Source: an optimization exercise on an open RTL-to-GDS flow (aim: small area, a short achievable clock period and few clock cycles per item). Production flows keep margins and buffers that such runs may drop. In this exercise RTL edits were held to simulation tests only and were not proved equivalent to the original. Not every run is shown, and edits may drop behaviour that the tests do not exercise. No activity file was given, so power comes from the tool's default toggle rates.

File: flow/design.v
module lpc_encoder
(
	input wire ACLK,
	input wire ARESET_N,
	input wire[15:0] TDATA,
	input wire TVALID,
	input wire TLAST,
	input wire TUSER,
	output wire TREADY,
	output wire OUT_VALID,
	output wire OUT_LAST,
	output wire OUT_USER,
	output wire [79:0] OUT_DATA,
	input wire OUT_READY
);
	reg [63:0] data_reg;
	reg [7:0]  pv_reg;
	reg [7:0]  ph_reg;
	reg        user_reg, last_reg;
	reg [1:0]  cnt_reg;
	reg        valid_reg;
	wire       acc   = TVALID & TREADY;
	wire [1:0] slot  = TUSER ? 2'd0 : cnt_reg;
	wire       first = (slot == 2'd0);
	wire [7:0] hi    = TDATA[15:8];
	wire [7:0] lo    = TDATA[7:0];
	always @(posedge ACLK or negedge ARESET_N) begin
		if (~ARESET_N) begin
			cnt_reg   <= 2'd0;
			valid_reg <= 1'b0;
		end else begin
			if (acc)
				cnt_reg <= slot + 2'd1;
			valid_reg <= (acc & (slot == 2'd3)) | (valid_reg & ~OUT_READY);
		end
	end
	always @(posedge ACLK) begin
		if (acc) begin
			case (slot)
				2'd0: begin data_reg[15:0]  <= {lo, hi}; pv_reg[1:0] <= {^lo, ^hi}; end
				2'd1: begin data_reg[31:16] <= {lo, hi}; pv_reg[3:2] <= {^lo, ^hi}; end
				2'd2: begin data_reg[47:32] <= {lo, hi}; pv_reg[5:4] <= {^lo, ^hi}; end
				2'd3: begin data_reg[63:48] <= {lo, hi}; pv_reg[7:6] <= {^lo, ^hi}; end
			endcase
			ph_reg   <= (first ? 8'd0 : ph_reg) ^ hi ^ lo;
			user_reg <= first ? TUSER : user_reg;
			last_reg <= (first ? 1'b0 : last_reg) | TLAST;
		end
	end
	assign TREADY    = ~valid_reg | OUT_READY;
	assign OUT_VALID = valid_reg;
	assign OUT_DATA  = {ph_reg, pv_reg, data_reg};
	assign OUT_USER  = user_reg;
	assign OUT_LAST  = last_reg;
endmodule
File: flow/run.sh
#!/bin/bash
# synth_recipe.tcl (not shown) runs the flow's synth.tcl, then flattens the netlist and writes it again
# the make line also repeats each setting of config.mk as NAME=value (left out here)
make -C /OpenROAD-flow-scripts/flow DESIGN_CONFIG=/design/flow/config.mk WORK_HOME=/design/flow/orfs CLKGATE_MAP_FILE= SYNTH_SCRIPT=/design/flow/synth_recipe.tcl finish
File: flow/config.mk
export PLATFORM = sky130hd
export DESIGN_NAME = lpc_encoder
export DESIGN_NICKNAME = lpc_encoder
export VERILOG_FILES = /design/flow/design.v
export SDC_FILE = /design/flow/constraint.sdc
export NUM_CORES = 4
export LEC_CHECK = 0
export CAP_MARGIN = 20
export CORE_MARGIN = 2
export CORE_UTILIZATION = 40
export SLEW_MARGIN = 20
File: flow/constraint.sdc
create_clock -name core_clock -period 5.0 [get_ports {ACLK}]
set_input_delay 1.0000 -clock core_clock [delete_from_list [all_inputs] [get_ports {ACLK}]]
set_output_delay 1.0000 -clock core_clock [all_outputs]
set_load 0.01 [all_outputs]
### Nets reached from selected ports, run 1

Bar = 20 µm.
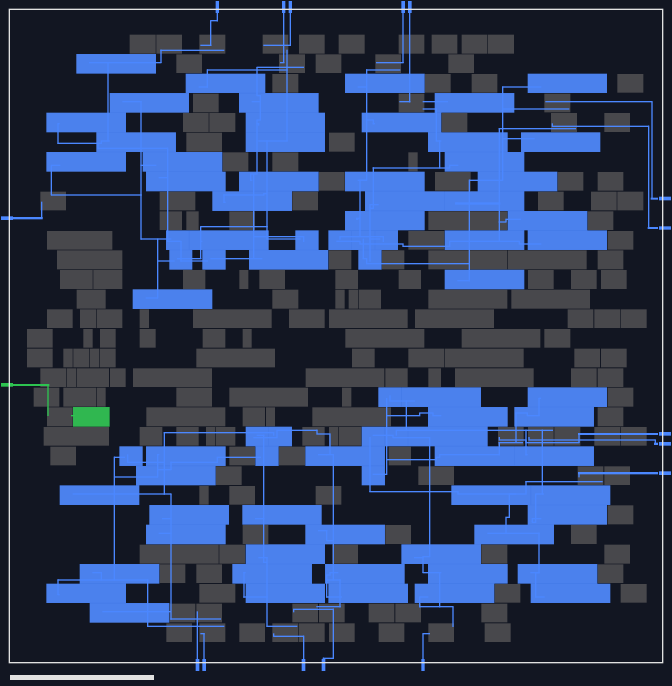
[OUT_READY] green | direction: input | end cells: 1 | wire: 9.50 µm
[TDATA] blue | direction: input | end cells: 80 | wire: 1150 µm

### Supply network, run 1

Bar = 20 µm. Pins as bars on the die edge.
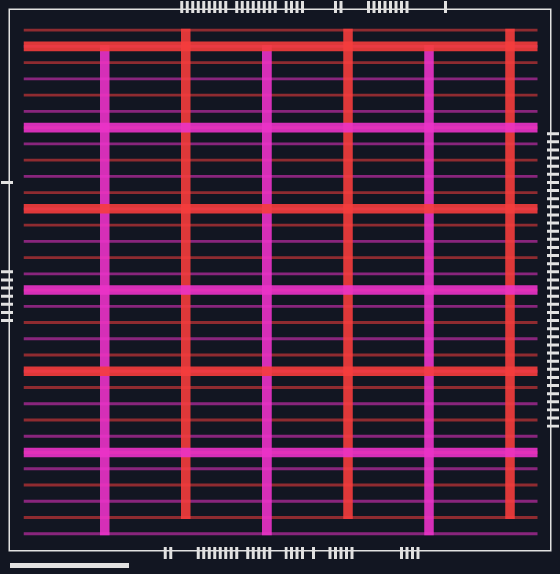
[VDD] red
[VSS] magenta
rows: 31
signal pins: 106
met1 rails: 32
met4 straps: 6

### Cells by drive strength, run 1

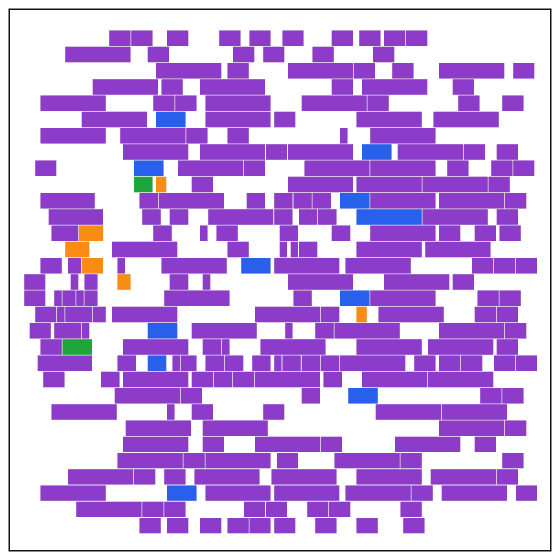
[_0 and _1 cells] purple | cells: 245 | share: 93%
[_6 and larger] blue | cells: 11 | share: 4.2%
[_2 cells] orange | cells: 6 | share: 2.3%
[_3 and _4 cells] green | cells: 2 | share: 0.76%

## run 1: power by group
group / internal [W] / total (W) / switching [W]
combinational: 0.000133 / 0.000258 / 0.000125
sequential: 0.000864 / 0.000887 / 0.0000231
clock: 0.000228 / 0.000465 / 0.000237
## run 1: cell type report
| cell class | instances | area [µm²] |
|---|---|---|
| Timing Repair Buffer | 105 | 1050 |
| Inverter | 3 | 11.3 |
| Clock buffer | 9 | 124 |
| Sequential cell | 85 | 2540 |
| Tap cell | 99 | 124 |
| Clock inverter | 7 | 65.1 |
| Fill cell | 572 | 2910 |
| Multi-Input combinational cell | 55 | 433 |
## run 1: cells by family after synthesis
family / count (synthesis) / share of synthesized area [%]
AOI/OAI and AO/OA: 2 / 0.587
xor gates and xnor gates: 30 / 8.80
adders and majority gates: 3 / 1.26
buffers and inverters: 4 / 0.628
DFF: 85 / 85.0
muxes: 2 / 0.754
and+or+nand+nor: 18 / 3.02
## run 1: routing by layer
metal  global-route usage (%)  vias to the layer above  routed length, µm
li1                         -                      754                  -
met1                     20.5                      775               2670
met2                     24.0                       70               3010
met3                     3.42                       11                335
met4                     8.46                        0                142
met5                        0                        -                  0
==> reports/qor.log, run 1 <==
[clock_tree] TritonCTS clock tree yes
[clock_tree] clk slew on worst S/H paths 0.08 ns
[clock_tree] Clk Tree Root Cell clkbuf_8
[yosys] count of mapped cells out of synthesis 144
[worst_setup_path] worst path required time 4.00 ns
[sta] clk_skew 0.0118 ns
[sta] top achievable clock speed 320 MHz
[layout] number of diodes added for antenna fixing 0
[sta] fraction of the cycle the final worst path needs 62.4%
[power_and_ir_drop] static power due to leakage 1.50 nW
[layout] Layout Nets 284
[sta] unrepaired setup endpoints after global routing false
[layout] synthesis-to-layout area growth 45.5%
[sta] min Tclk post-route 3.12 ns
[min_path] cell depth of the worst min-delay path 1
[worst_setup_path] slack of the worst reg-to-reg path 2.99 ns
[clock_tree] total number of H-tree levels 3
[clock_tree] clock network latency to the later pin of the worst-skew pair 0.35 ns
[global_routing] global-route wire length before repair 9280 µm
[worst_setup_path] stage delay of the slowest cell on the critical path 0.54 ns
[global_routing] Remaining Overflow, GRT 0
[yosys] FF+latch count, synth 85
[floorplanning] DIE HEIGHT 90.4 µm
[global_routing] largest net degree at the start of global routing 20
[sta] worst hold margin 0.548 ns
[yosys] commonest cells in the synthesized netlist edfxtp_1 (82), xnor2_1 (20), nand2_1 (11)
[layout] Layout Cells excl Fill 363
[sta] final setup violation count 0
[yosys] netlist area before placement 2990 µm²
[power_and_ir_drop] Peak VDD IR 0.000169 V
[routing] final antenna-violating net count 0
[yosys] syn nets 169
[layout] Post-Layout Inst Area 4350 µm²
[sta] Total Negative Setup Slacks 0 ns
[run] max_cap viols 0
[placed_design] dpl hpwl 4270 µm
[worst_setup_path] Critical path buffers and inverters 2
[worst_setup_path] beginning of the critical path OUT_READY
[clock_tree] TritonCTS Buffers 9
[yosys] Cell variety after synth 15
[routing] post-detailed-route via-to-cell ratio 4.44
[worst_setup_path] Register-to-Register Path Depth 3
[global_routing] initial antenna violation count 0
[worst_setup_path] cell type with the highest occurrence count on the critical path clkdlybuf4s50_1
[power_and_ir_drop] power density of the placed cells 371 nW/µm²
[sta] Final WS setup 1.88 ns
[placed_design] post-place instance area 4160 µm²
[floorplanning] die area 8170 µm²
[layout] layout cells sized above 1 7.20%
[floorplanning] core footprint 7250 µm²
[floorplanning] Die Span X 90.4 µm
[yosys] leading register cell type out of synthesis edfxtp_1
[placed_design] worst setup timing slack at the placement stage 1.84 ns
[worst_setup_path] kind of cell with the highest combined delay on the critical path buffers and inverters
[worst_setup_path] number of gates on the worst path with buffers counted 3
[min_path] min-delay src cnt_reg[0]
[global_routing] via count of the first global-routing pass 1527
[routing] post-detailed-routing wire length 6160 µm
[yosys] post-synthesis cell type with the largest combined area edfxtp_1
[sta] fin. max-slew vios 0
[yosys] count of flip-flops with a built-in enable after synthesis 82
[worst_setup_path] cell with the largest stage delay on the worst path clkdlybuf4s50_1
[floorplanning] Std-Cell Rows 31
[global_routing] GRT Resource Usage Total 15.5%
[worst_setup_path] crit path capture type output pin
[worst_setup_path] startpoint class of the critical path input port
[layout] Finished Core Util 59.9%
[floorplanning] Boundary Pins 106
[sta] headroom to the max-slew limit 31.7%
[yosys] Area contributors post-synth edfxtp_1 (82%), xnor2_1 (5.9%), xor2_1 (2.9%), dfrtp_1 (2.5%), nand2_1 (1.4%)
[yosys] sequential cell area fraction in the yosys report 85.0%
[worst_setup_path] cells along the critical path clkdlybuf4s50_1 -> nand2b_4 -> clkdlybuf4s50_1
[sta] slew at the pin closest to its max-slew limit 1.02 ns
[placed_design] number of buffers inserted by port buffering 105
[status] run status timing/DRC/antenna clean
Testbench counts for the RTL of run 1, summed over its fixed seeds: cycles 12,808, items 3,200.
==> inputs of run 2 (changes only) <==
--- a/flow/config.mk
+++ b/flow/config.mk
@@ -10,2 +10,3 @@
 export CORE_UTILIZATION = 40
+export SETUP_SLACK_MARGIN = 3.2
 export SLEW_MARGIN = 20
==> run 2 against run 1 <==
  * Still clean on timing, DRC and antenna
  * Combinational power grew 12%
  * Sequential power shrank 0.6%
  * Clock skew fell by 0.0033 ns
  * Area after synthesis stayed put
  * First-iteration DRC count down 61%
  * Wire length increased by 5.2%
  * Critical path depth stayed put
  * Sequential cell count unchanged
  * Synthesized cell count unchanged
==> reports/qor.log, run 2 <==
[sta] final setup violation count 0 [unchanged]
[clock_tree] TritonCTS Buffers 9 [unchanged]
[layout] Finished Core Util 59.0% [-0.93 points]
[power_and_ir_drop] power density of the placed cells 392 nW/µm² [+5.8%]
[clock_tree] total number of H-tree levels 3 [unchanged]
[yosys] post-synthesis cell type with the largest combined area edfxtp_1
[global_routing] initial antenna violation count 0 [unchanged]
[status] run status timing/DRC/antenna clean
[layout] Layout Cells excl Fill 382 [+5.2%]
[sta] slew at the pin closest to its max-slew limit 0.274 ns [-0.750 ns]
[layout] FILL cells 597 [+4.4%]
[sta] worst hold margin 0.554 ns [+0.00597 ns]
[layout] Layout Nets 304 [+7.0%]
[worst_setup_path] worst path required time 4.00 ns [about the same]
[yosys] netlist area before placement 2990 µm² [unchanged]
[routing] final antenna-violating net count 0 [unchanged]
[global_routing] Remaining Overflow, GRT 0 [unchanged]
[yosys] dominant combinational cell family by area after synthesis XOR/XNOR gates
[sta] headroom to the max-slew limit 81.8% [+50 points]
[sta] top achievable clock speed 428 MHz [+34%]
[routing] post-detailed-routing wire length 6480 µm [+5.2%]
[worst_setup_path] beginning of the critical path OUT_READY
[clock_tree] clock network latency to the later pin of the worst-skew pair 0.35 ns [about the same]
[yosys] Synth Area in Compound Gates 0.587% [unchanged]
[yosys] leading register cell type out of synthesis edfxtp_1
[global_routing] GRT Resource Usage Total 16.6% [+1.0 points]
[global_routing] most utilized layer in the global route result met2
[yosys] count of flip-flops with a built-in enable after synthesis 82 [unchanged]
[global_routing] GR met2 Demand/Resource 24.6% [+0.63 points]
[clock_tree] TritonCTS clock tree yes
[worst_setup_path] worst reg2reg endpoint pv_reg[3]
[yosys] sequential cell area fraction in the yosys report 85.0% [unchanged]
[worst_setup_path] cell type with the highest occurrence count on the critical path buf_6
[routing] number of iterations in the first detailed-routing pass 5
[worst_setup_path] slack of the worst reg-to-reg path 3.60 ns [+0.61 ns]
[worst_setup_path] startpoint class of the critical path input port
[global_routing] Global Route met1 Usage 22.7% [+2.2 points]
[yosys] Avg Inst Size Synth 20.7 µm²
[yosys] count of mapped cells out of synthesis 144 [unchanged]
[clock_tree] CTS Hold Buffers Added 0
[worst_setup_path] Critical path buffers and inverters 2 [unchanged]
[yosys] simple-gate area share of the yosys netlist 3.02% [unchanged]
[floorplanning] die area 8170 µm² [unchanged]
[min_path] min-delay src cnt_reg[1]
[routing] detailed-routing wirelength on met1 3000 µm [+12%]
[yosys] Area contributors post-synth edfxtp_1 (82%), xnor2_1 (5.9%), xor2_1 (2.9%), dfrtp_1 (2.5%), nand2_1 (1.4%)
[routing] number of DRC violations after detailed routing 0
[sta] unrepaired setup endpoints after global routing true
[yosys] syn nets 169 [unchanged]
[worst_setup_path] cell with the largest stage delay on the worst path nand2b_4
[layout] Multi-input gate area 541 µm² [+25%]
[global_routing] via count of the first global-routing pass 1720 [+13%]
[worst_setup_path] CP arrival 1.34 ns
[worst_setup_path] Critical Path Sink TREADY
[yosys] proportion of register bits with asynchronous set or reset after synthesis 3.53%
[run] max_cap viols 0 [unchanged]
[min_path] cell depth of the worst min-delay path 1 [unchanged]
[placed_design] Placer Congestion 0.722
[worst_setup_path] Register-to-Register Path Depth 5 [+2]
[layout] synthesis-to-layout area growth 43.2%
[layout] Post-Layout Inst Area 4280 µm² [-1.6%]
[worst_setup_path] Worst Path Class, Setup input port to output pin
[yosys] mux cell area share after synthesis 0.754% [unchanged]
[layout] flip-flop count of the largest register, all copies and words added 64
[placed_design] count of placed standard cells including taps 347
[yosys] adder and majority gate portion of the synthesized area 1.26% [unchanged]
[worst_setup_path] worst flop-to-flop path startpoint cnt_reg[1]
[clock_tree] Longest Clk Path Bufs 2
[yosys] FF+latch count, synth 85 [unchanged]
[sta] Final WS setup 2.66 ns [+0.785 ns]
[worst_setup_path] cells along the critical path buf_6 -> nand2b_4 -> buf_6
[global_routing] global-route wire length before repair 10100 µm [+8.8%]
[routing] routed length on met2 3040 µm [+1.1%]
[worst_setup_path] number of gates on the worst path with buffers counted 3 [unchanged]
[yosys] Cell variety after synth 15 [unchanged]
[sta] min Tclk post-route 2.34 ns [-0.785 ns]
[worst_setup_path] maximum fanout along the worst path 2
[placed_design] number of buffers inserted by port buffering 105 [unchanged]
[power_and_ir_drop] Total Power 0.00168 W
[clock_tree] number of sinks driven by the clock tree 85
[layout] layout cells sized above 1 54.8% [+48 points]
[layout] leading cell types in the layout, fill and taps excluded buf_2 (88), edfxtp_1 (82), xnor2_1 (14)
[floorplanning] DIE HEIGHT 90.4 µm [unchanged]
[layout] most common library cell in the layout ignoring fill and taps buf_2
[global_routing] met3 capacity usage during global routing 4.42% [+1.0 points]
[floorplanning] effective utilization at floorplan 41.2%
[routing] post-detailed-route via-to-cell ratio 4.43 [about the same]
[sta] fin. max-slew vios 0 [unchanged]
[yosys] commonest cells in the synthesized netlist edfxtp_1 (82), xnor2_1 (20), nand2_1 (11)
[yosys] Yosys top cell area share 82.4%
[routing] highest routed metal layer met4
[layout] sequential cell area 2540 µm² [unchanged]
[worst_setup_path] crit path capture type output pin
[global_routing] largest net degree at the start of global routing 14 [-30%]
[clock_tree] Clk Tree Root Cell clkbuf_8
[worst_setup_path] kind of cell with the highest combined delay on the critical path buffers and inverters
[clock_tree] clk slew on worst S/H paths 0.08 ns [about the same]
[placed_design] dpl hpwl 4240 µm [-0.74%]
[sta] clk_skew 0.00854 ns [-0.00327 ns]
[sta] total count of hold-check failures in the final report 0
[floorplanning] core footprint 7250 µm² [unchanged]
[worst_setup_path] stage delay of the slowest cell on the critical path 0.13 ns [-0.41 ns]
[yosys] Post-Synth XOR/XNOR Area 8.80% [unchanged]
[yosys] dominant cell by count in the synthesized netlist edfxtp_1
[power_and_ir_drop] static power due to leakage 1.68 nW [+12%]
[placed_design] post-place instance area 4170 µm² [+0.21%]
[floorplanning] Std-Cell Rows 31 [unchanged]
[power_and_ir_drop] Peak VDD IR 0.000229 V [+35%]
[sta] Total Negative Setup Slacks 0 ns [unchanged]
[sta] fraction of the cycle the final worst path needs 46.7% [-16 points]
[yosys] yosys warns 1
[min_path] worst hold-check path type register to register
[routing] DR iter-0 viols 49
[placed_design] worst setup timing slack at the placement stage 1.88 ns [+0.0382 ns]
[min_path] endpoint with the worst hold slack cnt_reg[1]
[layout] number of diodes added for antenna fixing 0 [unchanged]
[floorplanning] Die Span X 90.4 µm [unchanged]
[floorplanning] Boundary Pins 106 [unchanged]
[run 2: cell types whose count changed in the layout (fill, tap and decap cells not counted), sizes merged]
cell,previous run,this run
buf,0,112
clkdlybuf4s50,105,2
clkdlybuf4s15,0,6
clkbuf,9,14
clkinv,5,2
clkinvlp,0,2
inv,4,2
bufinv,1,2
dlygate4sd2,0,1
[run 2: cell type report]
cell class,instances,area share [%]
clock buffer,11,3.07
timing repair buffer,124,19.9
tap,99,2.90
clock inverter,4,1.73
inverter,3,0.351
timing repair inverter,1,0.117
multi-input combinational,55,12.6
sequential,85,59.3
[run 2: kinds of logic (layout without fill, tap and decap cells)]
logic type | after synthesis | after routing
AOI/OAI and AO/OA | 2 | 2
DFF | 85 | 85
muxes | 2 | 2
and+or+nand+nor | 18 | 18
xor gates and xnor gates | 30 | 30
adders and majority gates | 3 | 3
buffers and inverters | 4 | 143
[run 2: power breakdown]
group          internal [W]  total, W  switching, W
logic              0.000141  0.000289      0.000148
clock network      0.000279  0.000505      0.000226
registers          0.000862  0.000882     0.0000201
[run 2: timing repair]
action,CTS,global route
setup buffers,17,2
resized for setup,397,34
pin swaps,11,5
cloned,0,1
setup endpoints to repair,185,122
### Supply network, run 2

Bar = 20 µm. Pins as bars on the die edge.
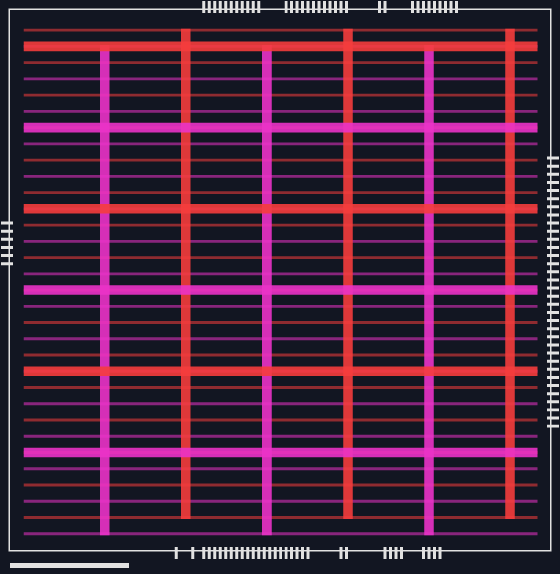
[VSS] magenta
[VDD] red
signal pins: 106
met5 straps: 6
met1 rails: 32
met4 straps: 6

### The routed nets, run 2

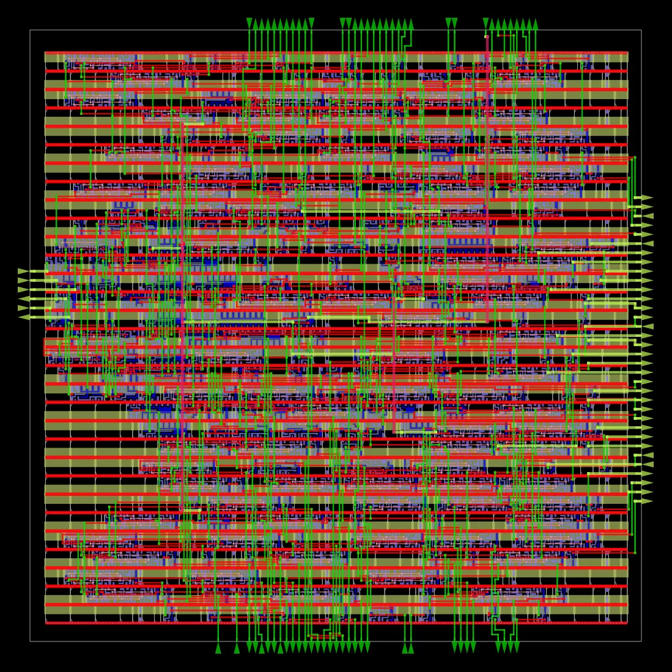
final routed wire length divided by cell count: 17.0 µm
vias after detailed routing: 1694
met3 WL: 317 µm

### Register map, names as in the netlist, run 2

Bar = 20 µm. Other sequential cells in the stronger grey, the rest of the logic in the fainter grey.
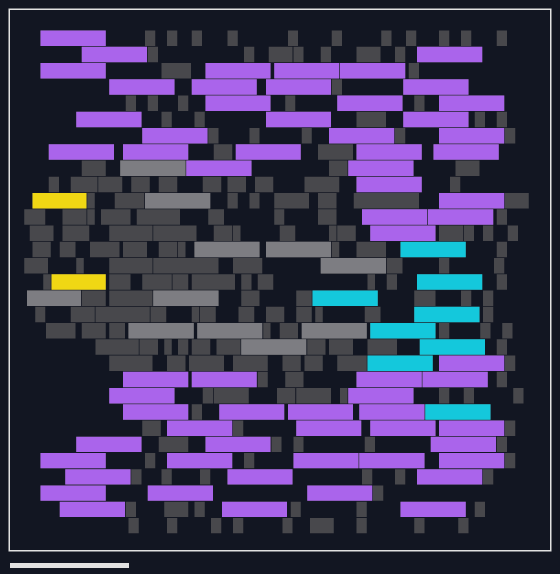
[cnt_reg] yellow | flops: 2
[data_reg] purple | flops: 64 | where: all over the die
[pv_reg] cyan | flops: 8 | where: right middle
not coloured: 11

### Nets reached from selected ports, run 2

Bar = 20 µm.
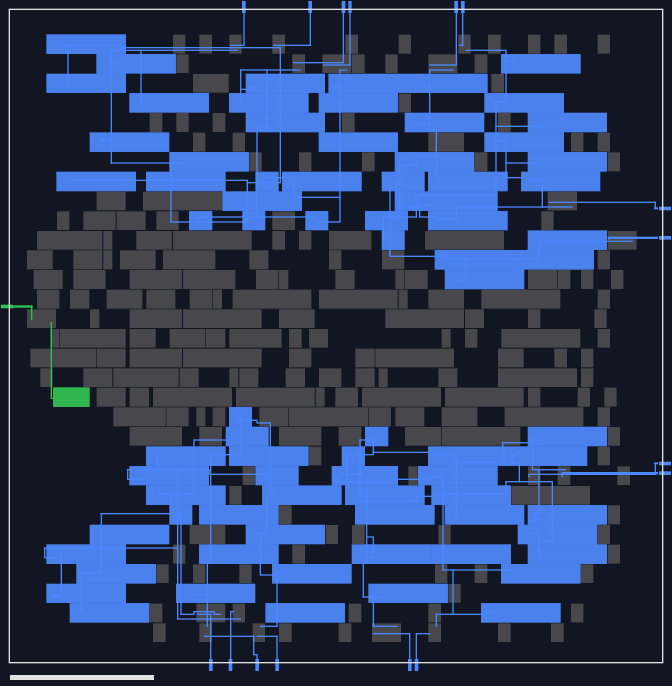
[TDATA] blue | direction: input | end cells: 80 | wire: 1080 µm
[OUT_READY] green | direction: input | end cells: 1 | wire: 15.4 µm

==> inputs of run 3 (changes only) <==
==> flow/flow/run.sh (new file) <==
#!/bin/bash
set -euo pipefail
export BUFFER_PORTS_ARGS="-buffer_cell sky130_fd_sc_hd__buf_1"
bash standard.sh > standard_flow.log 2>&1
==> flow/standard.sh (new file) <==
#!/bin/bash
# synth_recipe.tcl (not shown) runs the flow's synth.tcl, then flattens the netlist and writes it again
# the make line also repeats each setting of config.mk as NAME=value (left out here)
make -C /OpenROAD-flow-scripts/flow DESIGN_CONFIG=/design/flow/config.mk WORK_HOME=/design/flow/orfs CLKGATE_MAP_FILE= SYNTH_SCRIPT=/design/flow/synth_recipe.tcl "${@:-finish}"
--- a/flow/config.mk
+++ b/flow/config.mk
@@ -9,4 +9,4 @@
 export CORE_MARGIN = 2
-export CORE_UTILIZATION = 40
-export SETUP_SLACK_MARGIN = 3.2
+export CORE_UTILIZATION = 60
+export SETUP_SLACK_MARGIN = 2.7
 export SLEW_MARGIN = 20
removed: flow/run.sh
==> run 3 against run 2 <==
  * Still clean on timing, DRC and antenna
  * Sequential share of layout area is 10 points higher
  * Critical path depth stayed put
  * Clock power is 14% lower
  * Sequential cell count stayed put
  * First-iteration DRC count grew to 2.6 times the previous value
  * Final area is 14% lower
  * Combinational power is 35% lower
  * Worst hold slack worse by 0.10 ns
  * Area after synthesis stayed put
  * Largest power group unchanged
==> reports/qor.log, run 3 <==
[sta] slew at the pin closest to its max-slew limit 0.596 ns [+0.323 ns]
[yosys] dominant cell by count in the synthesized netlist edfxtp_1
[sta] worst hold margin 0.454 ns [-0.100 ns]
[power_and_ir_drop] biggest power consumer among the groups sequential cells
[layout] Layout Nets 285 [-6.3%]
[yosys] FF+latch count, synth 85 [unchanged]
[clock_tree] post-CTS setup buffer count 0 [-17]
[worst_setup_path] Critical Path Sink TREADY
[worst_setup_path] worst path required time 4.00 ns [about the same]
[power_and_ir_drop] switching power of the nets 0.000359 W [-8.8%]
[yosys] Avg Inst Size Synth 20.7 µm² [unchanged]
[routing] number of iterations in the first detailed-routing pass 4 [-1]
[sta] total count of hold-check failures in the final report 0 [unchanged]
[worst_setup_path] cells along the critical path buf_1 -> nand2b_4 -> buf_6
[power_and_ir_drop] static power due to leakage 1.21 nW [-28%]
[routing] DR iter-0 viols 129 [+160%]
[worst_setup_path] Register-to-Register Path Depth 3 [-2]
[worst_setup_path] worst reg2reg endpoint data_reg[48]
[clock_tree] TritonCTS Buffers 9 [unchanged]
[worst_setup_path] kind of cell with the highest combined delay on the critical path buffers and inverters
[sta] min Tclk post-route 2.35 ns [+0.0185 ns]
[global_routing] global-route wire length before repair 7730 µm [-23%]
[layout] number of diodes added for antenna fixing 0 [unchanged]
[yosys] commonest cells in the synthesized netlist edfxtp_1 (82), xnor2_1 (20), nand2_1 (11)
[worst_setup_path] CP arrival 1.35 ns [about the same]
[yosys] netlist area before placement 2990 µm² [unchanged]
[status] run status timing/DRC/antenna clean
[worst_setup_path] cell with the largest stage delay on the worst path nand2b_4
[yosys] Cell variety after synth 15 [unchanged]
[yosys] proportion of register bits with asynchronous set or reset after synthesis 3.53% [unchanged]
[yosys] leading register cell type out of synthesis edfxtp_1
[global_routing] met3 capacity usage during global routing 4.34% [-0.088 points]
[sta] Total Negative Setup Slacks 0 ns [unchanged]
[routing] final routed wire length divided by cell count 16.5 µm [-2.8%]
[placed_design] number of buffers inserted by port buffering 105 [unchanged]
[worst_setup_path] maximum fanout along the worst path 4 [+2]
[routing] routed length on met2 2740 µm [-9.9%]
[sta] unrepaired setup endpoints after global routing true
[worst_setup_path] Critical path buffers and inverters 2 [unchanged]
[min_path] worst hold-check path type input port to asynchronous set/reset pin
[clock_tree] clock network latency to the later pin of the worst-skew pair 0.33 ns [-0.02 ns]
[power_and_ir_drop] Seq power 0.000888 W [+0.7%]
[sta] clk_skew 0.00333 ns [-0.00521 ns]
[sta] fraction of the cycle the final worst path needs 47.1% [+0.37 points]
[global_routing] initial antenna violation count 0 [unchanged]
[sta] final setup violation count 0 [unchanged]
[power_and_ir_drop] power density of the placed cells 412 nW/µm² [+5.2%]
[global_routing] Global Route met1 Usage 27.4% [+4.7 points]
[global_routing] largest net degree at the start of global routing 20 [+6]
[routing] number of DRC violations after detailed routing 0 [unchanged]
[layout] leading cell types in the layout, fill and taps excluded buf_1 (104), edfxtp_1 (82), xnor2_1 (20)
[layout] flip-flop count of the largest register, all copies and words added 64 [unchanged]
[yosys] sequential cell area fraction in the yosys report 85.0% [unchanged]
[power_and_ir_drop] switching part of the total 23.8% [+0.31 points]
[global_routing] most utilized layer in the global route result met2
[power_and_ir_drop] power consumed by combinational cells 0.000187 W [-35%]
[layout] most common library cell in the layout ignoring fill and taps buf_1
[worst_setup_path] slack of the worst reg-to-reg path 3.33 ns [-0.27 ns]
[clock_tree] total number of H-tree levels 3 [unchanged]
[routing] detailed-routing wirelength on met1 2300 µm [-23%]
[worst_setup_path] crit path capture type output pin
[clock_tree] clk slew on worst S/H paths 0.07 ns [about the same]
[yosys] Yosys top cell area share 82.4% [unchanged]
[worst_setup_path] worst flop-to-flop path startpoint cnt_reg[1]
[clock_tree] CTS Hold Buffers Added 0 [unchanged]
[placed_design] dpl hpwl 3750 µm [-12%]
[power_and_ir_drop] proportion of power drawn by the clock network 28.8% [-1.3 points]
[layout] FILL cells 301 [-50%]
[global_routing] via count of the first global-routing pass 1538 [-11%]
[power_and_ir_drop] Internal 0.00115 W [-10%]
[power_and_ir_drop] fraction of power consumed by combinational cells 12.4% [-4.8 points]
[run] max_cap viols 0 [unchanged]
[floorplanning] DIE HEIGHT 74.6 µm [-18%]
[placed_design] Placer Congestion 0.775 [+7.3%]
[sta] headroom to the max-slew limit 60.2% [-22 points]
[power_and_ir_drop] Peak VDD IR 0.000239 V [+4.5%]
[yosys] syn nets 169 [unchanged]
[yosys] count of mapped cells out of synthesis 144 [unchanged]
[layout] layout cells sized above 1 8.71% [-46 points]
[worst_setup_path] number of gates on the worst path with buffers counted 3 [unchanged]
[power_and_ir_drop] Total Power 0.00151 W [-10%]
[clock_tree] TritonCTS clock tree yes
[floorplanning] core footprint 4750 µm² [-34%]
[power_and_ir_drop] power dissipated in the clock network 0.000435 W [-14%]
[clock_tree] Clk Tree Root Cell clkbuf_8
[sta] fin. max-slew vios 0 [unchanged]
[global_routing] Remaining Overflow, GRT 0 [unchanged]
[worst_setup_path] stage delay of the slowest cell on the critical path 0.15 ns [+0.02 ns]
[yosys] count of flip-flops with a built-in enable after synthesis 82 [unchanged]
[worst_setup_path] beginning of the critical path OUT_READY
[worst_setup_path] Worst Path Class, Setup input port to output pin
[sta] top achievable clock speed 425 MHz [-0.79%]
[routing] final antenna-violating net count 0 [unchanged]
[yosys] post-synthesis cell type with the largest combined area edfxtp_1
[global_routing] GR met2 Demand/Resource 31.5% [+6.8 points]
[floorplanning] die area 5560 µm² [-32%]
[worst_setup_path] startpoint class of the critical path input port
[floorplanning] effective utilization at floorplan 62.8% [+22 points]
[global_routing] GRT Resource Usage Total 20.3% [+3.7 points]
[yosys] Area contributors post-synth edfxtp_1 (82%), xnor2_1 (5.9%), xor2_1 (2.9%), dfrtp_1 (2.5%), nand2_1 (1.4%)
[routing] post-detailed-route via-to-cell ratio 4.90 [+11%]
[yosys] yosys warns 1 [unchanged]
[clock_tree] quantity of gates resized following cts 6 [-98%]
[floorplanning] Die Span X 74.6 µm [-18%]
[power_and_ir_drop] power share of the sequential group 58.8% [+6.2 points]
[layout] synthesis-to-layout area growth 22.6%
[clock_tree] Longest Clk Path Bufs 2 [unchanged]
[clock_tree] number of sinks driven by the clock tree 85 [unchanged]
## run 3: changes by cell type in the layout (fill, tap and decap cells not counted), sizes merged
cell           delta
bufinv            -1
clkbuf            -5
clkinvlp          -1
inv               +1
dlygate4sd2       -1
buf               -6
clkdlybuf4s15     -6
clkinv            +2
clkdlybuf4s50     -2
## run 3: stage by stage
step	util, %	instances	instance area (µm²)	worst slack [ns]
2_1_floorplan	-	144	2990	2.75
3_3_place_gp	72.8	315	3460	2.37
3_5_place_dp	72.8	315	3460	2.28
4_1_cts	76.9	330	3650	2.65
5_1_grt	77.0	331	3660	2.65
6_report	77.0	331	3660	2.65
## run 3: logic make-up after synthesis
logic type | synth area share, %
xor+xnor | 8.80
simple gates | 3.02
mux | 0.754
fa+ha+maj | 1.26
buf+inv | 0.628
flops | 85.0
compound gates | 0.587
## run 3: final cells by class
type | instances | area (µm²) | area share, %
Inverter | 3 | 11.3 | 0.307
Timing Repair Buffer | 106 | 409 | 11.2
Sequential cell | 85 | 2540 | 69.3
Clock inverter | 6 | 55.1 | 1.50
Multi-Input combinational cell | 55 | 442 | 12.1
Tap cell | 67 | 83.8 | 2.29
Clock buffer | 9 | 124 | 3.38
### Nets reached from selected ports, run 3

Bar = 20 µm.
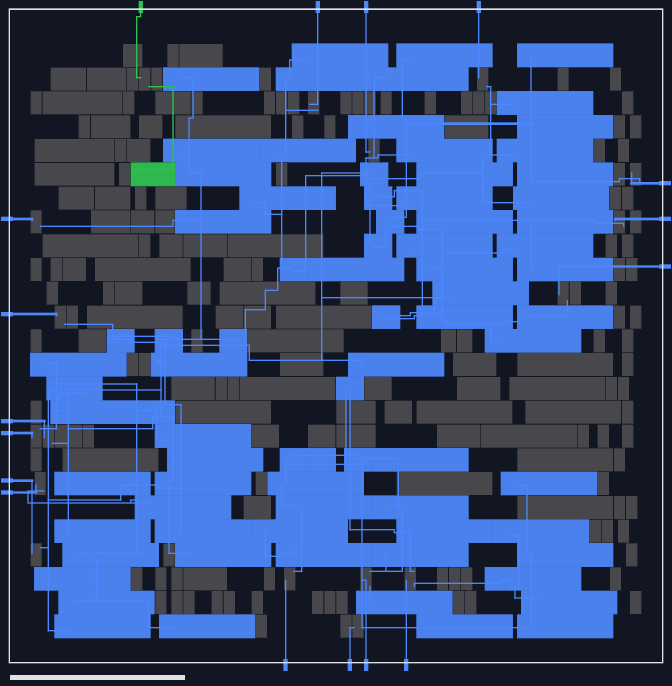
[TDATA] blue | direction: input | end cells: 80 | wire: 1030 µm
[OUT_READY] green | direction: input | end cells: 1 | wire: 25.6 µm

### The routed nets, run 3

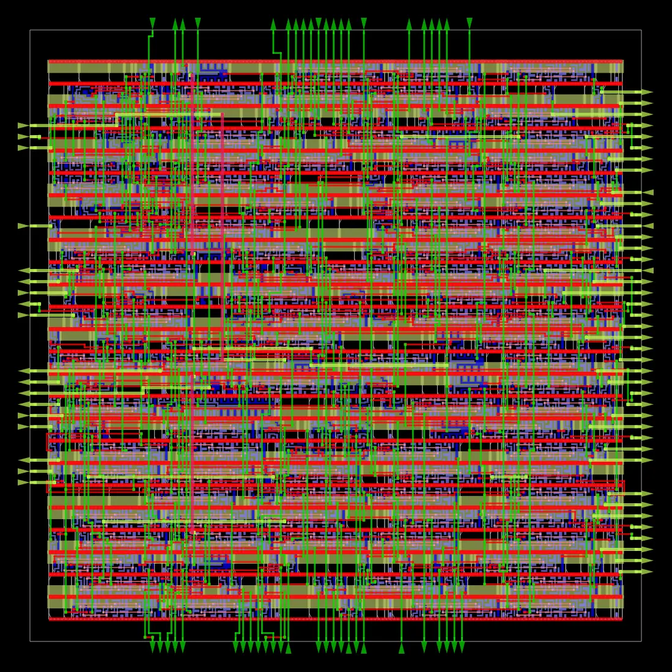
met3 WL: 344 µm
highest routed metal layer: met4
vias after detailed routing: 1623

### Final layout, run 3

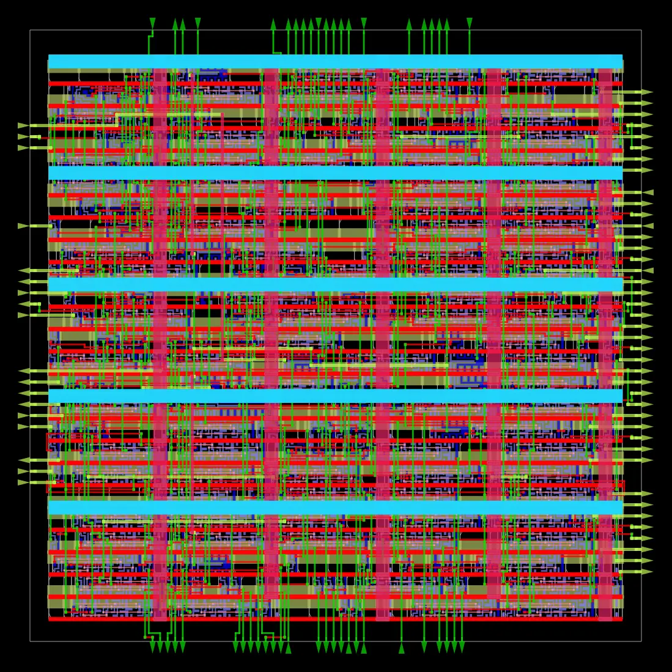
Boundary Pins: 106
Std-Cell Rows: 25
Layout Cells excl Fill: 331
Finished Core Util: 77.0%
post-detailed-routing wire length: 5460 µm

### Cells by drive strength, run 3

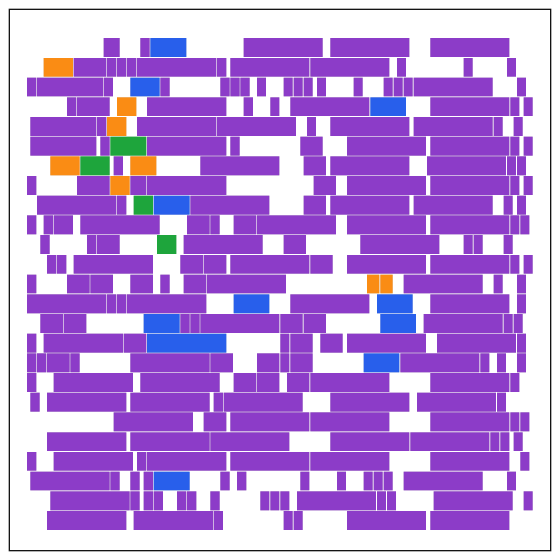
[_3 and _4 cells] green | cells: 4 | share: 1.5%
[_6 and larger] blue | cells: 11 | share: 4.2%
[_0 and _1 cells] purple | cells: 241 | share: 91%
[_2 cells] orange | cells: 8 | share: 3.0%

==> inputs of run 4 (changes only) <==
--- a/flow/config.mk
+++ b/flow/config.mk
@@ -10,3 +10,3 @@
 export CORE_UTILIZATION = 60
-export SETUP_SLACK_MARGIN = 2.7
+export SETUP_SLACK_MARGIN = 2.9
 export SLEW_MARGIN = 20
==> run 4 against run 3 <==
  * Still clean
  * Utilization grew 0.26 points
  * Setup slack better by 0.029 ns
  * Area after synthesis unchanged
  * Final area is 0.34% higher
  * Global-route usage rose by 0.26 points
  * Combinational power is 5% higher
  * Worst hold slack worse by 0.0040 ns
  * Wire length rose by 1.6%
  * Clock power decreased by 7.6%
  * Largest power group unchanged
  * Highest routed layer unchanged
==> reports/qor.log, run 4 <==
[power_and_ir_drop] switching power of the nets 0.000371 W [+3.1%]
[layout] layout buffering overhead excluding clock cells 11.7% [+0.51 points]
[power_and_ir_drop] Total Power 0.00148 W [-1.8%]
[sta] fin. max-slew vios 0 [unchanged]
[worst_setup_path] stage delay of the slowest cell on the critical path 0.14 ns [about the same]
[floorplanning] Std-Cell Rows 25 [unchanged]
[yosys] post-synthesis cell type with the largest combined area edfxtp_1
[layout] Layout Nets 286 [+0.35%]
[placed_design] count of placed standard cells including taps 315 [unchanged]
[worst_setup_path] worst path required time 4.00 ns [about the same]
[clock_tree] Clk Tree Root Cell clkbuf_8
[sta] top achievable clock speed 430 MHz [+1.2%]
[routing] post-detailed-routing wire length 5540 µm [+1.6%]
[yosys] yosys warns 1 [unchanged]
[routing] DR iter-0 viols 111 [-14%]
[global_routing] largest net degree at the start of global routing 20 [unchanged]
[layout] number of non-clock buffers 107 [+0.94%]
[worst_setup_path] worst reg2reg endpoint data_reg[37]
[worst_setup_path] kind of cell with the highest combined delay on the critical path buffers and inverters
[sta] headroom to the max-slew limit 75.5% [+15 points]
[layout] number of diodes added for antenna fixing 0 [unchanged]
[yosys] FF+latch count, synth 85 [unchanged]
[floorplanning] effective utilization at floorplan 62.8% [unchanged]
[power_and_ir_drop] power density of the placed cells 403 nW/µm² [-2.1%]
[sta] worst hold margin 0.450 ns [-0.00403 ns]
[power_and_ir_drop] biggest power consumer among the groups sequential cells
[worst_setup_path] beginning of the critical path OUT_READY
[clock_tree] TritonCTS Buffers 9 [unchanged]
[routing] final routed wire length divided by cell count 16.6 µm [+0.95%]
[placed_design] dpl hpwl 3700 µm [-1.4%]
[clock_tree] TritonCTS clock tree yes
[global_routing] initial antenna violation count 0 [unchanged]
[layout] synthesis-to-layout area growth 23.0%
[yosys] Avg Inst Size Synth 20.7 µm² [unchanged]
[clock_tree] clk slew on worst S/H paths 0.08 ns [about the same]
[yosys] Area contributors post-synth edfxtp_1 (82%), xnor2_1 (5.9%), xor2_1 (2.9%), dfrtp_1 (2.5%), nand2_1 (1.4%)
[yosys] netlist area before placement 2990 µm² [unchanged]
[power_and_ir_drop] Internal 0.00111 W [-3.3%]
[floorplanning] core footprint 4750 µm² [unchanged]
[power_and_ir_drop] proportion of power drawn by the clock network 27.1% [-1.7 points]
[power_and_ir_drop] static power due to leakage 1.20 nW [-0.70%]
[layout] flip-flop count of the largest register, all copies and words added 64 [unchanged]
[routing] number of DRC violations after detailed routing 0 [unchanged]
[clock_tree] total number of H-tree levels 3 [unchanged]
[yosys] Yosys top cell area share 82.4% [unchanged]
[floorplanning] Die Span X 74.6 µm [unchanged]
[yosys] count of mapped cells out of synthesis 144 [unchanged]
[global_routing] met3 capacity usage during global routing 5.15% [+0.81 points]
[layout] share of the final layout cell area in multi-input gates 12.3% [+0.27 points]
[worst_setup_path] Worst Path Class, Setup input port to output pin
[placed_design] post-place instance area 3470 µm² [+0.25%]
[global_routing] GR met2 Demand/Resource 32.5% [+1.1 points]
[clock_tree] Longest Clk Path Bufs 2 [unchanged]
[sta] Final WS setup 2.67 ns [+0.0289 ns]
[power_and_ir_drop] power dissipated in the clock network 0.000402 W [-7.6%]
[clock_tree] CTS Hold Buffers Added 0 [unchanged]
[placed_design] number of buffers inserted by port buffering 105 [unchanged]
[yosys] Cell variety after synth 15 [unchanged]
[layout] leading cell types in the layout, fill and taps excluded buf_1 (104), edfxtp_1 (82), xnor2_1 (20)
[layout] clock buffer count 12 [+3]
[layout] layout cells sized above 1 9.02% [+0.31 points]
[yosys] commonest cells in the synthesized netlist edfxtp_1 (82), xnor2_1 (20), nand2_1 (11)
[routing] number of iterations in the first detailed-routing pass 4 [unchanged]
[global_routing] via count of the first global-routing pass 1601 [+4.1%]
[layout] fraction of standard cell area that is sequential 69.1% [-0.24 points]
[sta] fraction of the cycle the final worst path needs 46.5% [-0.58 points]
[yosys] syn nets 169 [unchanged]
[layout] sequential cell area 2540 µm² [unchanged]
[clock_tree] clock network latency to the later pin of the worst-skew pair 0.33 ns [about the same]
[global_routing] Global Route met1 Usage 27.1% [-0.28 points]
[yosys] sequential cell area fraction in the yosys report 85.0% [unchanged]
[sta] unrepaired setup endpoints after global routing true
[yosys] proportion of register bits with asynchronous set or reset after synthesis 3.53% [unchanged]
[layout] FILL cells 315 [+4.7%]
[worst_setup_path] worst flop-to-flop path startpoint cnt_reg[1]
[layout] Multi-input gate area 453 µm² [+2.5%]
[sta] slew at the pin closest to its max-slew limit 0.367 ns [-0.229 ns]
[worst_setup_path] startpoint class of the critical path input port
[run] max_cap viols 0 [unchanged]
[placed_design] Placer Congestion 0.741 [-4.3%]
[power_and_ir_drop] power share of the sequential group 59.7% [+0.9 points]
[worst_setup_path] CP arrival 1.33 ns [-0.02 ns]
[global_routing] most utilized layer in the global route result met2
[power_and_ir_drop] power consumed by combinational cells 0.000196 W [+5%]
[sta] clk_skew 0.00720 ns [+0.00387 ns]
[global_routing] GRT Resource Usage Total 20.6% [+0.26 points]
[clock_tree] number of sinks driven by the clock tree 85 [unchanged]
[power_and_ir_drop] Peak VDD IR 0.000252 V [+5.3%]
[routing] post-detailed-route via-to-cell ratio 5.01 [+2.1%]
[routing] routed length on met2 2760 µm [+0.69%]
[yosys] count of flip-flops with a built-in enable after synthesis 82 [unchanged]
[worst_setup_path] Critical path buffers and inverters 2 [unchanged]
[routing] final antenna-violating net count 0 [unchanged]
[layout] most common library cell in the layout ignoring fill and taps buf_1
[sta] Total Negative Setup Slacks 0 ns [unchanged]
[yosys] leading register cell type out of synthesis edfxtp_1
[power_and_ir_drop] fraction of power consumed by combinational cells 13.2% [+0.8 points]
[power_and_ir_drop] Seq power 0.000885 W [about the same]
[sta] total count of hold-check failures in the final report 0 [unchanged]
[layout] sequential cell count 85 [unchanged]
[yosys] dominant cell by count in the synthesized netlist edfxtp_1
[layout] Layout Cells excl Fill 333 [+0.60%]
[global_routing] global-route wire length before repair 8050 µm [+4.1%]
[sta] min Tclk post-route 2.33 ns [-0.0289 ns]
[worst_setup_path] cell with the largest stage delay on the worst path nand2b_4
[layout] multi-input gate count 55 [unchanged]
[status] run status timing/DRC/antenna clean
[layout] non-clock inverter total of the final layout 3 [unchanged]
[floorplanning] Boundary Pins 106 [unchanged]
[global_routing] Remaining Overflow, GRT 0 [unchanged]
[floorplanning] tap cells 67 [unchanged]
[layout] top cell category registers
[worst_setup_path] cells along the critical path buf_1 -> nand2b_4 -> buf_6
## run 4: cell counts after synthesis
Identical to the previous run, type by type.
## run 4: how the worst max path moves through the flow
| stage | endpoint | slack [ns] | cells past startpoint |
|---|---|---|---|
| 6_report | TREADY | 2.67 | 3 |
| 3_3_place_gp | TREADY | 2.65 | 3 |
| 4_1_cts | TREADY | 2.68 | 3 |
| 5_1_grt | TREADY | 2.67 | 3 |
| 3_5_place_dp | data_reg[40] | 2.55 | 4 |
| 2_1_floorplan | TREADY | 2.86 | 1 |
## run 4: cells by family (layout without fill, tap and decap cells)
logic type	Yosys count	in the layout	share of synthesized area, %
flip-flops	85	85	85.0
XOR/XNOR	30	30	8.80
AND/OR/NAND/NOR	18	18	3.02
buffers and inverters	4	126	0.628
adder cells (fa/ha/maj)	3	3	1.26
AO/OA/AOI/OAI	2	2	0.587
multiplexers	2	2	0.754
## run 4: repair_timing
| item | 4_1_cts | 5_1_grt |
|---|---|---|
| setup endpoints to repair | 1 | 74 |
| setup buffers | 1 | 1 |
| gates resized for setup | 2 | 3 |
| hold endpoints to repair | 0 | 0 |
| pin swaps | 0 | 1 |
### Cells by drive strength, run 4

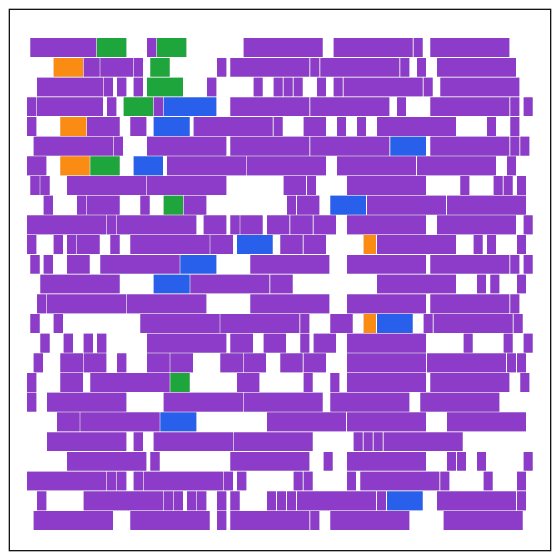
[_3 and _4 cells] green | cells: 8 | share: 3.0%
[_2 cells] orange | cells: 5 | share: 1.9%
[_0 and _1 cells] purple | cells: 242 | share: 91%
[_6 and larger] blue | cells: 11 | share: 4.1%

### Supply network, run 4

Bar = 20 µm. Pins as bars on the die edge.
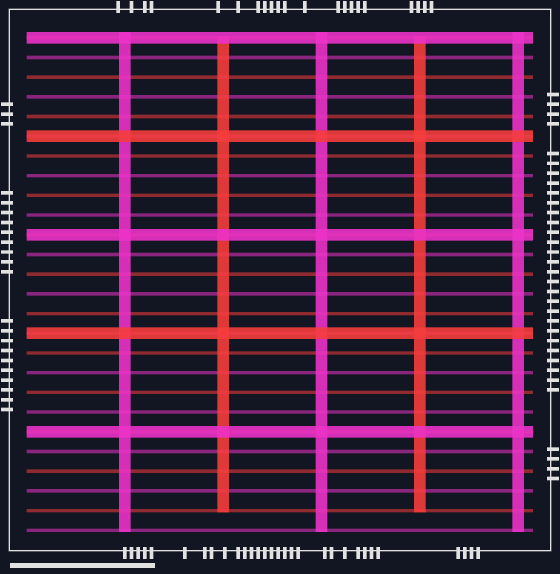
[VDD] red
[VSS] magenta
met4 straps: 5
met1 rails: 26

### Final layout, run 4

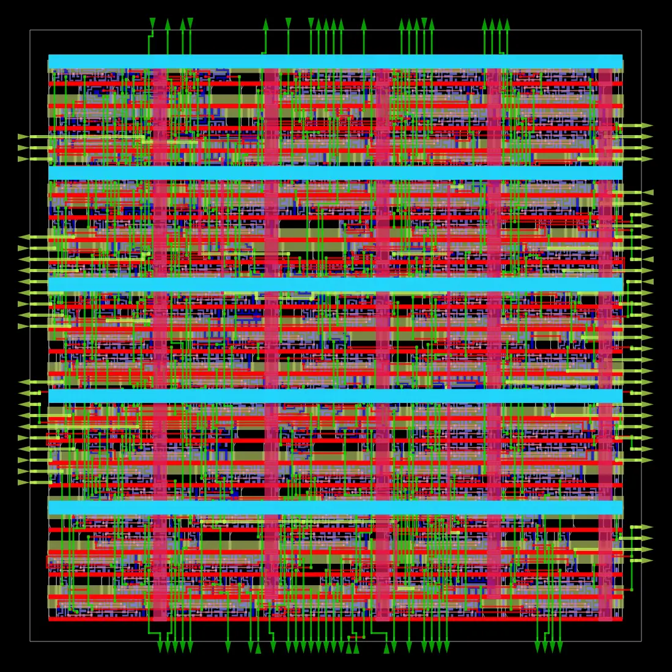
die area: 5560 µm²
DIE HEIGHT: 74.6 µm
Post-Layout Inst Area: 3670 µm²
Finished Core Util: 77.3%

### The routed nets, run 4

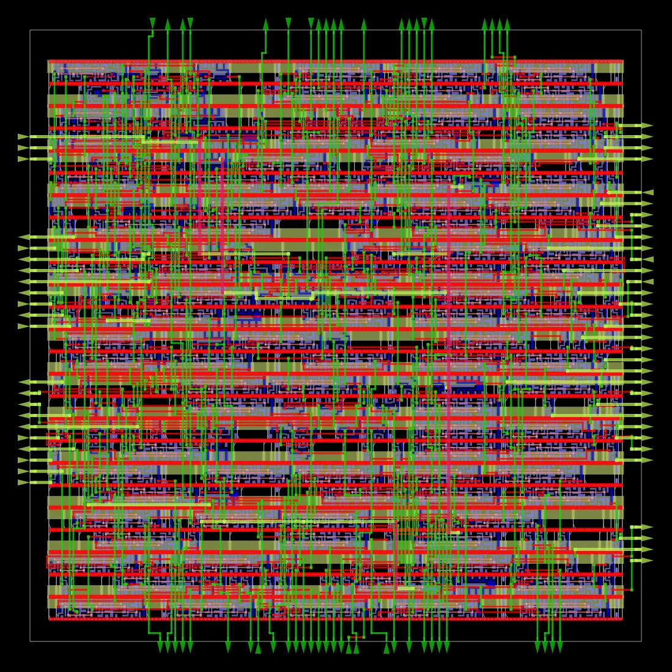
met3 WL: 350 µm
detailed-routing wirelength on met1: 2350 µm
vias after detailed routing: 1667

==> inputs of run 5 (changes only) <==
--- a/flow/config.mk
+++ b/flow/config.mk
@@ -9,3 +9,3 @@
 export CORE_MARGIN = 2
-export CORE_UTILIZATION = 60
+export CORE_UTILIZATION = 70
 export SETUP_SLACK_MARGIN = 2.9
==> run 5 against run 4 <==
  * Synthesized cell count unchanged
  * Global-route usage increased by 11 points
  * Largest power group unchanged
  * Sequential share of layout area up 0.45 points
  * Critical path type unchanged
  * Largest cell class unchanged
  * Highest routed layer unchanged
  * Clock power up 14%
==> reports/qor.log, run 5 <==
[status] run status timing/DRC/antenna clean
[layout] Post-Layout Inst Area 3650 µm² [-0.65%]
[power_and_ir_drop] Peak VDD IR 0.000328 V [+30%]
[clock_tree] post-CTS setup buffer count 1 [unchanged]
[sta] total count of hold-check failures in the final report 0 [unchanged]
[placed_design] worst setup timing slack at the placement stage 2.52 ns
[yosys] commonest cells in the synthesized netlist edfxtp_1 (82), xnor2_1 (20), nand2_1 (11)
[sta] fin. max-slew vios 0 [unchanged]
[clock_tree] Clk Tree Root Cell clkbuf_8
[routing] detailed-routing wirelength on met1 2390 µm [+1.5%]
[routing] highest routed metal layer met4
[yosys] sequential cell area fraction in the yosys report 85.0% [unchanged]
[worst_setup_path] Register-to-Register Path Depth 4
[clock_tree] total number of H-tree levels 3 [unchanged]
[yosys] syn nets 169 [unchanged]
[worst_setup_path] beginning of the critical path OUT_READY
[global_routing] GR met2 Demand/Resource 53.1% [+21 points]
[yosys] mux cell area share after synthesis 0.754% [unchanged]
[yosys] proportion of register bits with asynchronous set or reset after synthesis 3.53% [unchanged]
[yosys] netlist area before placement 2990 µm² [unchanged]
[yosys] adder and majority gate portion of the synthesized area 1.26% [unchanged]
[placed_design] dpl hpwl 4010 µm [+8.4%]
[worst_setup_path] stage delay of the slowest cell on the critical path 0.13 ns [about the same]
[run] max_cap viols 0 [unchanged]
[worst_setup_path] worst reg2reg endpoint data_reg[5]
[clock_tree] quantity of gates resized following cts 4 [+2]
[layout] layout cells sized above 1 8.37% [-0.66 points]
[yosys] Yosys top cell area share 82.4% [unchanged]
[yosys] FF+latch count, synth 85 [unchanged]
[worst_setup_path] maximum fanout along the worst path 2
[yosys] Avg Inst Size Synth 20.7 µm² [unchanged]
[power_and_ir_drop] static power due to leakage 1.21 nW [+0.54%]
[sta] unrepaired setup endpoints after global routing true
[yosys] Post-Synth XOR/XNOR Area 8.80% [unchanged]
[sta] top achievable clock speed 427 MHz [-0.67%]
[layout] synthesis-to-layout area growth 22.2%
[floorplanning] effective utilization at floorplan 73.6% [+11 points]
[worst_setup_path] worst flop-to-flop path startpoint valid_reg
[global_routing] met3 capacity usage during global routing 10.2% [+5.0 points]
[clock_tree] TritonCTS clock tree yes
[routing] number of DRC violations after detailed routing 0 [unchanged]
[sta] slew at the pin closest to its max-slew limit 0.623 ns [+0.256 ns]
[clock_tree] CTS Hold Buffers Added 0 [unchanged]
[worst_setup_path] worst path required time 4.00 ns [about the same]
[clock_tree] TritonCTS Buffers 9 [unchanged]
[global_routing] global-route wire length before repair 10600 µm [+32%]
[layout] Layout Nets 285 [-0.35%]
[routing] routed length on met2 3630 µm [+32%]
[routing] post-detailed-routing wire length 6910 µm [+25%]
[global_routing] Remaining Overflow, GRT 0 [unchanged]
[worst_setup_path] startpoint class of the critical path input port
[worst_setup_path] cell type with the highest occurrence count on the critical path buf_6
[routing] number of iterations in the first detailed-routing pass 4 [unchanged]
[layout] sequential cell area 2540 µm² [unchanged]
[floorplanning] Std-Cell Rows 23 [-8.0%]
[layout] flip-flop count of the largest register, all copies and words added 64 [unchanged]
[yosys] dominant cell by count in the synthesized netlist edfxtp_1
[layout] Finished Core Util 90.0% [+13 points]
[worst_setup_path] crit path capture type output pin
[routing] post-detailed-route via-to-cell ratio 5.72 [+14%]
[global_routing] most utilized layer in the global route result met2
[sta] headroom to the max-slew limit 58.3% [-17 points]
[yosys] simple-gate area share of the yosys netlist 3.02% [unchanged]
[layout] FILL cells 139 [-56%]
[power_and_ir_drop] Total Power 0.00155 W [+4.7%]
[clock_tree] clk slew on worst S/H paths 0.08 ns [about the same]
[yosys] count of mapped cells out of synthesis 144 [unchanged]
[floorplanning] die area 4810 µm² [-14%]
[placed_design] Placer Congestion 0.731 [-1.4%]
[layout] number of diodes added for antenna fixing 0 [unchanged]
[floorplanning] Die Span X 69.3 µm [-7.0%]
[placed_design] count of placed standard cells including taps 298 [-5.4%]
[global_routing] Global Route met1 Usage 36.8% [+9.6 points]
[yosys] dominant combinational cell family by area after synthesis XOR/XNOR gates
[routing] DR iter-0 viols 240 [+120%]
[yosys] Area contributors post-synth edfxtp_1 (82%), xnor2_1 (5.9%), xor2_1 (2.9%), dfrtp_1 (2.5%), nand2_1 (1.4%)
[yosys] leading register cell type out of synthesis edfxtp_1
[worst_setup_path] Worst Path Class, Setup input port to output pin
[clock_tree] Longest Clk Path Bufs 2 [unchanged]
[sta] Final WS setup 2.66 ns [-0.0156 ns]
[worst_setup_path] cell with the largest stage delay on the worst path nand2b_4
[routing] vias after detailed routing 1789 [+7.3%]
[sta] final setup violation count 0
[layout] leading cell types in the layout, fill and taps excluded buf_1 (103), edfxtp_1 (82), xnor2_1 (20)
[sta] min Tclk post-route 2.34 ns [+0.0156 ns]
[sta] fraction of the cycle the final worst path needs 46.8% [+0.31 points]
[placed_design] number of buffers inserted by port buffering 105 [unchanged]
[yosys] post-synthesis cell type with the largest combined area edfxtp_1
[yosys] count of flip-flops with a built-in enable after synthesis 82 [unchanged]
[global_routing] initial antenna violation count 0 [unchanged]
[worst_setup_path] slack of the worst reg-to-reg path 3.27 ns
[floorplanning] DIE HEIGHT 69.3 µm [-7.0%]
[power_and_ir_drop] power density of the placed cells 425 nW/µm² [+5.4%]
[sta] Total Negative Setup Slacks 0 ns [unchanged]
[global_routing] largest net degree at the start of global routing 20 [unchanged]
[worst_setup_path] cells along the critical path buf_6 -> nand2b_4 -> buf_6
[sta] worst hold margin 0.436 ns [-0.0139 ns]
[global_routing] via count of the first global-routing pass 1796 [+12%]
[worst_setup_path] Critical Path Sink TREADY
[min_path] worst hold-check path type input port to asynchronous set/reset pin
[worst_setup_path] CP arrival 1.34 ns [about the same]
[routing] met3 WL 607 µm [+73%]
[global_routing] GRT Resource Usage Total 31.2% [+11 points]
[floorplanning] Boundary Pins 106 [unchanged]
[yosys] Synth Area in Compound Gates 0.587% [unchanged]
[layout] Multi-input gate area 453 µm² [unchanged]
[routing] final routed wire length divided by cell count 22.1 µm [+33%]
[routing] final antenna-violating net count 0 [unchanged]
[layout] most common library cell in the layout ignoring fill and taps buf_1
[floorplanning] core footprint 4060 µm² [-15%]
[sta] clk_skew 0.00692 ns [-0.000275 ns]
[yosys] Cell variety after synth 15 [unchanged]
[layout] Layout Cells excl Fill 313 [-6.0%]
[yosys] yosys warns 1 [unchanged]
[clock_tree] clock network latency to the later pin of the worst-skew pair 0.35 ns [+0.02 ns]
[placed_design] post-place instance area 3450 µm² [-0.61%]
[clock_tree] number of sinks driven by the clock tree 85 [unchanged]
-- run 5: changes by cell type in the layout (fill, tap and decap cells not counted) --
cell / previous run / this run
buf_6: 1 / 2
clkinv_2: 2 / 1
clkinv_1: 0 / 1
bufinv_16: 0 / 1
clkbuf_1: 3 / 2
buf_1: 104 / 103
buf_12: 1 / 0
clkinvlp_4: 2 / 0
-- run 5: cells by family (layout without fill, tap and decap cells) --
family / Yosys count / count (layout)
compound gates: 2 / 2
mux: 2 / 2
flops: 85 / 85
buf+inv: 4 / 123
fa+ha+maj: 3 / 3
simple gates: 18 / 18
xor+xnor: 30 / 30
-- run 5: layout make-up --
cell class | count | area share, %
multi-input cells | 55 | 12.4
clock inverters | 3 | 1.06
flip-flops and latches | 85 | 69.5
well taps | 50 | 1.71
clock buffers | 11 | 3.60
inverters | 3 | 0.308
repair buffers | 106 | 11.4
-- run 5: worst max-delay path: cells and delay by family --
family / cells / cell delay, ns
buffers and inverters: 2 / 0.21
and+or+nand+nor: 1 / 0.13
-- run 5: report_power, final --
part | switching, W | internal, W
registers | 0.0000265 | 0.000863
logic | 0.000138 | 0.0000664
clock network | 0.000234 | 0.000224
total | 0.000398 | 0.00115
### Cells by drive strength, run 5

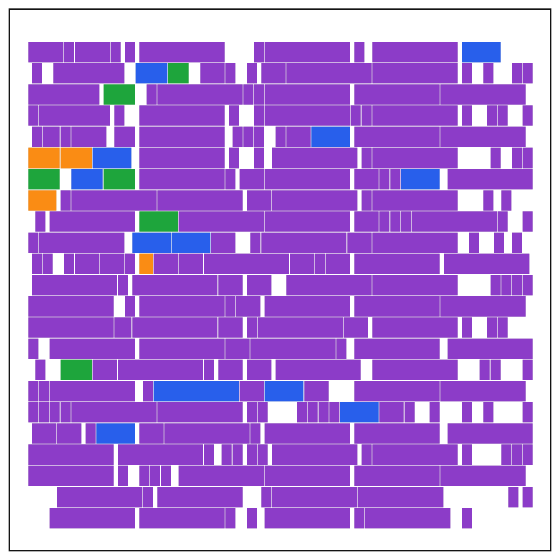
[_6 and larger] blue | cells: 12 | share: 4.6%
[_2 cells] orange | cells: 4 | share: 1.5%
[_3 and _4 cells] green | cells: 6 | share: 2.3%
[_0 and _1 cells] purple | cells: 241 | share: 92%

### Supply network, run 5

Bar = 20 µm. Pins as bars on the die edge.
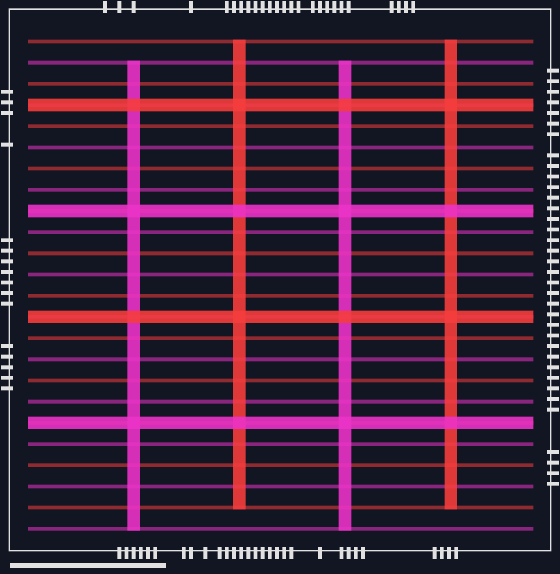
[VDD] red
[VSS] magenta
signal pins: 106
met4 straps: 4

### Nets reached from selected ports, run 5

Bar = 20 µm.
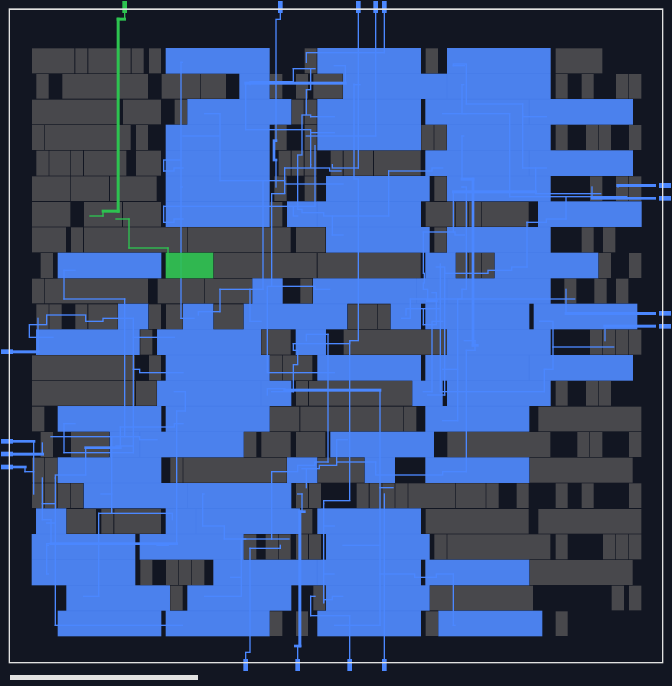
[OUT_READY] green | direction: input | end cells: 1 | wire: 35.9 µm
[TDATA] blue | direction: input | end cells: 80 | wire: 1150 µm

### Register map, names as in the netlist, run 5

Bar = 20 µm. Other sequential cells in the stronger grey, the rest of the logic in the fainter grey.
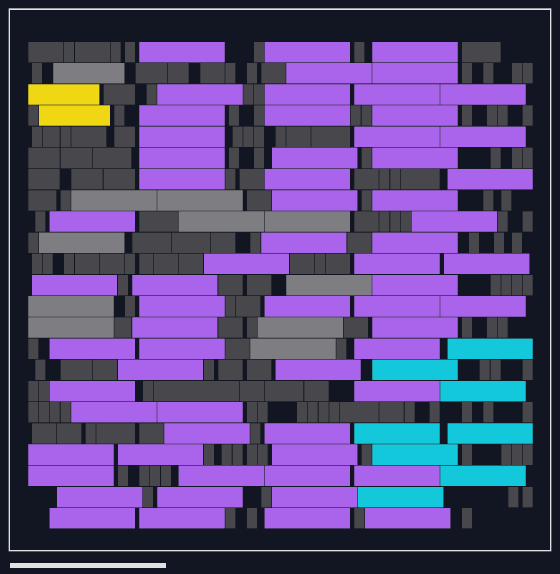
[data_reg] purple | flops: 64
[cnt_reg] yellow | flops: 2
[pv_reg] cyan | flops: 8 | where: bottom right
not coloured: 11

==> inputs of run 6 (changes only) <==
--- a/flow/config.mk
+++ b/flow/config.mk
@@ -9,3 +9,5 @@
 export CORE_MARGIN = 2
-export CORE_UTILIZATION = 70
+export CORE_UTILIZATION = 65
+export CTS_CLUSTER_DIAMETER = 100
+export CTS_CLUSTER_SIZE = 30
 export SETUP_SLACK_MARGIN = 2.9
==> run 6 against run 5 <==
  * Final area shrank 0.17%
  * Critical path depth is the same
  * Sequential cell count is the same
  * Global-route usage shrank 7.8 points
  * Clock skew is essentially flat
  * Sequential share of layout area grew 0.12 points
  * Critical endpoint unchanged
  * Largest power group unchanged
==> reports/qor.log, run 6 <==
[status] run status timing/DRC/antenna clean
[floorplanning] core footprint 4380 µm² [+8.0%]
[clock_tree] quantity of gates resized following cts 2 [-2]
[clock_tree] CTS Hold Buffers Added 0 [unchanged]
[layout] number of diodes added for antenna fixing 0 [unchanged]
[yosys] simple-gate area share of the yosys netlist 3.02% [unchanged]
[sta] headroom to the max-slew limit 60.4% [+2.0 points]
[placed_design] post-place instance area 3450 µm² [about the same]
[yosys] syn nets 169 [unchanged]
[sta] top achievable clock speed 428 MHz [+0.25%]
[worst_setup_path] maximum fanout along the worst path 2 [unchanged]
[global_routing] initial antenna violation count 0 [unchanged]
[yosys] adder and majority gate portion of the synthesized area 1.26% [unchanged]
[sta] total count of hold-check failures in the final report 0 [unchanged]
[yosys] count of flip-flops with a built-in enable after synthesis 82 [unchanged]
[placed_design] worst setup timing slack at the placement stage 2.59 ns [+0.0679 ns]
[layout] most common library cell in the layout ignoring fill and taps buf_1
[power_and_ir_drop] Peak VDD IR 0.000266 V [-19%]
[clock_tree] Clk Tree Root Cell clkbuf_8
[sta] Total Negative Setup Slacks 0 ns [unchanged]
[power_and_ir_drop] Internal 0.00114 W [-1.5%]
[layout] synthesis-to-layout area growth 22.0%
[sta] final setup violation count 0 [unchanged]
[power_and_ir_drop] switching part of the total 24.3% [-1.4 points]
[yosys] netlist area before placement 2990 µm² [unchanged]
[placed_design] count of placed standard cells including taps 300 [+0.67%]
[sta] min Tclk post-route 2.34 ns [-0.00574 ns]
[global_routing] via count of the first global-routing pass 1729 [-3.7%]
[worst_setup_path] Worst Path Class, Setup input port to output pin
[clock_tree] clock network latency to the later pin of the worst-skew pair 0.34 ns [about the same]
[global_routing] global-route wire length before repair 8620 µm [-19%]
[worst_setup_path] worst path required time 4.00 ns [about the same]
[layout] leading cell types in the layout, fill and taps excluded buf_1 (104), edfxtp_1 (82), xnor2_1 (20)
[worst_setup_path] slack of the worst reg-to-reg path 3.35 ns [+0.08 ns]
[power_and_ir_drop] power consumed by combinational cells 0.000192 W [-6%]
[min_path] worst hold-check path type input port to asynchronous set/reset pin
[sta] Final WS setup 2.66 ns [+0.00574 ns]
[power_and_ir_drop] fraction of power consumed by combinational cells 12.8% [-0.3 points]
[worst_setup_path] CP arrival 1.34 ns [about the same]
[yosys] Yosys top cell area share 82.4% [unchanged]
[yosys] leading register cell type out of synthesis edfxtp_1
[routing] highest routed metal layer met4
[floorplanning] Die Span X 71.8 µm [+3.6%]
[yosys] FF+latch count, synth 85 [unchanged]
[global_routing] GR met2 Demand/Resource 42.6% [-11 points]
[sta] unrepaired setup endpoints after global routing true
[routing] final antenna-violating net count 0 [unchanged]
[floorplanning] Std-Cell Rows 24 [+4.3%]
[yosys] dominant combinational cell family by area after synthesis XOR/XNOR gates
[clock_tree] number of sinks driven by the clock tree 85 [unchanged]
[sta] fin. max-slew vios 0 [unchanged]
[floorplanning] effective utilization at floorplan 68.1% [-5.5 points]
[layout] Layout Cells excl Fill 317 [+1.3%]
[placed_design] number of buffers inserted by port buffering 105 [unchanged]
[placed_design] Placer Congestion 0.708 [-3.2%]
[sta] worst hold margin 0.466 ns [+0.0301 ns]
[routing] met3 WL 352 µm [-42%]
[sta] slew at the pin closest to its max-slew limit 0.593 ns [-0.0301 ns]
[placed_design] dpl hpwl 3960 µm [-1.3%]
[yosys] commonest cells in the synthesized netlist edfxtp_1 (82), xnor2_1 (20), nand2_1 (11)
[power_and_ir_drop] Seq power 0.000885 W [-0.6%]
[power_and_ir_drop] proportion of power drawn by the clock network 28.2% [-1.3 points]
[power_and_ir_drop] static power due to leakage 1.21 nW [about the same]
[routing] number of iterations in the first detailed-routing pass 4 [unchanged]
[worst_setup_path] startpoint class of the critical path input port
[routing] DR iter-0 viols 152 [-37%]
[layout] Post-Layout Inst Area 3640 µm² [-0.17%]
[clock_tree] TritonCTS Buffers 9 [unchanged]
[routing] final routed wire length divided by cell count 18.1 µm [-18%]
[yosys] dominant cell by count in the synthesized netlist edfxtp_1
[yosys] sequential cell area fraction in the yosys report 85.0% [unchanged]
[yosys] Avg Inst Size Synth 20.7 µm² [unchanged]
[layout] layout cells sized above 1 8.68% [+0.31 points]
[yosys] Post-Synth XOR/XNOR Area 8.80% [unchanged]
[power_and_ir_drop] Total Power 0.00150 W [-3.3%]
[yosys] Cell variety after synth 15 [unchanged]
[global_routing] met3 capacity usage during global routing 6.47% [-3.7 points]
[routing] number of DRC violations after detailed routing 0 [unchanged]
[run 6: cell count changes in the layout (fill, tap and decap cells not counted)]
cell       delta
clkbuf_8      +2
clkinv_2      +1
and3_4        -1
buf_1         +1
bufinv_16     -1
clkbuf_1      +1
clkinv_1      -1
buf_6         -1
and3_2        +1
[run 6: worst max-delay path by stage]
stage              start         to  slack [ns]
6_report       OUT_READY     TREADY        2.66
3_3_place_gp   OUT_READY     TREADY        2.65
2_1_floorplan  OUT_READY     TREADY        2.86
3_5_place_dp       TUSER  pv_reg[5]        2.59
5_1_grt        OUT_READY     TREADY        2.65
4_1_cts        OUT_READY     TREADY        2.67
[run 6: area by class of cell]
| type | count | area, µm² |
|---|---|---|
| sequential | 85 | 2540 |
| clock buffer | 14 | 163 |
| clock inverter | 2 | 10.0 |
| multi-input combinational | 55 | 449 |
| fill | 233 | 739 |
| inverter | 3 | 11.3 |
| timing repair buffer | 106 | 409 |
| tap | 52 | 65.1 |
[run 6: worst max-delay path, cell delays in order]
cell and delay [ns]:
buf_1 0.08, nand2b_4 0.14, buf_6 0.12
### Nets reached from selected ports, run 6

Bar = 20 µm.
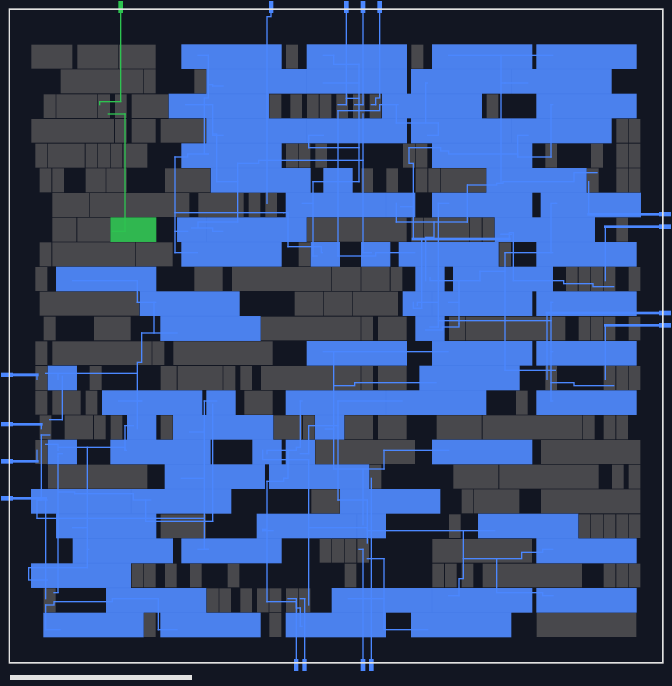
[OUT_READY] green | direction: input | end cells: 1 | wire: 28.6 µm
[TDATA] blue | direction: input | end cells: 80 | wire: 1070 µm

### Final layout, run 6

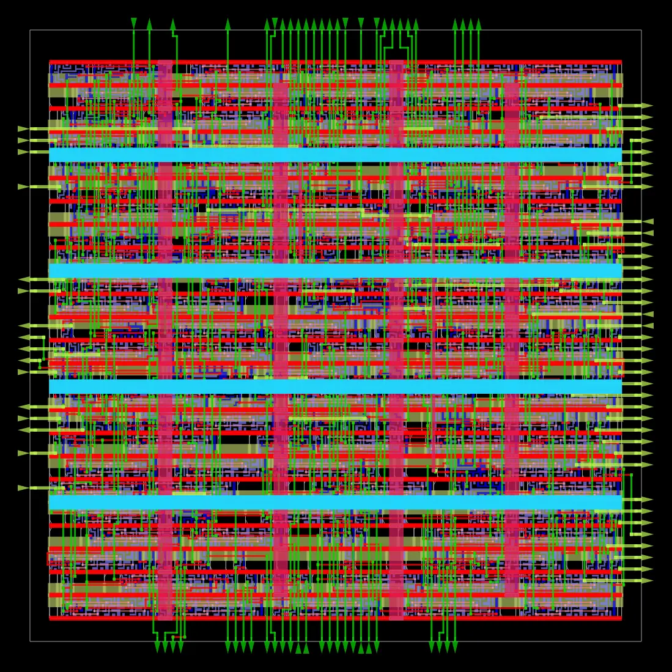
post-detailed-routing wire length: 5740 µm
Finished Core Util: 83.1%

### Supply network, run 6

Bar = 20 µm. Pins as bars on the die edge.
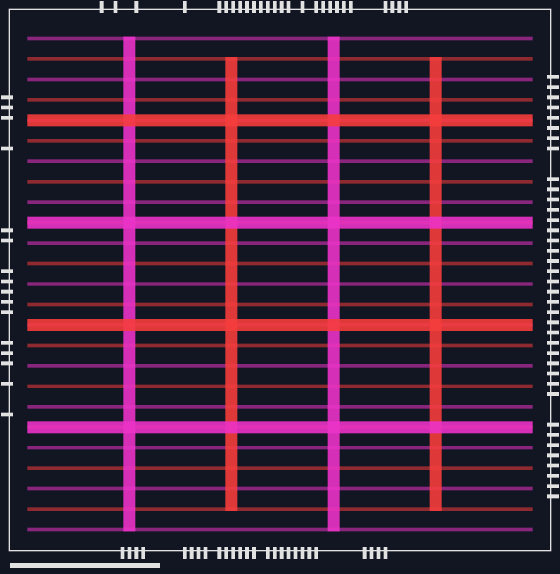
[VDD] red
[VSS] magenta
met4 straps: 4
rows: 24
signal pins: 106
met5 straps: 4

### Cells by drive strength, run 6

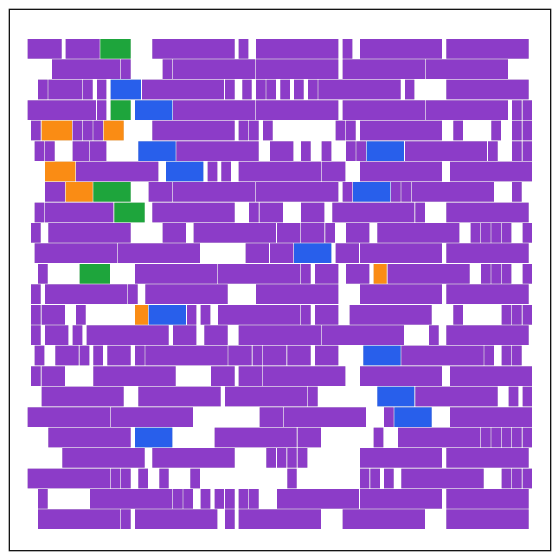
[_0 and _1 cells] purple | cells: 242 | share: 91%
[_2 cells] orange | cells: 6 | share: 2.3%
[_3 and _4 cells] green | cells: 5 | share: 1.9%
[_6 and larger] blue | cells: 12 | share: 4.5%

==> inputs of run 7 (changes only) <==
--- a/flow/config.mk
+++ b/flow/config.mk
@@ -10,4 +10,5 @@
 export CORE_UTILIZATION = 65
-export CTS_CLUSTER_DIAMETER = 100
-export CTS_CLUSTER_SIZE = 30
+export CTS_BUF_LIST = sky130_fd_sc_hd__clkbuf_16
+export CTS_CLUSTER_DIAMETER = 200
+export CTS_CLUSTER_SIZE = 50
 export SETUP_SLACK_MARGIN = 2.9
==> run 7 against run 6 <==
  * Still clean on timing, DRC and antenna
  * Final area is 2.9% higher
  * Synthesized cell count stayed put
  * Global-route usage is 0.85 points higher
  * Wire length is 3.9% higher
  * Via count is 1.6% higher
  * Critical path type unchanged
  * Largest cell class unchanged
  * Highest routed layer unchanged
==> reports/qor.log, run 7 <==
[power_and_ir_drop] static power due to leakage 1.27 nW [+4.5%]
[floorplanning] core footprint 4380 µm² [unchanged]
[worst_setup_path] maximum fanout along the worst path 2 [unchanged]
[routing] number of iterations in the first detailed-routing pass 4 [unchanged]
[worst_setup_path] Worst Path Class, Setup input port to output pin
[layout] Post-Layout Inst Area 3750 µm² [+2.9%]
[floorplanning] tap cells 52 [unchanged]
[layout] layout cells sized above 1 8.27% [-0.41 points]
[yosys] sequential cell area fraction in the yosys report 85.0% [unchanged]
[yosys] dominant combinational cell family by area after synthesis XOR/XNOR gates
[clock_tree] TritonCTS Buffers 9 [unchanged]
[worst_setup_path] cells along the critical path buf_1 -> nand2b_4 -> buf_6
[clock_tree] number of sinks driven by the clock tree 85 [unchanged]
[sta] fin. max-slew vios 0 [unchanged]
[min_path] worst hold-check path type input port to asynchronous set/reset pin
[worst_setup_path] Critical path buffers and inverters 2 [unchanged]
[layout] leading cell types in the layout, fill and taps excluded buf_1 (104), edfxtp_1 (82), xnor2_1 (20)
[global_routing] global-route wire length before repair 8980 µm [+4.2%]
[yosys] netlist area before placement 2990 µm² [unchanged]
[layout] top cell category registers
[yosys] simple-gate area share of the yosys netlist 3.02% [unchanged]
[sta] Total Negative Setup Slacks 0 ns [unchanged]
[global_routing] initial antenna violation count 0 [unchanged]
[layout] non-clock inverter total of the final layout 3 [unchanged]
[yosys] count of flip-flops with a built-in enable after synthesis 82 [unchanged]
[layout] FILL cells 216 [-7.3%]
[yosys] Cell variety after synth 15 [unchanged]
[clock_tree] clock network latency to the later pin of the worst-skew pair 0.32 ns [-0.02 ns]
[worst_setup_path] startpoint class of the critical path input port
[sta] final setup violation count 0 [unchanged]
[worst_setup_path] number of gates on the worst path with buffers counted 3 [unchanged]
[worst_setup_path] worst path required time 4.00 ns [about the same]
[layout] sequential cell area 2540 µm² [unchanged]
[placed_design] Placer Congestion 0.708 [unchanged]
[power_and_ir_drop] Peak VDD IR 0.000297 V [+12%]
[placed_design] dpl hpwl 3960 µm [unchanged]
[routing] met3 WL 343 µm [-2.6%]
[sta] headroom to the max-slew limit 73.6% [+13 points]
[yosys] dominant cell by count in the synthesized netlist edfxtp_1
[layout] Multi-input gate area 453 µm² [+0.84%]
[worst_setup_path] beginning of the critical path OUT_READY
[routing] highest routed metal layer met4
[global_routing] via count of the first global-routing pass 1747 [+1.0%]
[layout] number of non-clock buffers 107 [+0.94%]
[layout] Layout Cells excl Fill 318 [+0.32%]
[clock_tree] CTS Hold Buffers Added 0 [unchanged]
[layout] share of the final layout cell area in multi-input gates 12.1% [-0.25 points]
[sta] min Tclk post-route 2.33 ns [-0.00329 ns]
[yosys] leading register cell type out of synthesis edfxtp_1
[floorplanning] effective utilization at floorplan 68.1% [unchanged]
[placed_design] count of placed standard cells including taps 300 [unchanged]
[yosys] Post-Synth XOR/XNOR Area 8.80% [unchanged]
[routing] routed length on met2 3350 µm
[yosys] syn nets 169 [unchanged]
[worst_setup_path] kind of cell with the highest combined delay on the critical path buffers and inverters
[worst_setup_path] slack of the worst reg-to-reg path 3.49 ns [+0.14 ns]
[layout] most common library cell in the layout ignoring fill and taps buf_1
[global_routing] met3 capacity usage during global routing 6.89% [+0.42 points]
[yosys] Avg Inst Size Synth 20.7 µm² [unchanged]
[layout] number of diodes added for antenna fixing 0 [unchanged]
[power_and_ir_drop] power density of the placed cells 441 nW/µm²
[layout] synthesis-to-layout area growth 25.6%
[layout] clock buffer count 9 [-5]
[yosys] yosys warns 1
[clock_tree] Longest Clk Path Bufs 2
[sta] slew at the pin closest to its max-slew limit 0.396 ns [-0.197 ns]
[clock_tree] Clk Tree Root Cell clkbuf_16
[worst_setup_path] Critical Path Sink TREADY
[placed_design] number of buffers inserted by port buffering 105 [unchanged]
[layout] layout buffering overhead excluding clock cells 11.4% [+0.22 points]
[yosys] commonest cells in the synthesized netlist edfxtp_1 (82), xnor2_1 (20), nand2_1 (11)
[yosys] Yosys top cell area share 82.4% [unchanged]
[status] run status timing/DRC/antenna clean
[routing] final antenna-violating net count 0 [unchanged]
[routing] DR iter-0 viols 81 [-47%]
[layout] ClkCell Share 6.77% [+2.0 points]
[yosys] FF+latch count, synth 85 [unchanged]
[routing] number of DRC violations after detailed routing 0 [unchanged]
[sta] total count of hold-check failures in the final report 0 [unchanged]
[placed_design] post-place instance area 3450 µm² [unchanged]
[layout] multi-input gate count 55 [unchanged]
[sta] unrepaired setup endpoints after global routing true
-- run 7: kinds of logic (layout without fill, tap and decap cells) --
group | count (synthesis) | count (layout)
flip-flops | 85 | 85
XOR/XNOR | 30 | 30
AND/OR/NAND/NOR | 18 | 18
buffers and inverters | 4 | 126
adder cells (fa/ha/maj) | 3 | 3
AO/OA/AOI/OAI | 2 | 2
multiplexers | 2 | 2
-- run 7: report_power, final --
group / internal, W / total, W / switching, W
registers: 0.000864 / 0.000887 / 0.0000230
clock network: 0.000325 / 0.000567 / 0.000241
logic: 0.0000696 / 0.000199 / 0.000129
-- run 7: what timing repair did --
| action | CTS | global route |
|---|---|---|
| endpoints found under the hold margin | 0 | 0 |
| pin swaps | 0 | 1 |
| setup endpoints to repair | 1 | 70 |
| setup buffers | 1 | 1 |
| gates resized for setup | 2 | 3 |
-- run 7: through the flow --
step,util (%),hold WS [ns],setup WS (ns),power (W)
after detailed placement,78.7,0.528,2.59,0.00109
final,85.5,0.484,2.67,0.00165
after global routing,85.5,0.489,2.65,0.00171
after CTS,84.8,0.481,2.67,0.00165
after global placement,78.7,0.513,2.65,0.00108
after floorplan,-,0.495,2.86,0.00101
### Cells by drive strength, run 7

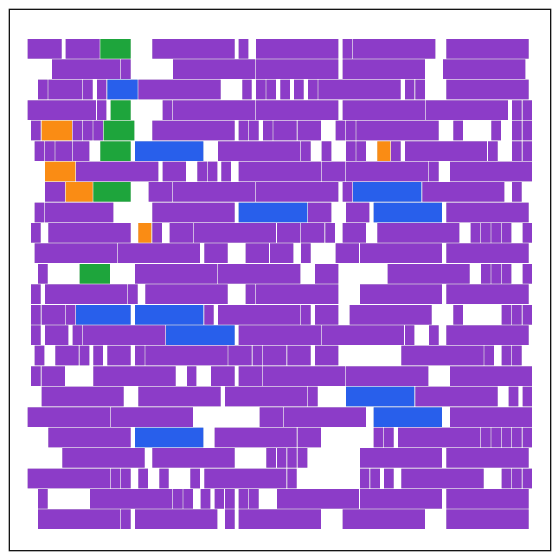
[_3 and _4 cells] green | cells: 6 | share: 2.3%
[_6 and larger] blue | cells: 11 | share: 4.1%
[_2 cells] orange | cells: 5 | share: 1.9%
[_0 and _1 cells] purple | cells: 244 | share: 92%

### Nets reached from selected ports, run 7

Bar = 20 µm.
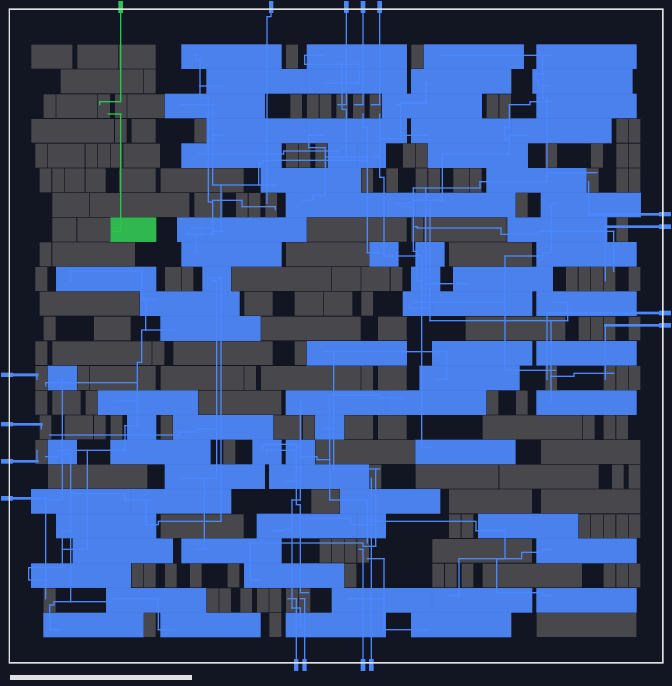
[TDATA] blue | direction: input | end cells: 80 | wire: 1100 µm
[OUT_READY] green | direction: input | end cells: 1 | wire: 27.7 µm

### Final layout, run 7

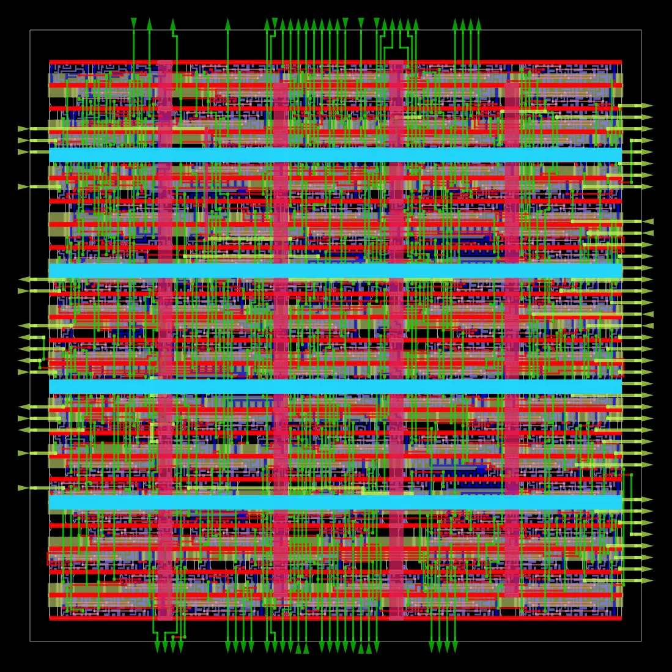
Die Span X: 71.8 µm
Std-Cell Rows: 24

### The routed nets, run 7

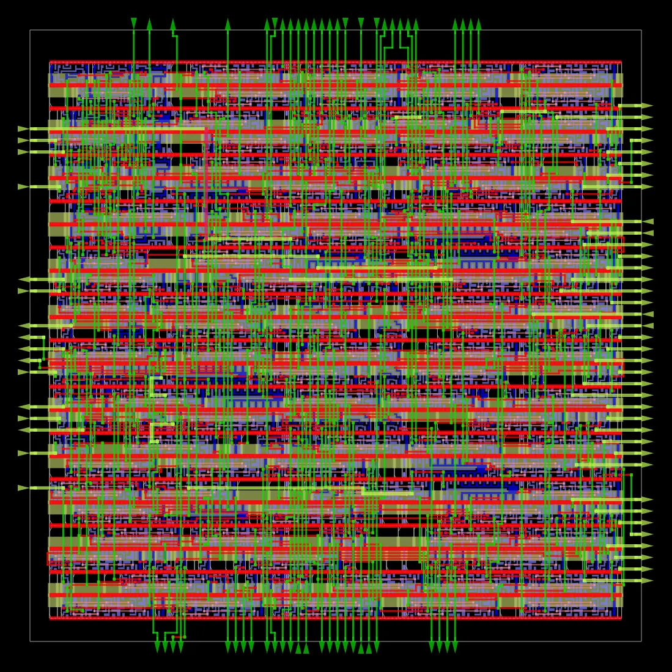
vias after detailed routing: 1674
final routed wire length divided by cell count: 18.8 µm
detailed-routing wirelength on met1: 2260 µm
post-detailed-routing wire length: 5970 µm

==> inputs of run 8 (changes only) <==
==> flow/flow/run.sh (replaced) <==
#!/bin/bash
set -euo pipefail
export BUFFER_PORTS_ARGS="-buffer_cell sky130_fd_sc_hd__buf_1"
export CTS_ARGS="-sink_clustering_enable -repair_clock_nets -dont_use_dummy_load -sink_clustering_size 30 -sink_clustering_max_diameter 120"
bash standard.sh > standard_flow.log 2>&1
--- a/flow/config.mk
+++ b/flow/config.mk
@@ -10,5 +10,2 @@
 export CORE_UTILIZATION = 65
-export CTS_BUF_LIST = sky130_fd_sc_hd__clkbuf_16
-export CTS_CLUSTER_DIAMETER = 200
-export CTS_CLUSTER_SIZE = 50
 export SETUP_SLACK_MARGIN = 2.9
==> run 8 against run 7 <==
  * Sequential share of layout area increased by 2.3 points
  * Power decreased by 13%
  * Synthesized cell count did not move
  * Setup slack got worse by 0.0017 ns
  * Area after synthesis did not move
  * Cell count shrank 1.9%
  * Count of clock-buffer cells in the layout unchanged
  * First-iteration DRC count rose by 80%
  * Die area is the same
  * Clock skew up 0.0064 ns
  * Fmax barely moved
==> reports/qor.log, run 8 <==
[sta] worst hold margin 0.463 ns [-0.0215 ns]
[power_and_ir_drop] power density of the placed cells 398 nW/µm² [-9.6%]
[yosys] sequential cell area fraction in the yosys report 85.0% [unchanged]
[power_and_ir_drop] power share of the sequential group 61.3% [+7.6 points]
[placed_design] post-place instance area 3450 µm² [unchanged]
[power_and_ir_drop] power dissipated in the clock network 0.000361 W [-36%]
[routing] DR iter-0 viols 146 [+80%]
[yosys] count of mapped cells out of synthesis 144
[layout] Layout Nets 287
[power_and_ir_drop] switching power of the nets 0.000349 W [-11%]
[yosys] syn nets 169 [unchanged]
[yosys] commonest cells in the synthesized netlist edfxtp_1 (82), xnor2_1 (20), nand2_1 (11)
[power_and_ir_drop] static power due to leakage 1.20 nW [-5.4%]
[run] max_cap viols 0
[sta] total count of hold-check failures in the final report 0 [unchanged]
[global_routing] largest net degree at the start of global routing 20
[layout] ClkCell Share 3.41% [-3.4 points]
[worst_setup_path] startpoint class of the critical path input port
[worst_setup_path] cell with the largest stage delay on the worst path nand2b_4
[global_routing] most utilized layer in the global route result met2
[yosys] Yosys top cell area share 82.4% [unchanged]
[clock_tree] TritonCTS Buffers 9 [unchanged]
[power_and_ir_drop] switching part of the total 24.2% [+0.39 points]
[sta] fraction of the cycle the final worst path needs 46.7%
[power_and_ir_drop] Peak VDD IR 0.000263 V [-11%]
[routing] final routed wire length divided by cell count 18.3 µm [-2.3%]
[worst_setup_path] CP arrival 1.33 ns
[layout] sequential cell area 2540 µm² [unchanged]
[yosys] FF+latch count, synth 85 [unchanged]
[sta] min Tclk post-route 2.33 ns [+0.00173 ns]
[power_and_ir_drop] Internal 0.00110 W [-13%]
[floorplanning] Std-Cell Rows 24 [unchanged]
[power_and_ir_drop] proportion of power drawn by the clock network 25.0% [-9.3 points]
[layout] layout cells sized above 1 8.08% [-0.19 points]
[worst_setup_path] cells along the critical path buf_1 -> nand2b_4 -> buf_6
[yosys] leading register cell type out of synthesis edfxtp_1
[yosys] Cell variety after synth 15 [unchanged]
[worst_setup_path] worst path required time 4.00 ns [about the same]
[floorplanning] DIE HEIGHT 71.8 µm
[placed_design] dpl hpwl 3960 µm [unchanged]
[clock_tree] post-CTS setup buffer count 1 [unchanged]
[clock_tree] Clk Tree Root Cell clkbuf_8
[routing] final antenna-violating net count 0 [unchanged]
[floorplanning] effective utilization at floorplan 68.1% [unchanged]
[yosys] yosys warns 1 [unchanged]
[layout] sequential cell count 85
[yosys] count of flip-flops with a built-in enable after synthesis 82 [unchanged]
[clock_tree] quantity of gates resized following cts 2 [unchanged]
[power_and_ir_drop] Total Power 0.00144 W [-13%]
[layout] clock buffer count 9 [unchanged]
[clock_tree] total number of H-tree levels 3
[routing] detailed-routing wirelength on met1 2140 µm [-5.4%]
[worst_setup_path] crit path capture type output pin
[layout] non-clock inverter total of the final layout 3 [unchanged]
[yosys] netlist area before placement 2990 µm² [unchanged]
[global_routing] Remaining Overflow, GRT 0
[sta] final setup violation count 0 [unchanged]
[layout] synthesis-to-layout area growth 21.4%
[layout] layout buffering overhead excluding clock cells 12.0% [+0.59 points]
[global_routing] GRT Resource Usage Total 23.1%
[floorplanning] core footprint 4380 µm² [unchanged]
[layout] share of the final layout cell area in multi-input gates 12.5% [+0.41 points]
[sta] fin. max-slew vios 0 [unchanged]
[yosys] post-synthesis cell type with the largest combined area edfxtp_1
[layout] FILL cells 239 [+11%]
[global_routing] GR met2 Demand/Resource 42.6%
[placed_design] worst setup timing slack at the placement stage 2.59 ns [unchanged]
[placed_design] Placer Congestion 0.708 [unchanged]
[layout] flip-flop count of the largest register, all copies and words added 64
[clock_tree] Longest Clk Path Bufs 2 [unchanged]
[worst_setup_path] maximum fanout along the worst path 2 [unchanged]
[placed_design] number of buffers inserted by port buffering 105 [unchanged]
[floorplanning] tap cells 52 [unchanged]
[global_routing] initial antenna violation count 0 [unchanged]
[placed_design] count of placed standard cells including taps 300 [unchanged]
[routing] post-detailed-route via-to-cell ratio 5.35
[layout] fraction of standard cell area that is sequential 70.0%
[global_routing] met3 capacity usage during global routing 4.78% [-2.1 points]
[sta] headroom to the max-slew limit 73.9% [+0.35 points]
[sta] clk_skew 0.0115 ns
[layout] multi-input gate count 55 [unchanged]
[layout] Multi-input gate area 453 µm² [unchanged]
[min_path] worst hold-check path type input port to asynchronous set/reset pin
[yosys] Area contributors post-synth edfxtp_1 (82%), xnor2_1 (5.9%), xor2_1 (2.9%), dfrtp_1 (2.5%), nand2_1 (1.4%)
[global_routing] global-route wire length before repair 8580 µm [-4.5%]
[worst_setup_path] Worst Path Class, Setup input port to output pin
[clock_tree] clk slew on worst S/H paths 0.07 ns
[clock_tree] clock network latency to the later pin of the worst-skew pair 0.33 ns [about the same]
[sta] slew at the pin closest to its max-slew limit 0.391 ns [-0.00531 ns]
[routing] highest routed metal layer met4
[global_routing] via count of the first global-routing pass 1739 [-0.46%]
[yosys] dominant cell by count in the synthesized netlist edfxtp_1
[sta] Total Negative Setup Slacks 0 ns [unchanged]
[routing] number of DRC violations after detailed routing 0 [unchanged]
[power_and_ir_drop] biggest power consumer among the groups sequential cells
[layout] top cell category registers
[worst_setup_path] stage delay of the slowest cell on the critical path 0.14 ns
[power_and_ir_drop] power consumed by combinational cells 0.000199 W [about the same]
[layout] most common library cell in the layout ignoring fill and taps buf_1
[yosys] proportion of register bits with asynchronous set or reset after synthesis 3.53%
[clock_tree] CTS Hold Buffers Added 0 [unchanged]
[clock_tree] number of sinks driven by the clock tree 85 [unchanged]
[yosys] Avg Inst Size Synth 20.7 µm² [unchanged]
[power_and_ir_drop] Seq power 0.000885 W [about the same]
[routing] number of iterations in the first detailed-routing pass 4 [unchanged]
[floorplanning] Boundary Pins 106
[layout] number of non-clock buffers 108 [+0.93%]
[layout] number of diodes added for antenna fixing 0 [unchanged]
[global_routing] Global Route met1 Usage 26.4%
[floorplanning] Die Span X 71.8 µm [unchanged]
[power_and_ir_drop] fraction of power consumed by combinational cells 13.8% [+1.8 points]
[sta] unrepaired setup endpoints after global routing true
[sta] Final WS setup 2.67 ns [-0.00173 ns]
[layout] leading cell types in the layout, fill and taps excluded buf_1 (104), edfxtp_1 (82), xnor2_1 (20)
[status] run status timing/DRC/antenna clean
[sta] top achievable clock speed 428 MHz
run 8: final timing paths:
path | from | end | slack (ns) | cells past startpoint
hold / removal | ARESET_N | cnt_reg[0] | 0.46 | 1
min in group core_clock | cnt_reg[1] | cnt_reg[1] | 0.54 | 1
setup reg to reg | cnt_reg[1] | pv_reg[4] | 3.48 | 3
max in group asynchronous | ARESET_N | cnt_reg[1] | 4.37 | 1
hold reg to reg | cnt_reg[1] | cnt_reg[1] | 0.54 | 1
setup / recovery | OUT_READY | TREADY | 2.67 | 3
run 8: cells by family (layout without fill, tap and decap cells):
| logic type | Yosys count | after routing | share of synthesized area [%] |
|---|---|---|---|
| adders and majority gates | 3 | 3 | 1.26 |
| buffers and inverters | 4 | 120 | 0.628 |
| xor gates and xnor gates | 30 | 30 | 8.80 |
| AOI/OAI and AO/OA | 2 | 2 | 0.587 |
| and+or+nand+nor | 18 | 18 | 3.02 |
| muxes | 2 | 2 | 0.754 |
| DFF | 85 | 85 | 85.0 |
run 8: critical path: cells and delay by family:
kind	cells	cell delay, ns
buf+inv	2	0.20
simple gates	1	0.14
### The routed nets, run 8

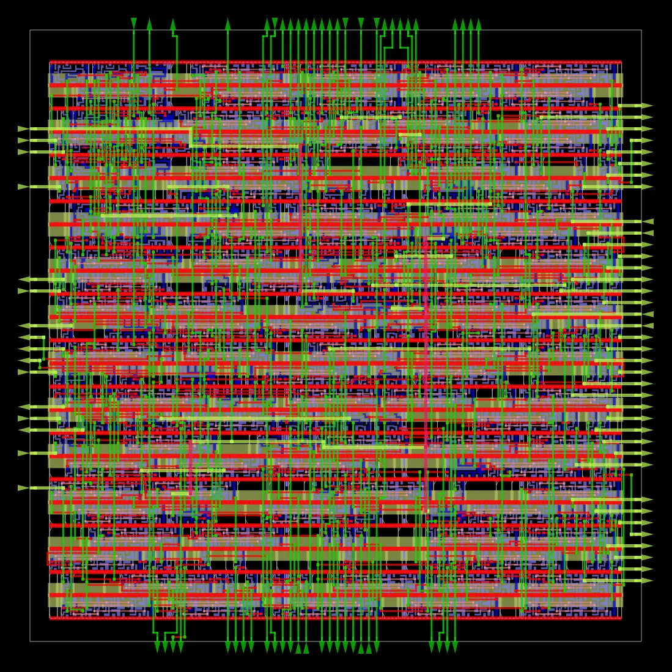
routed length on met2: 3100 µm
met3 WL: 424 µm
vias after detailed routing: 1668

### Cells by drive strength, run 8

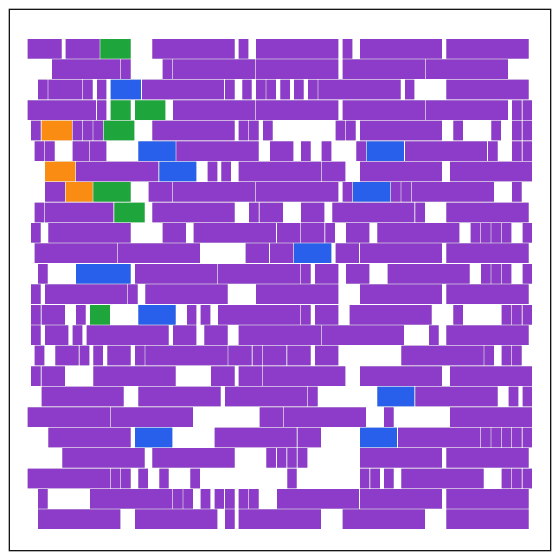
[_0 and _1 cells] purple | cells: 239 | share: 92%
[_3 and _4 cells] green | cells: 7 | share: 2.7%
[_2 cells] orange | cells: 3 | share: 1.2%
[_6 and larger] blue | cells: 11 | share: 4.2%

### Final layout, run 8

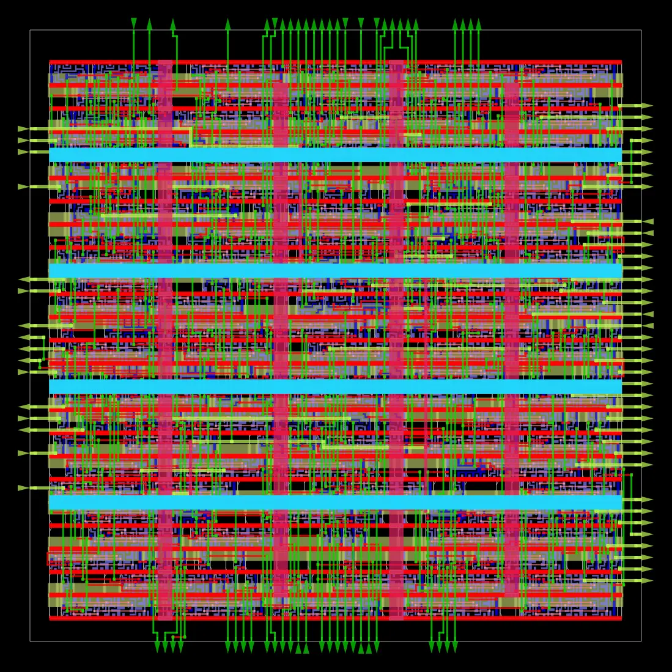
Finished Core Util: 82.7%
Post-Layout Inst Area: 3630 µm²
post-detailed-routing wire length: 5720 µm
Layout Cells excl Fill: 312
die area: 5150 µm²

### Nets reached from selected ports, run 8

Bar = 20 µm.
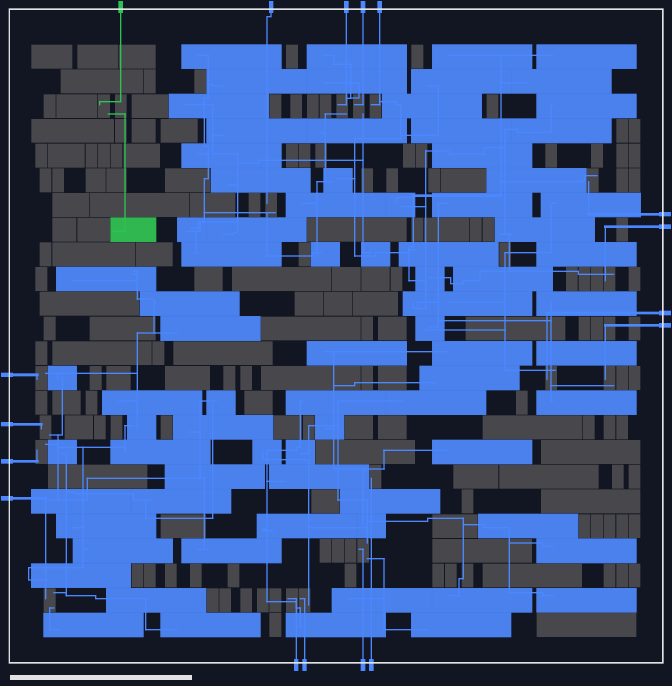
[TDATA] blue | direction: input | end cells: 80 | wire: 1040 µm
[OUT_READY] green | direction: input | end cells: 1 | wire: 28.6 µm

==> inputs of run 9 (changes only) <==
--- a/flow/design.v
+++ b/flow/design.v
@@ -21,3 +21,3 @@
 	reg        valid_reg;
-	wire       acc   = TVALID & TREADY;
+	wire       acc   = TVALID & OUT_READY;
 	wire [1:0] slot  = TUSER ? 2'd0 : cnt_reg;
@@ -49,3 +49,3 @@
 	end
-	assign TREADY    = ~valid_reg | OUT_READY;
+	assign TREADY    = OUT_READY;
 	assign OUT_VALID = valid_reg;
==> run 9 against run 8 <==
  * Synthesized cell count grew 0.69%
  * Fmax increased by 6.0%
  * Utilization is 0.66 points lower
  * Sequential cell count stayed put
  * Die area shrank 0.15%
  * Non-clock buffer count shrank 2
  * Critical endpoint unchanged
==> reports/qor.log, run 9 <==
[status] run status timing/DRC/antenna clean
[worst_setup_path] maximum fanout along the worst path 2 [unchanged]
[worst_setup_path] Worst Path Class, Setup input port to output pin
[yosys] count of flip-flops with a built-in enable after synthesis 82 [unchanged]
[floorplanning] Die Span X 71.7 µm [about the same]
[sta] clk_skew 0.0115 ns [+0.00000510 ns]
[clock_tree] number of sinks driven by the clock tree 85 [unchanged]
[power_and_ir_drop] static power due to leakage 1.18 nW [-1.3%]
[worst_setup_path] kind of cell with the highest combined delay on the critical path buffers and inverters
[layout] flip-flop count of the largest register, all copies and words added 64 [unchanged]
[power_and_ir_drop] Peak VDD IR 0.000245 V [-6.8%]
[sta] headroom to the max-slew limit 56.2% [-18 points]
[global_routing] global-route wire length before repair 8480 µm [-1.2%]
[worst_setup_path] worst path required time 4.00 ns [about the same]
[power_and_ir_drop] power density of the placed cells 372 nW/µm² [-6.7%]
[sta] top achievable clock speed 454 MHz [+6.0%]
[layout] Layout Nets 285 [-0.70%]
[layout] Finished Core Util 82.1% [-0.66 points]
[clock_tree] Clk Tree Root Cell clkbuf_8
[yosys] adder and majority gate portion of the synthesized area 1.26% [+0.0021 points]
[clock_tree] CTS Hold Buffers Added 0 [unchanged]
[yosys] Area contributors post-synth edfxtp_1 (83%), xnor2_1 (5.9%), xor2_1 (2.9%), dfrtp_1 (2.5%), ha_1 (1.3%)
[global_routing] initial antenna violation count 0 [unchanged]
[worst_setup_path] slack of the worst reg-to-reg path 3.34 ns [-0.14 ns]
[placed_design] dpl hpwl 3770 µm [-4.8%]
[worst_setup_path] stage delay of the slowest cell on the critical path 0.11 ns [-0.03 ns]
[yosys] leading register cell type out of synthesis edfxtp_1
[sta] fraction of the cycle the final worst path needs 44.1% [-2.6 points]
[clock_tree] clk slew on worst S/H paths 0.07 ns [about the same]
[yosys] Cell variety after synth 15 [unchanged]
[global_routing] via count of the first global-routing pass 1697 [-2.4%]
[yosys] commonest cells in the synthesized netlist edfxtp_1 (82), xnor2_1 (20), nand2_1 (10), xor2_1 (10), inv_1 (4)
[worst_setup_path] Register-to-Register Path Depth 2 [-1]
[routing] final routed wire length divided by cell count 17.9 µm [-2.2%]
[routing] number of iterations in the first detailed-routing pass 4 [unchanged]
[worst_setup_path] cells along the critical path buf_8 -> buf_6
[yosys] Yosys top cell area share 82.6% [+0.14 points]
[layout] number of diodes added for antenna fixing 0 [unchanged]
[sta] slew at the pin closest to its max-slew limit 0.655 ns [+0.264 ns]
[clock_tree] total number of H-tree levels 3 [unchanged]
[clock_tree] Longest Clk Path Bufs 2 [unchanged]
[layout] Layout Cells excl Fill 310 [-0.64%]
[sta] min Tclk post-route 2.20 ns [-0.132 ns]
[global_routing] largest net degree at the start of global routing 20 [unchanged]
[routing] number of DRC violations after detailed routing 0 [unchanged]
[layout] FILL cells 241 [+0.84%]
[floorplanning] DIE HEIGHT 71.7 µm [about the same]
[placed_design] Placer Congestion 0.693 [-2.1%]
[worst_setup_path] CP arrival 1.20 ns [-0.13 ns]
[floorplanning] Boundary Pins 106 [unchanged]
[global_routing] Remaining Overflow, GRT 0 [unchanged]
[routing] final antenna-violating net count 0 [unchanged]
[placed_design] worst setup timing slack at the placement stage 2.52 ns [-0.0702 ns]
[layout] synthesis-to-layout area growth 20.7%
[routing] post-detailed-routing wire length 5560 µm [-2.9%]
[run] max_cap viols 0 [unchanged]
[layout] layout cells sized above 1 6.98% [-1.1 points]
[sta] unrepaired setup endpoints after global routing true
[yosys] dominant cell by count in the synthesized netlist edfxtp_1
[routing] vias after detailed routing 1641 [-1.6%]
[floorplanning] effective utilization at floorplan 68.0% [-0.11 points]
[layout] leading cell types in the layout, fill and taps excluded buf_1 (103), edfxtp_1 (82), xnor2_1 (20)
[clock_tree] clock network latency to the later pin of the worst-skew pair 0.34 ns [about the same]
[routing] DR iter-0 viols 111 [-24%]
[sta] fin. max-slew vios 0 [unchanged]
[yosys] proportion of register bits with asynchronous set or reset after synthesis 3.53% [unchanged]
[floorplanning] core footprint 4380 µm² [unchanged]
[yosys] simple-gate area share of the yosys netlist 2.43% [-0.58 points]
[routing] post-detailed-route via-to-cell ratio 5.29 [-0.98%]
Testbench counts for the RTL of run 9, summed over its fixed seeds: cycles 12,808, items 3,200.
## run 9: cell count changes after synthesis, sizes merged
cell / change
o21ai: +1
nand2: -1
buf: +1
inv: +1
mux2: -1
nand2b: -1
a21o: +1
## run 9: report_power, final
part	total, W	internal [W]	switching (W)
clock network	0.000362	0.000161	0.000201
registers	0.000839	0.000827	0.0000122
logic	0.000136	0.0000493	0.0000871
## run 9: cell type report
cell class                 instances  area share [%]
multi-input combinational         54            12.1
timing repair buffer             106            11.7
sequential                        85            70.5
inverter                           4           0.417
clock buffer                       9            3.44
tap                               52            1.81
## run 9: what timing repair did
action / CTS / global route
setup buffers: 1 / 0
endpoints found under the hold margin: 0 / 0
resized for setup: 7 / 2
pin swaps: 0 / 0
endpoints found under the setup margin: 19 / 37
## run 9: metal layers
layer | GRT usage (%) | up-vias | share of wire [%]
li1 | - | 752 | -
met1 | 27.5 | 806 | 38
met2 | 40.0 | 75 | 54
met3 | 4.78 | 8 | 6.5
met4 | 10.3 | 0 | 1.3
met5 | 0 | - | 0
### Nets reached from selected ports, run 9

Bar = 20 µm.
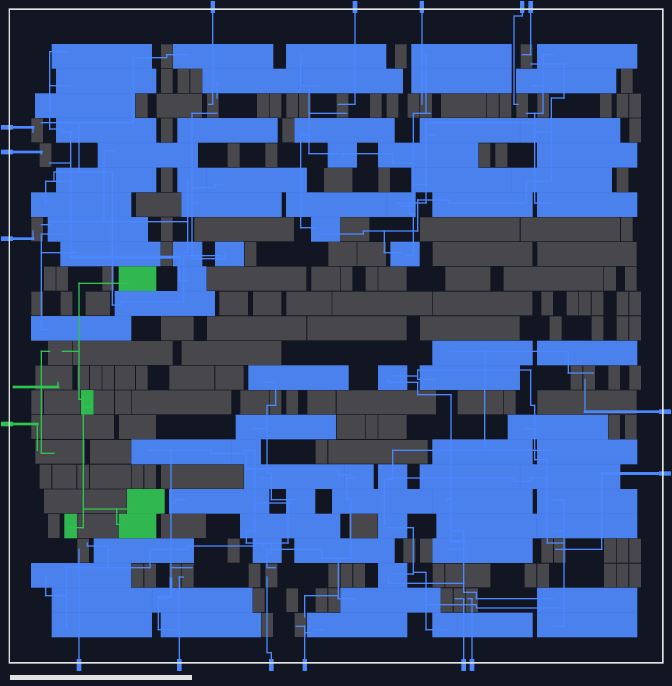
[OUT_READY] green | direction: input | end cells: 5 | wire: 69.3 µm
[TDATA] blue | direction: input | end cells: 80 | wire: 928 µm

### Register map, names as in the netlist, run 9

Bar = 20 µm. Other sequential cells in the stronger grey, the rest of the logic in the fainter grey.
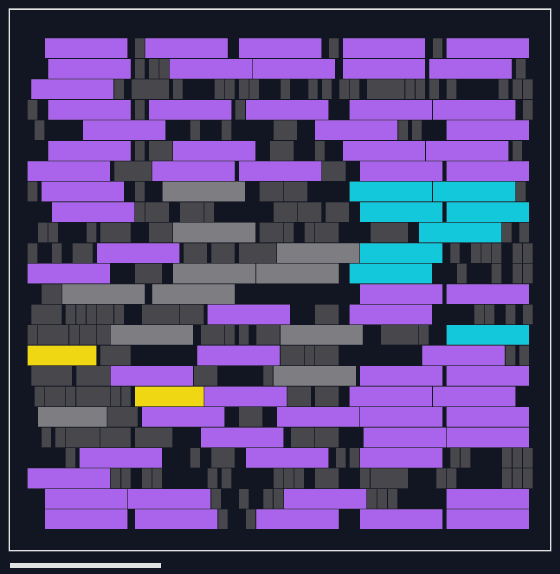
[pv_reg] cyan | flops: 8 | where: right middle
[cnt_reg] yellow | flops: 2
[data_reg] purple | flops: 64 | where: all over the die
not coloured: 11

### Supply network, run 9

Bar = 20 µm. Pins as bars on the die edge.
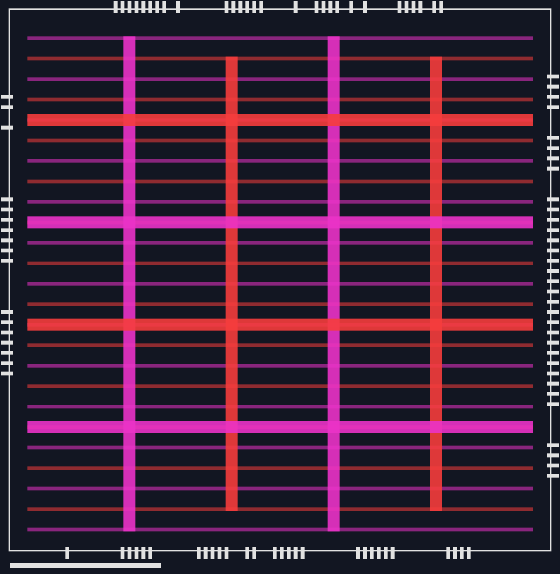
[VDD] red
[VSS] magenta
met1 rails: 25
rows: 24
met4 straps: 4

### Cells by drive strength, run 9

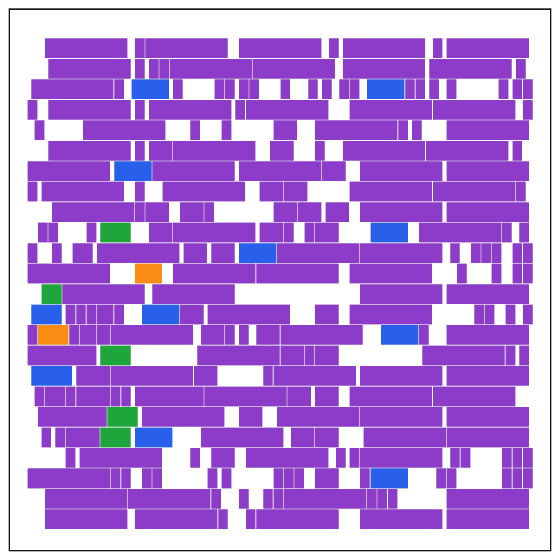
[_3 and _4 cells] green | cells: 5 | share: 1.9%
[_2 cells] orange | cells: 2 | share: 0.78%
[_6 and larger] blue | cells: 11 | share: 4.3%
[_0 and _1 cells] purple | cells: 240 | share: 93%

==> inputs of run 10 (changes only) <==
--- a/flow/config.mk
+++ b/flow/config.mk
@@ -10,3 +10,3 @@
 export CORE_UTILIZATION = 65
-export SETUP_SLACK_MARGIN = 2.9
+export SETUP_SLACK_MARGIN = 3.0
 export SLEW_MARGIN = 20
==> run 10 against run 9 <==
  * Area after synthesis is the same
  * First-iteration DRC count grew 3.6%
  * Combinational power is essentially flat
  * Count of clock-buffer cells in the layout is the same
  * Non-clock buffer count grew 2
  * Largest power group unchanged
==> reports/qor.log, run 10 <==
[floorplanning] core footprint 4380 µm² [unchanged]
[clock_tree] total number of H-tree levels 3 [unchanged]
[sta] headroom to the max-slew limit 61.1% [+4.8 points]
[worst_setup_path] CP arrival 1.21 ns [about the same]
[sta] worst hold margin 0.461 ns
[global_routing] via count of the first global-routing pass 1731 [+2.0%]
[layout] Layout Nets 287 [+0.70%]
[layout] leading cell types in the layout, fill and taps excluded buf_1 (103), edfxtp_1 (82), xnor2_1 (20)
[layout] FILL cells 236 [-2.1%]
[clock_tree] CTS Hold Buffers Added 0 [unchanged]
[routing] post-detailed-route via-to-cell ratio 5.23 [-1.2%]
[sta] fraction of the cycle the final worst path needs 44.1% [+0.081 points]
[clock_tree] post-CTS setup buffer count 1 [unchanged]
[power_and_ir_drop] switching part of the total 22.1% [-0.38 points]
[layout] flip-flop count of the largest register, all copies and words added 64 [unchanged]
[yosys] count of flip-flops with a built-in enable after synthesis 82 [unchanged]
[yosys] commonest cells in the synthesized netlist edfxtp_1 (82), xnor2_1 (20), nand2_1 (10), xor2_1 (10), inv_1 (4)
[routing] number of iterations in the first detailed-routing pass 4 [unchanged]
[clock_tree] clk slew on worst S/H paths 0.06 ns [about the same]
[layout] number of non-clock buffers 108 [+1.9%]
[layout] share of the final layout cell area in multi-input gates 12.0% [-0.13 points]
[layout] Layout Cells excl Fill 312 [+0.65%]
[routing] post-detailed-routing wire length 5500 µm [-1.1%]
[status] run status timing/DRC/antenna clean
[sta] top achievable clock speed 453 MHz [-0.18%]
[sta] clk_skew 0.0133 ns [+0.00187 ns]
[yosys] simple-gate area share of the yosys netlist 2.43% [unchanged]
[yosys] Cell variety after synth 15 [unchanged]
[run] max_cap viols 0 [unchanged]
[worst_setup_path] maximum fanout along the worst path 2 [unchanged]
[worst_setup_path] cells along the critical path buf_8 -> buf_6
[yosys] adder and majority gate portion of the synthesized area 1.26% [unchanged]
[power_and_ir_drop] fraction of power consumed by combinational cells 10.4% [+0.2 points]
[layout] top cell category registers
[clock_tree] Clk Tree Root Cell clkbuf_8
[power_and_ir_drop] proportion of power drawn by the clock network 26.8% [-0.3 points]
[placed_design] Placer Congestion 0.727 [+5.0%]
[layout] layout cells sized above 1 7.69% [+0.72 points]
[layout] layout buffering overhead excluding clock cells 12.7% [+0.97 points]
[routing] DR iter-0 viols 115 [+3.6%]
[layout] sequential cell count 85 [unchanged]
[global_routing] global-route wire length before repair 8560 µm [+0.90%]
[global_routing] largest net degree at the start of global routing 20 [unchanged]
[clock_tree] clock network latency to the later pin of the worst-skew pair 0.34 ns [about the same]
[routing] final antenna-violating net count 0 [unchanged]
[yosys] dominant combinational cell family by area after synthesis XOR/XNOR gates
[worst_setup_path] worst path required time 4.00 ns [about the same]
[floorplanning] tap cells 52 [unchanged]
[clock_tree] quantity of gates resized following cts 6 [-1]
[layout] fraction of standard cell area that is sequential 69.7% [-0.78 points]
[layout] synthesis-to-layout area growth 22.0%
[worst_setup_path] stage delay of the slowest cell on the critical path 0.11 ns [about the same]
[layout] clock buffer count 9 [unchanged]
[placed_design] worst setup timing slack at the placement stage 2.61 ns [+0.0954 ns]
[layout] non-clock inverter total of the final layout 4 [unchanged]
[sta] Final WS setup 2.79 ns
[power_and_ir_drop] Internal 0.00104 W [+0.24%]
[power_and_ir_drop] Peak VDD IR 0.000245 V [-0.30%]
[layout] multi-input gate count 54 [unchanged]
[floorplanning] Boundary Pins 106 [unchanged]
[global_routing] initial antenna violation count 0 [unchanged]
[worst_setup_path] kind of cell with the highest combined delay on the critical path buffers and inverters
[routing] number of DRC violations after detailed routing 0 [unchanged]
[yosys] Area contributors post-synth edfxtp_1 (83%), xnor2_1 (5.9%), xor2_1 (2.9%), dfrtp_1 (2.5%), ha_1 (1.3%)
[power_and_ir_drop] power share of the sequential group 62.8% [about the same]
[sta] min Tclk post-route 2.21 ns [+0.00403 ns]
[layout] number of diodes added for antenna fixing 0 [unchanged]
[sta] fin. max-slew vios 0 [unchanged]
[worst_setup_path] Worst Path Class, Setup input port to output pin
[placed_design] dpl hpwl 3720 µm [-1.2%]
[floorplanning] effective utilization at floorplan 68.0% [unchanged]
[power_and_ir_drop] power density of the placed cells 367 nW/µm² [-1.3%]
[layout] ClkCell Share 3.40% [-0.038 points]
[global_routing] Remaining Overflow, GRT 0 [unchanged]
run 10: changes by cell type in the layout (fill, tap and decap cells not counted), sizes merged:
cell / previous run / this run
buf: 106 / 108
run 10: power groups by stage:
stage          sequential (W)  clock [W]  combinational, W
3_3_place_gp         0.000853          0          0.000127
2_1_floorplan        0.000865          0         0.0000708
6_report             0.000839   0.000357          0.000139
3_5_place_dp         0.000854          0          0.000135
4_1_cts              0.000839   0.000363          0.000137
5_1_grt              0.000842   0.000386          0.000152
run 10: worst paths after layout:
| path | from | endpoint | slack, ns | cells past startpoint |
|---|---|---|---|---|
| min in group core_clock | valid_reg | valid_reg | 0.48 | 1 |
| setup / recovery | OUT_READY | TREADY | 2.79 | 2 |
| max in group asynchronous | ARESET_N | cnt_reg[0] | 4.39 | 1 |
| hold / removal | ARESET_N | valid_reg | 0.46 | 1 |
| setup reg to reg | cnt_reg[0] | data_reg[13] | 3.45 | 2 |
| hold reg to reg | valid_reg | valid_reg | 0.48 | 1 |
run 10: routing by layer:
metal,share of wire (%),routed length [µm],track usage [%],vias up
met3,8.4,462,5.91,14
met2,50,2770,38.9,85
met5,0,0,0,-
met4,1.9,106,11.5,0
met1,39,2160,28.1,778
li1,-,-,-,755
### The routed nets, run 10

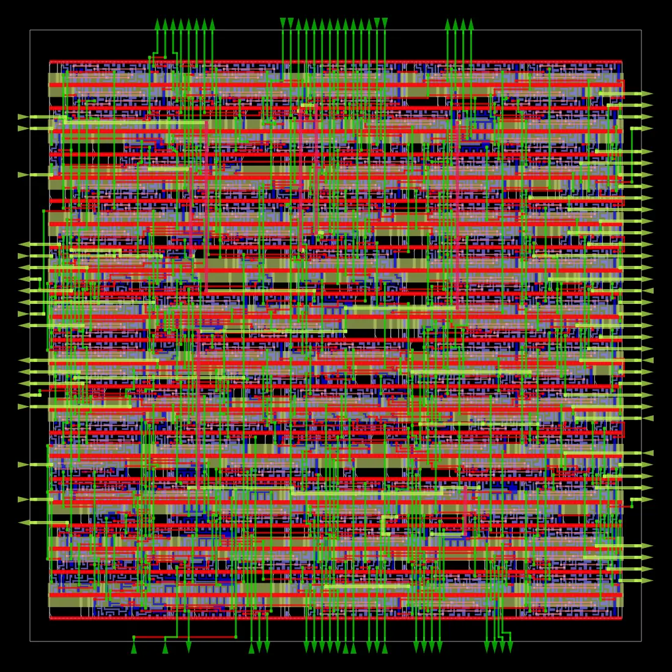
GRT Resource Usage Total: 23.2%
routed length on met2: 2770 µm
vias after detailed routing: 1632
detailed-routing wirelength on met1: 2160 µm
final routed wire length divided by cell count: 17.6 µm

### Nets reached from selected ports, run 10

Bar = 20 µm.
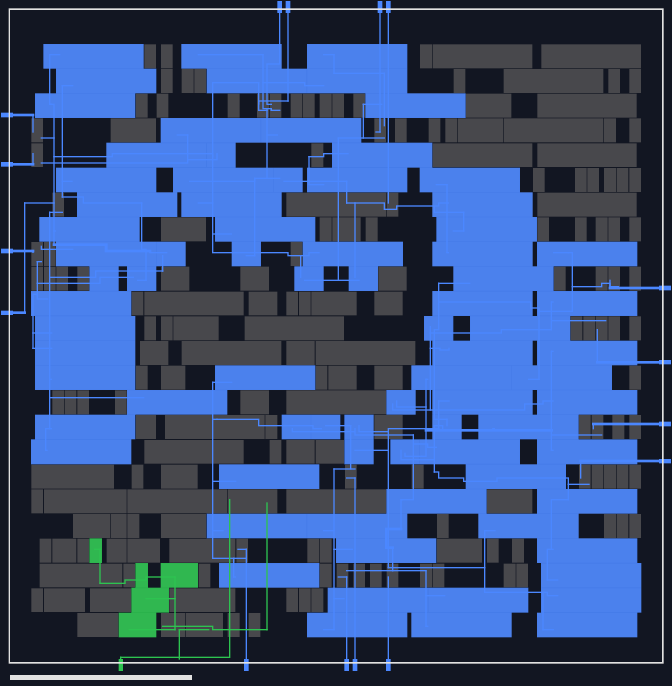
[OUT_READY] green | direction: input | end cells: 5 | wire: 89.0 µm
[TDATA] blue | direction: input | end cells: 80 | wire: 969 µm

### Supply network, run 10

Bar = 20 µm. Pins as bars on the die edge.
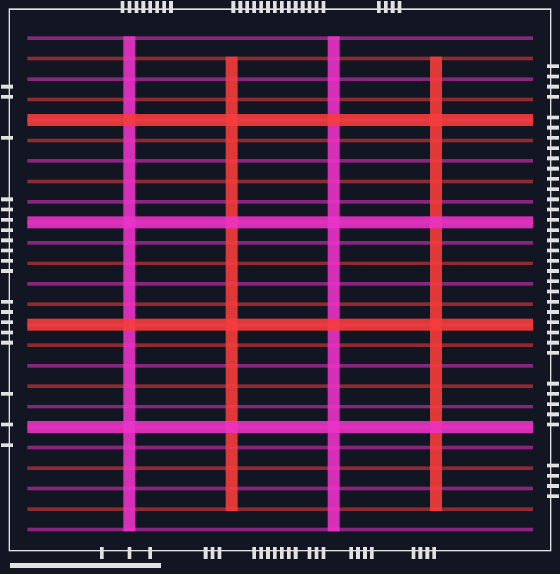
[VSS] magenta
[VDD] red
met1 rails: 25
signal pins: 106
rows: 24

### Final layout, run 10

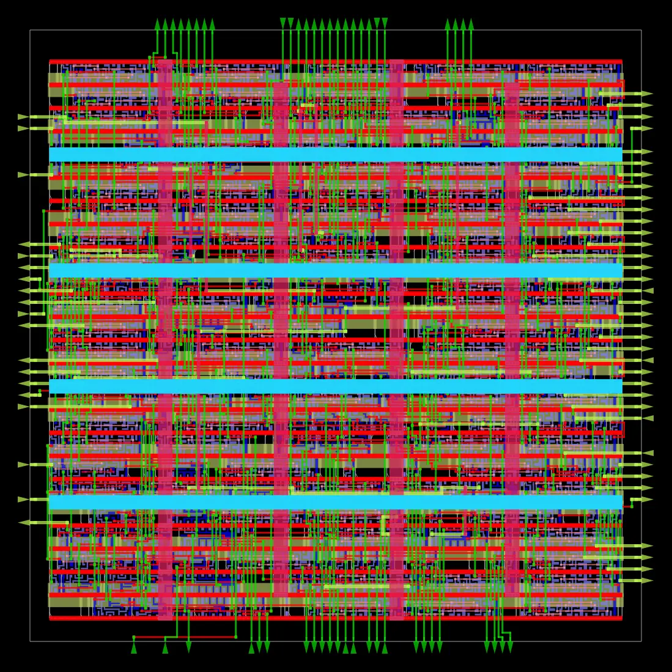
die area: 5150 µm²
Finished Core Util: 83.0%
Post-Layout Inst Area: 3640 µm²
Die Span X: 71.7 µm


==> layout pictures side by side <==
The routed nets.
picture 1
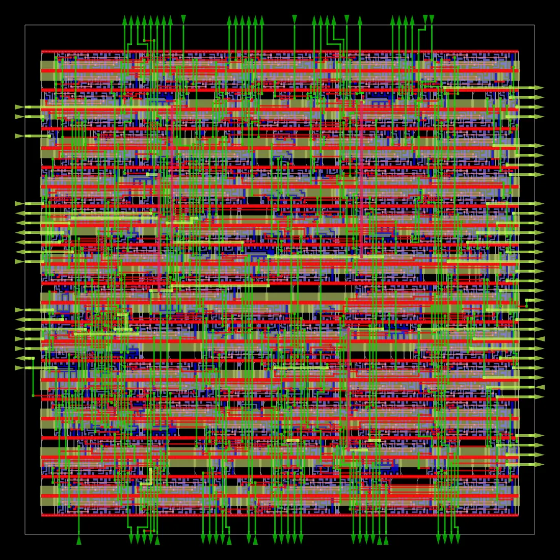
picture 2
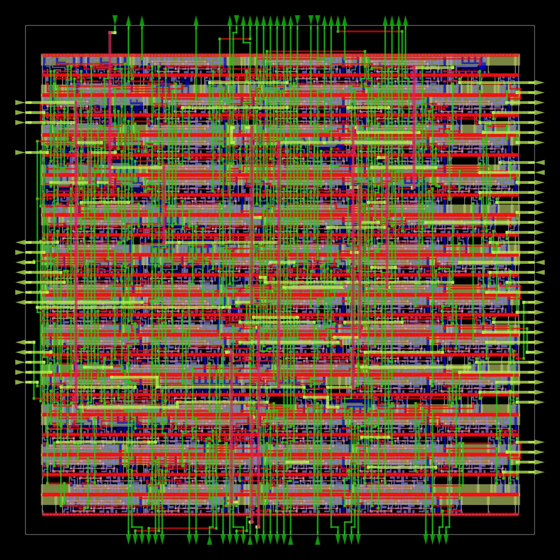
picture 3
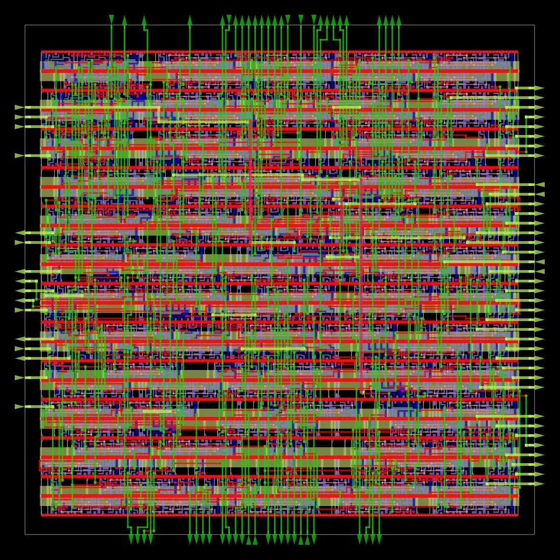
picture 4
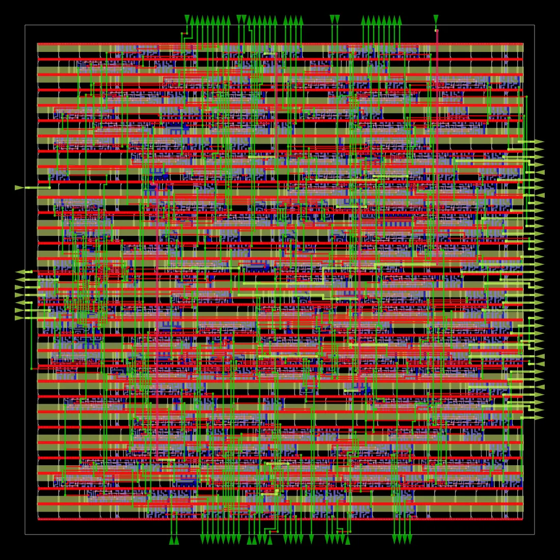
Run 5 is picture 2.
Run 1 is picture 4.
Run 6 is picture 3.
Run 9 is picture 1.
The one with the most wire per cell is picture 2.
The one with the highest track usage is picture 2.


==> gallery <==
Final layout.
image #1
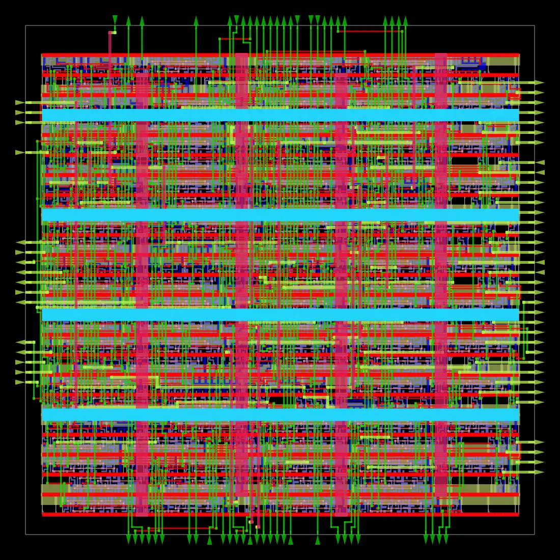
image #2
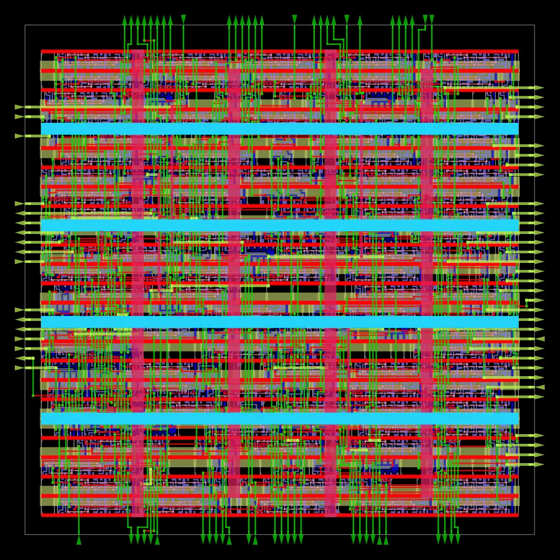
image #3
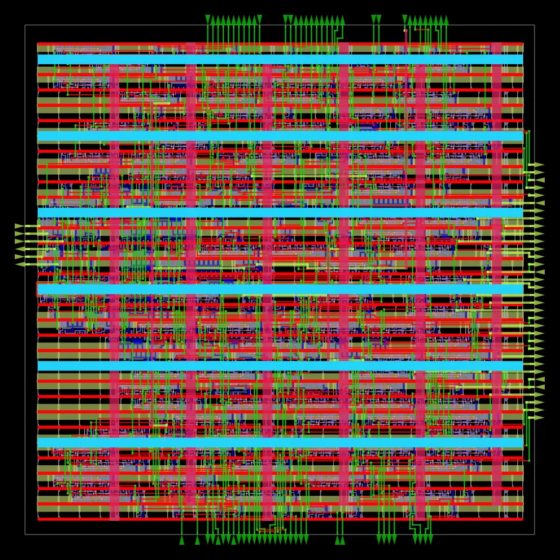
run 5: image #1
run 2: image #3
run 9: image #2
The one with the least wire is image #2.
The one with the largest die is image #3.

[what the ideal ports hide]
The results above use ideal ports. As a check the final layouts listed here were re-extracted and re-timed, cells and wires unchanged. Step 1 assumes that a clkbuf_16 drives the clock port and a buf_2 every other input. Step 2 times the ports against the registers' clock, not the clock port: input delays grow and output delays shrink by t, the midpoint of the rising clock arrivals with the driver on. a / b / c = no drivers / after step 1 / after step 2; a / b = the first two.
| run | t, ns | setup WS [ns] | clock arrival spread, ns | slew at the worst register clock pin (ns) |
|---|---|---|---|---|
| run 1 | 0.376 | 1.879 / 1.853 / 1.853 | 0.012 / 0.013 | 0.09 / 0.09 |
| run 2 | 0.370 | 2.664 / 2.633 / 2.633 | 0.009 / 0.010 | 0.08 / 0.08 |
| run 3 | 0.357 | 2.645 / 2.623 / 2.581 | 0.004 / 0.004 | 0.07 / 0.07 |
| run 4 | 0.359 | 2.674 / 2.650 / 2.650 | 0.010 / 0.010 | 0.08 / 0.08 |
| run 5 | 0.382 | 2.658 / 2.616 / 2.561 | 0.012 / 0.012 | 0.08 / 0.08 |
| run 6 | 0.359 | 2.664 / 2.638 / 2.606 | 0.009 / 0.010 | 0.08 / 0.08 |
| run 7 | 0.348 | 2.667 / 2.641 / 2.641 | 0.006 / 0.006 | 0.06 / 0.06 |
| run 8 | 0.357 | 2.666 / 2.640 / 2.640 | 0.013 / 0.012 | 0.08 / 0.08 |
| run 9 | 0.361 | 2.797 / 2.758 / 2.622 | 0.015 / 0.015 | 0.08 / 0.08 |
| run 10 | 0.361 | 2.793 / 2.744 / 2.701 | 0.016 / 0.016 | 0.08 / 0.08 |
After both steps every run listed still meets setup and hold. For run 9, which loses most, drivers alone change the setup slack by -0.039 ns; drivers and shift together by -0.175 ns.
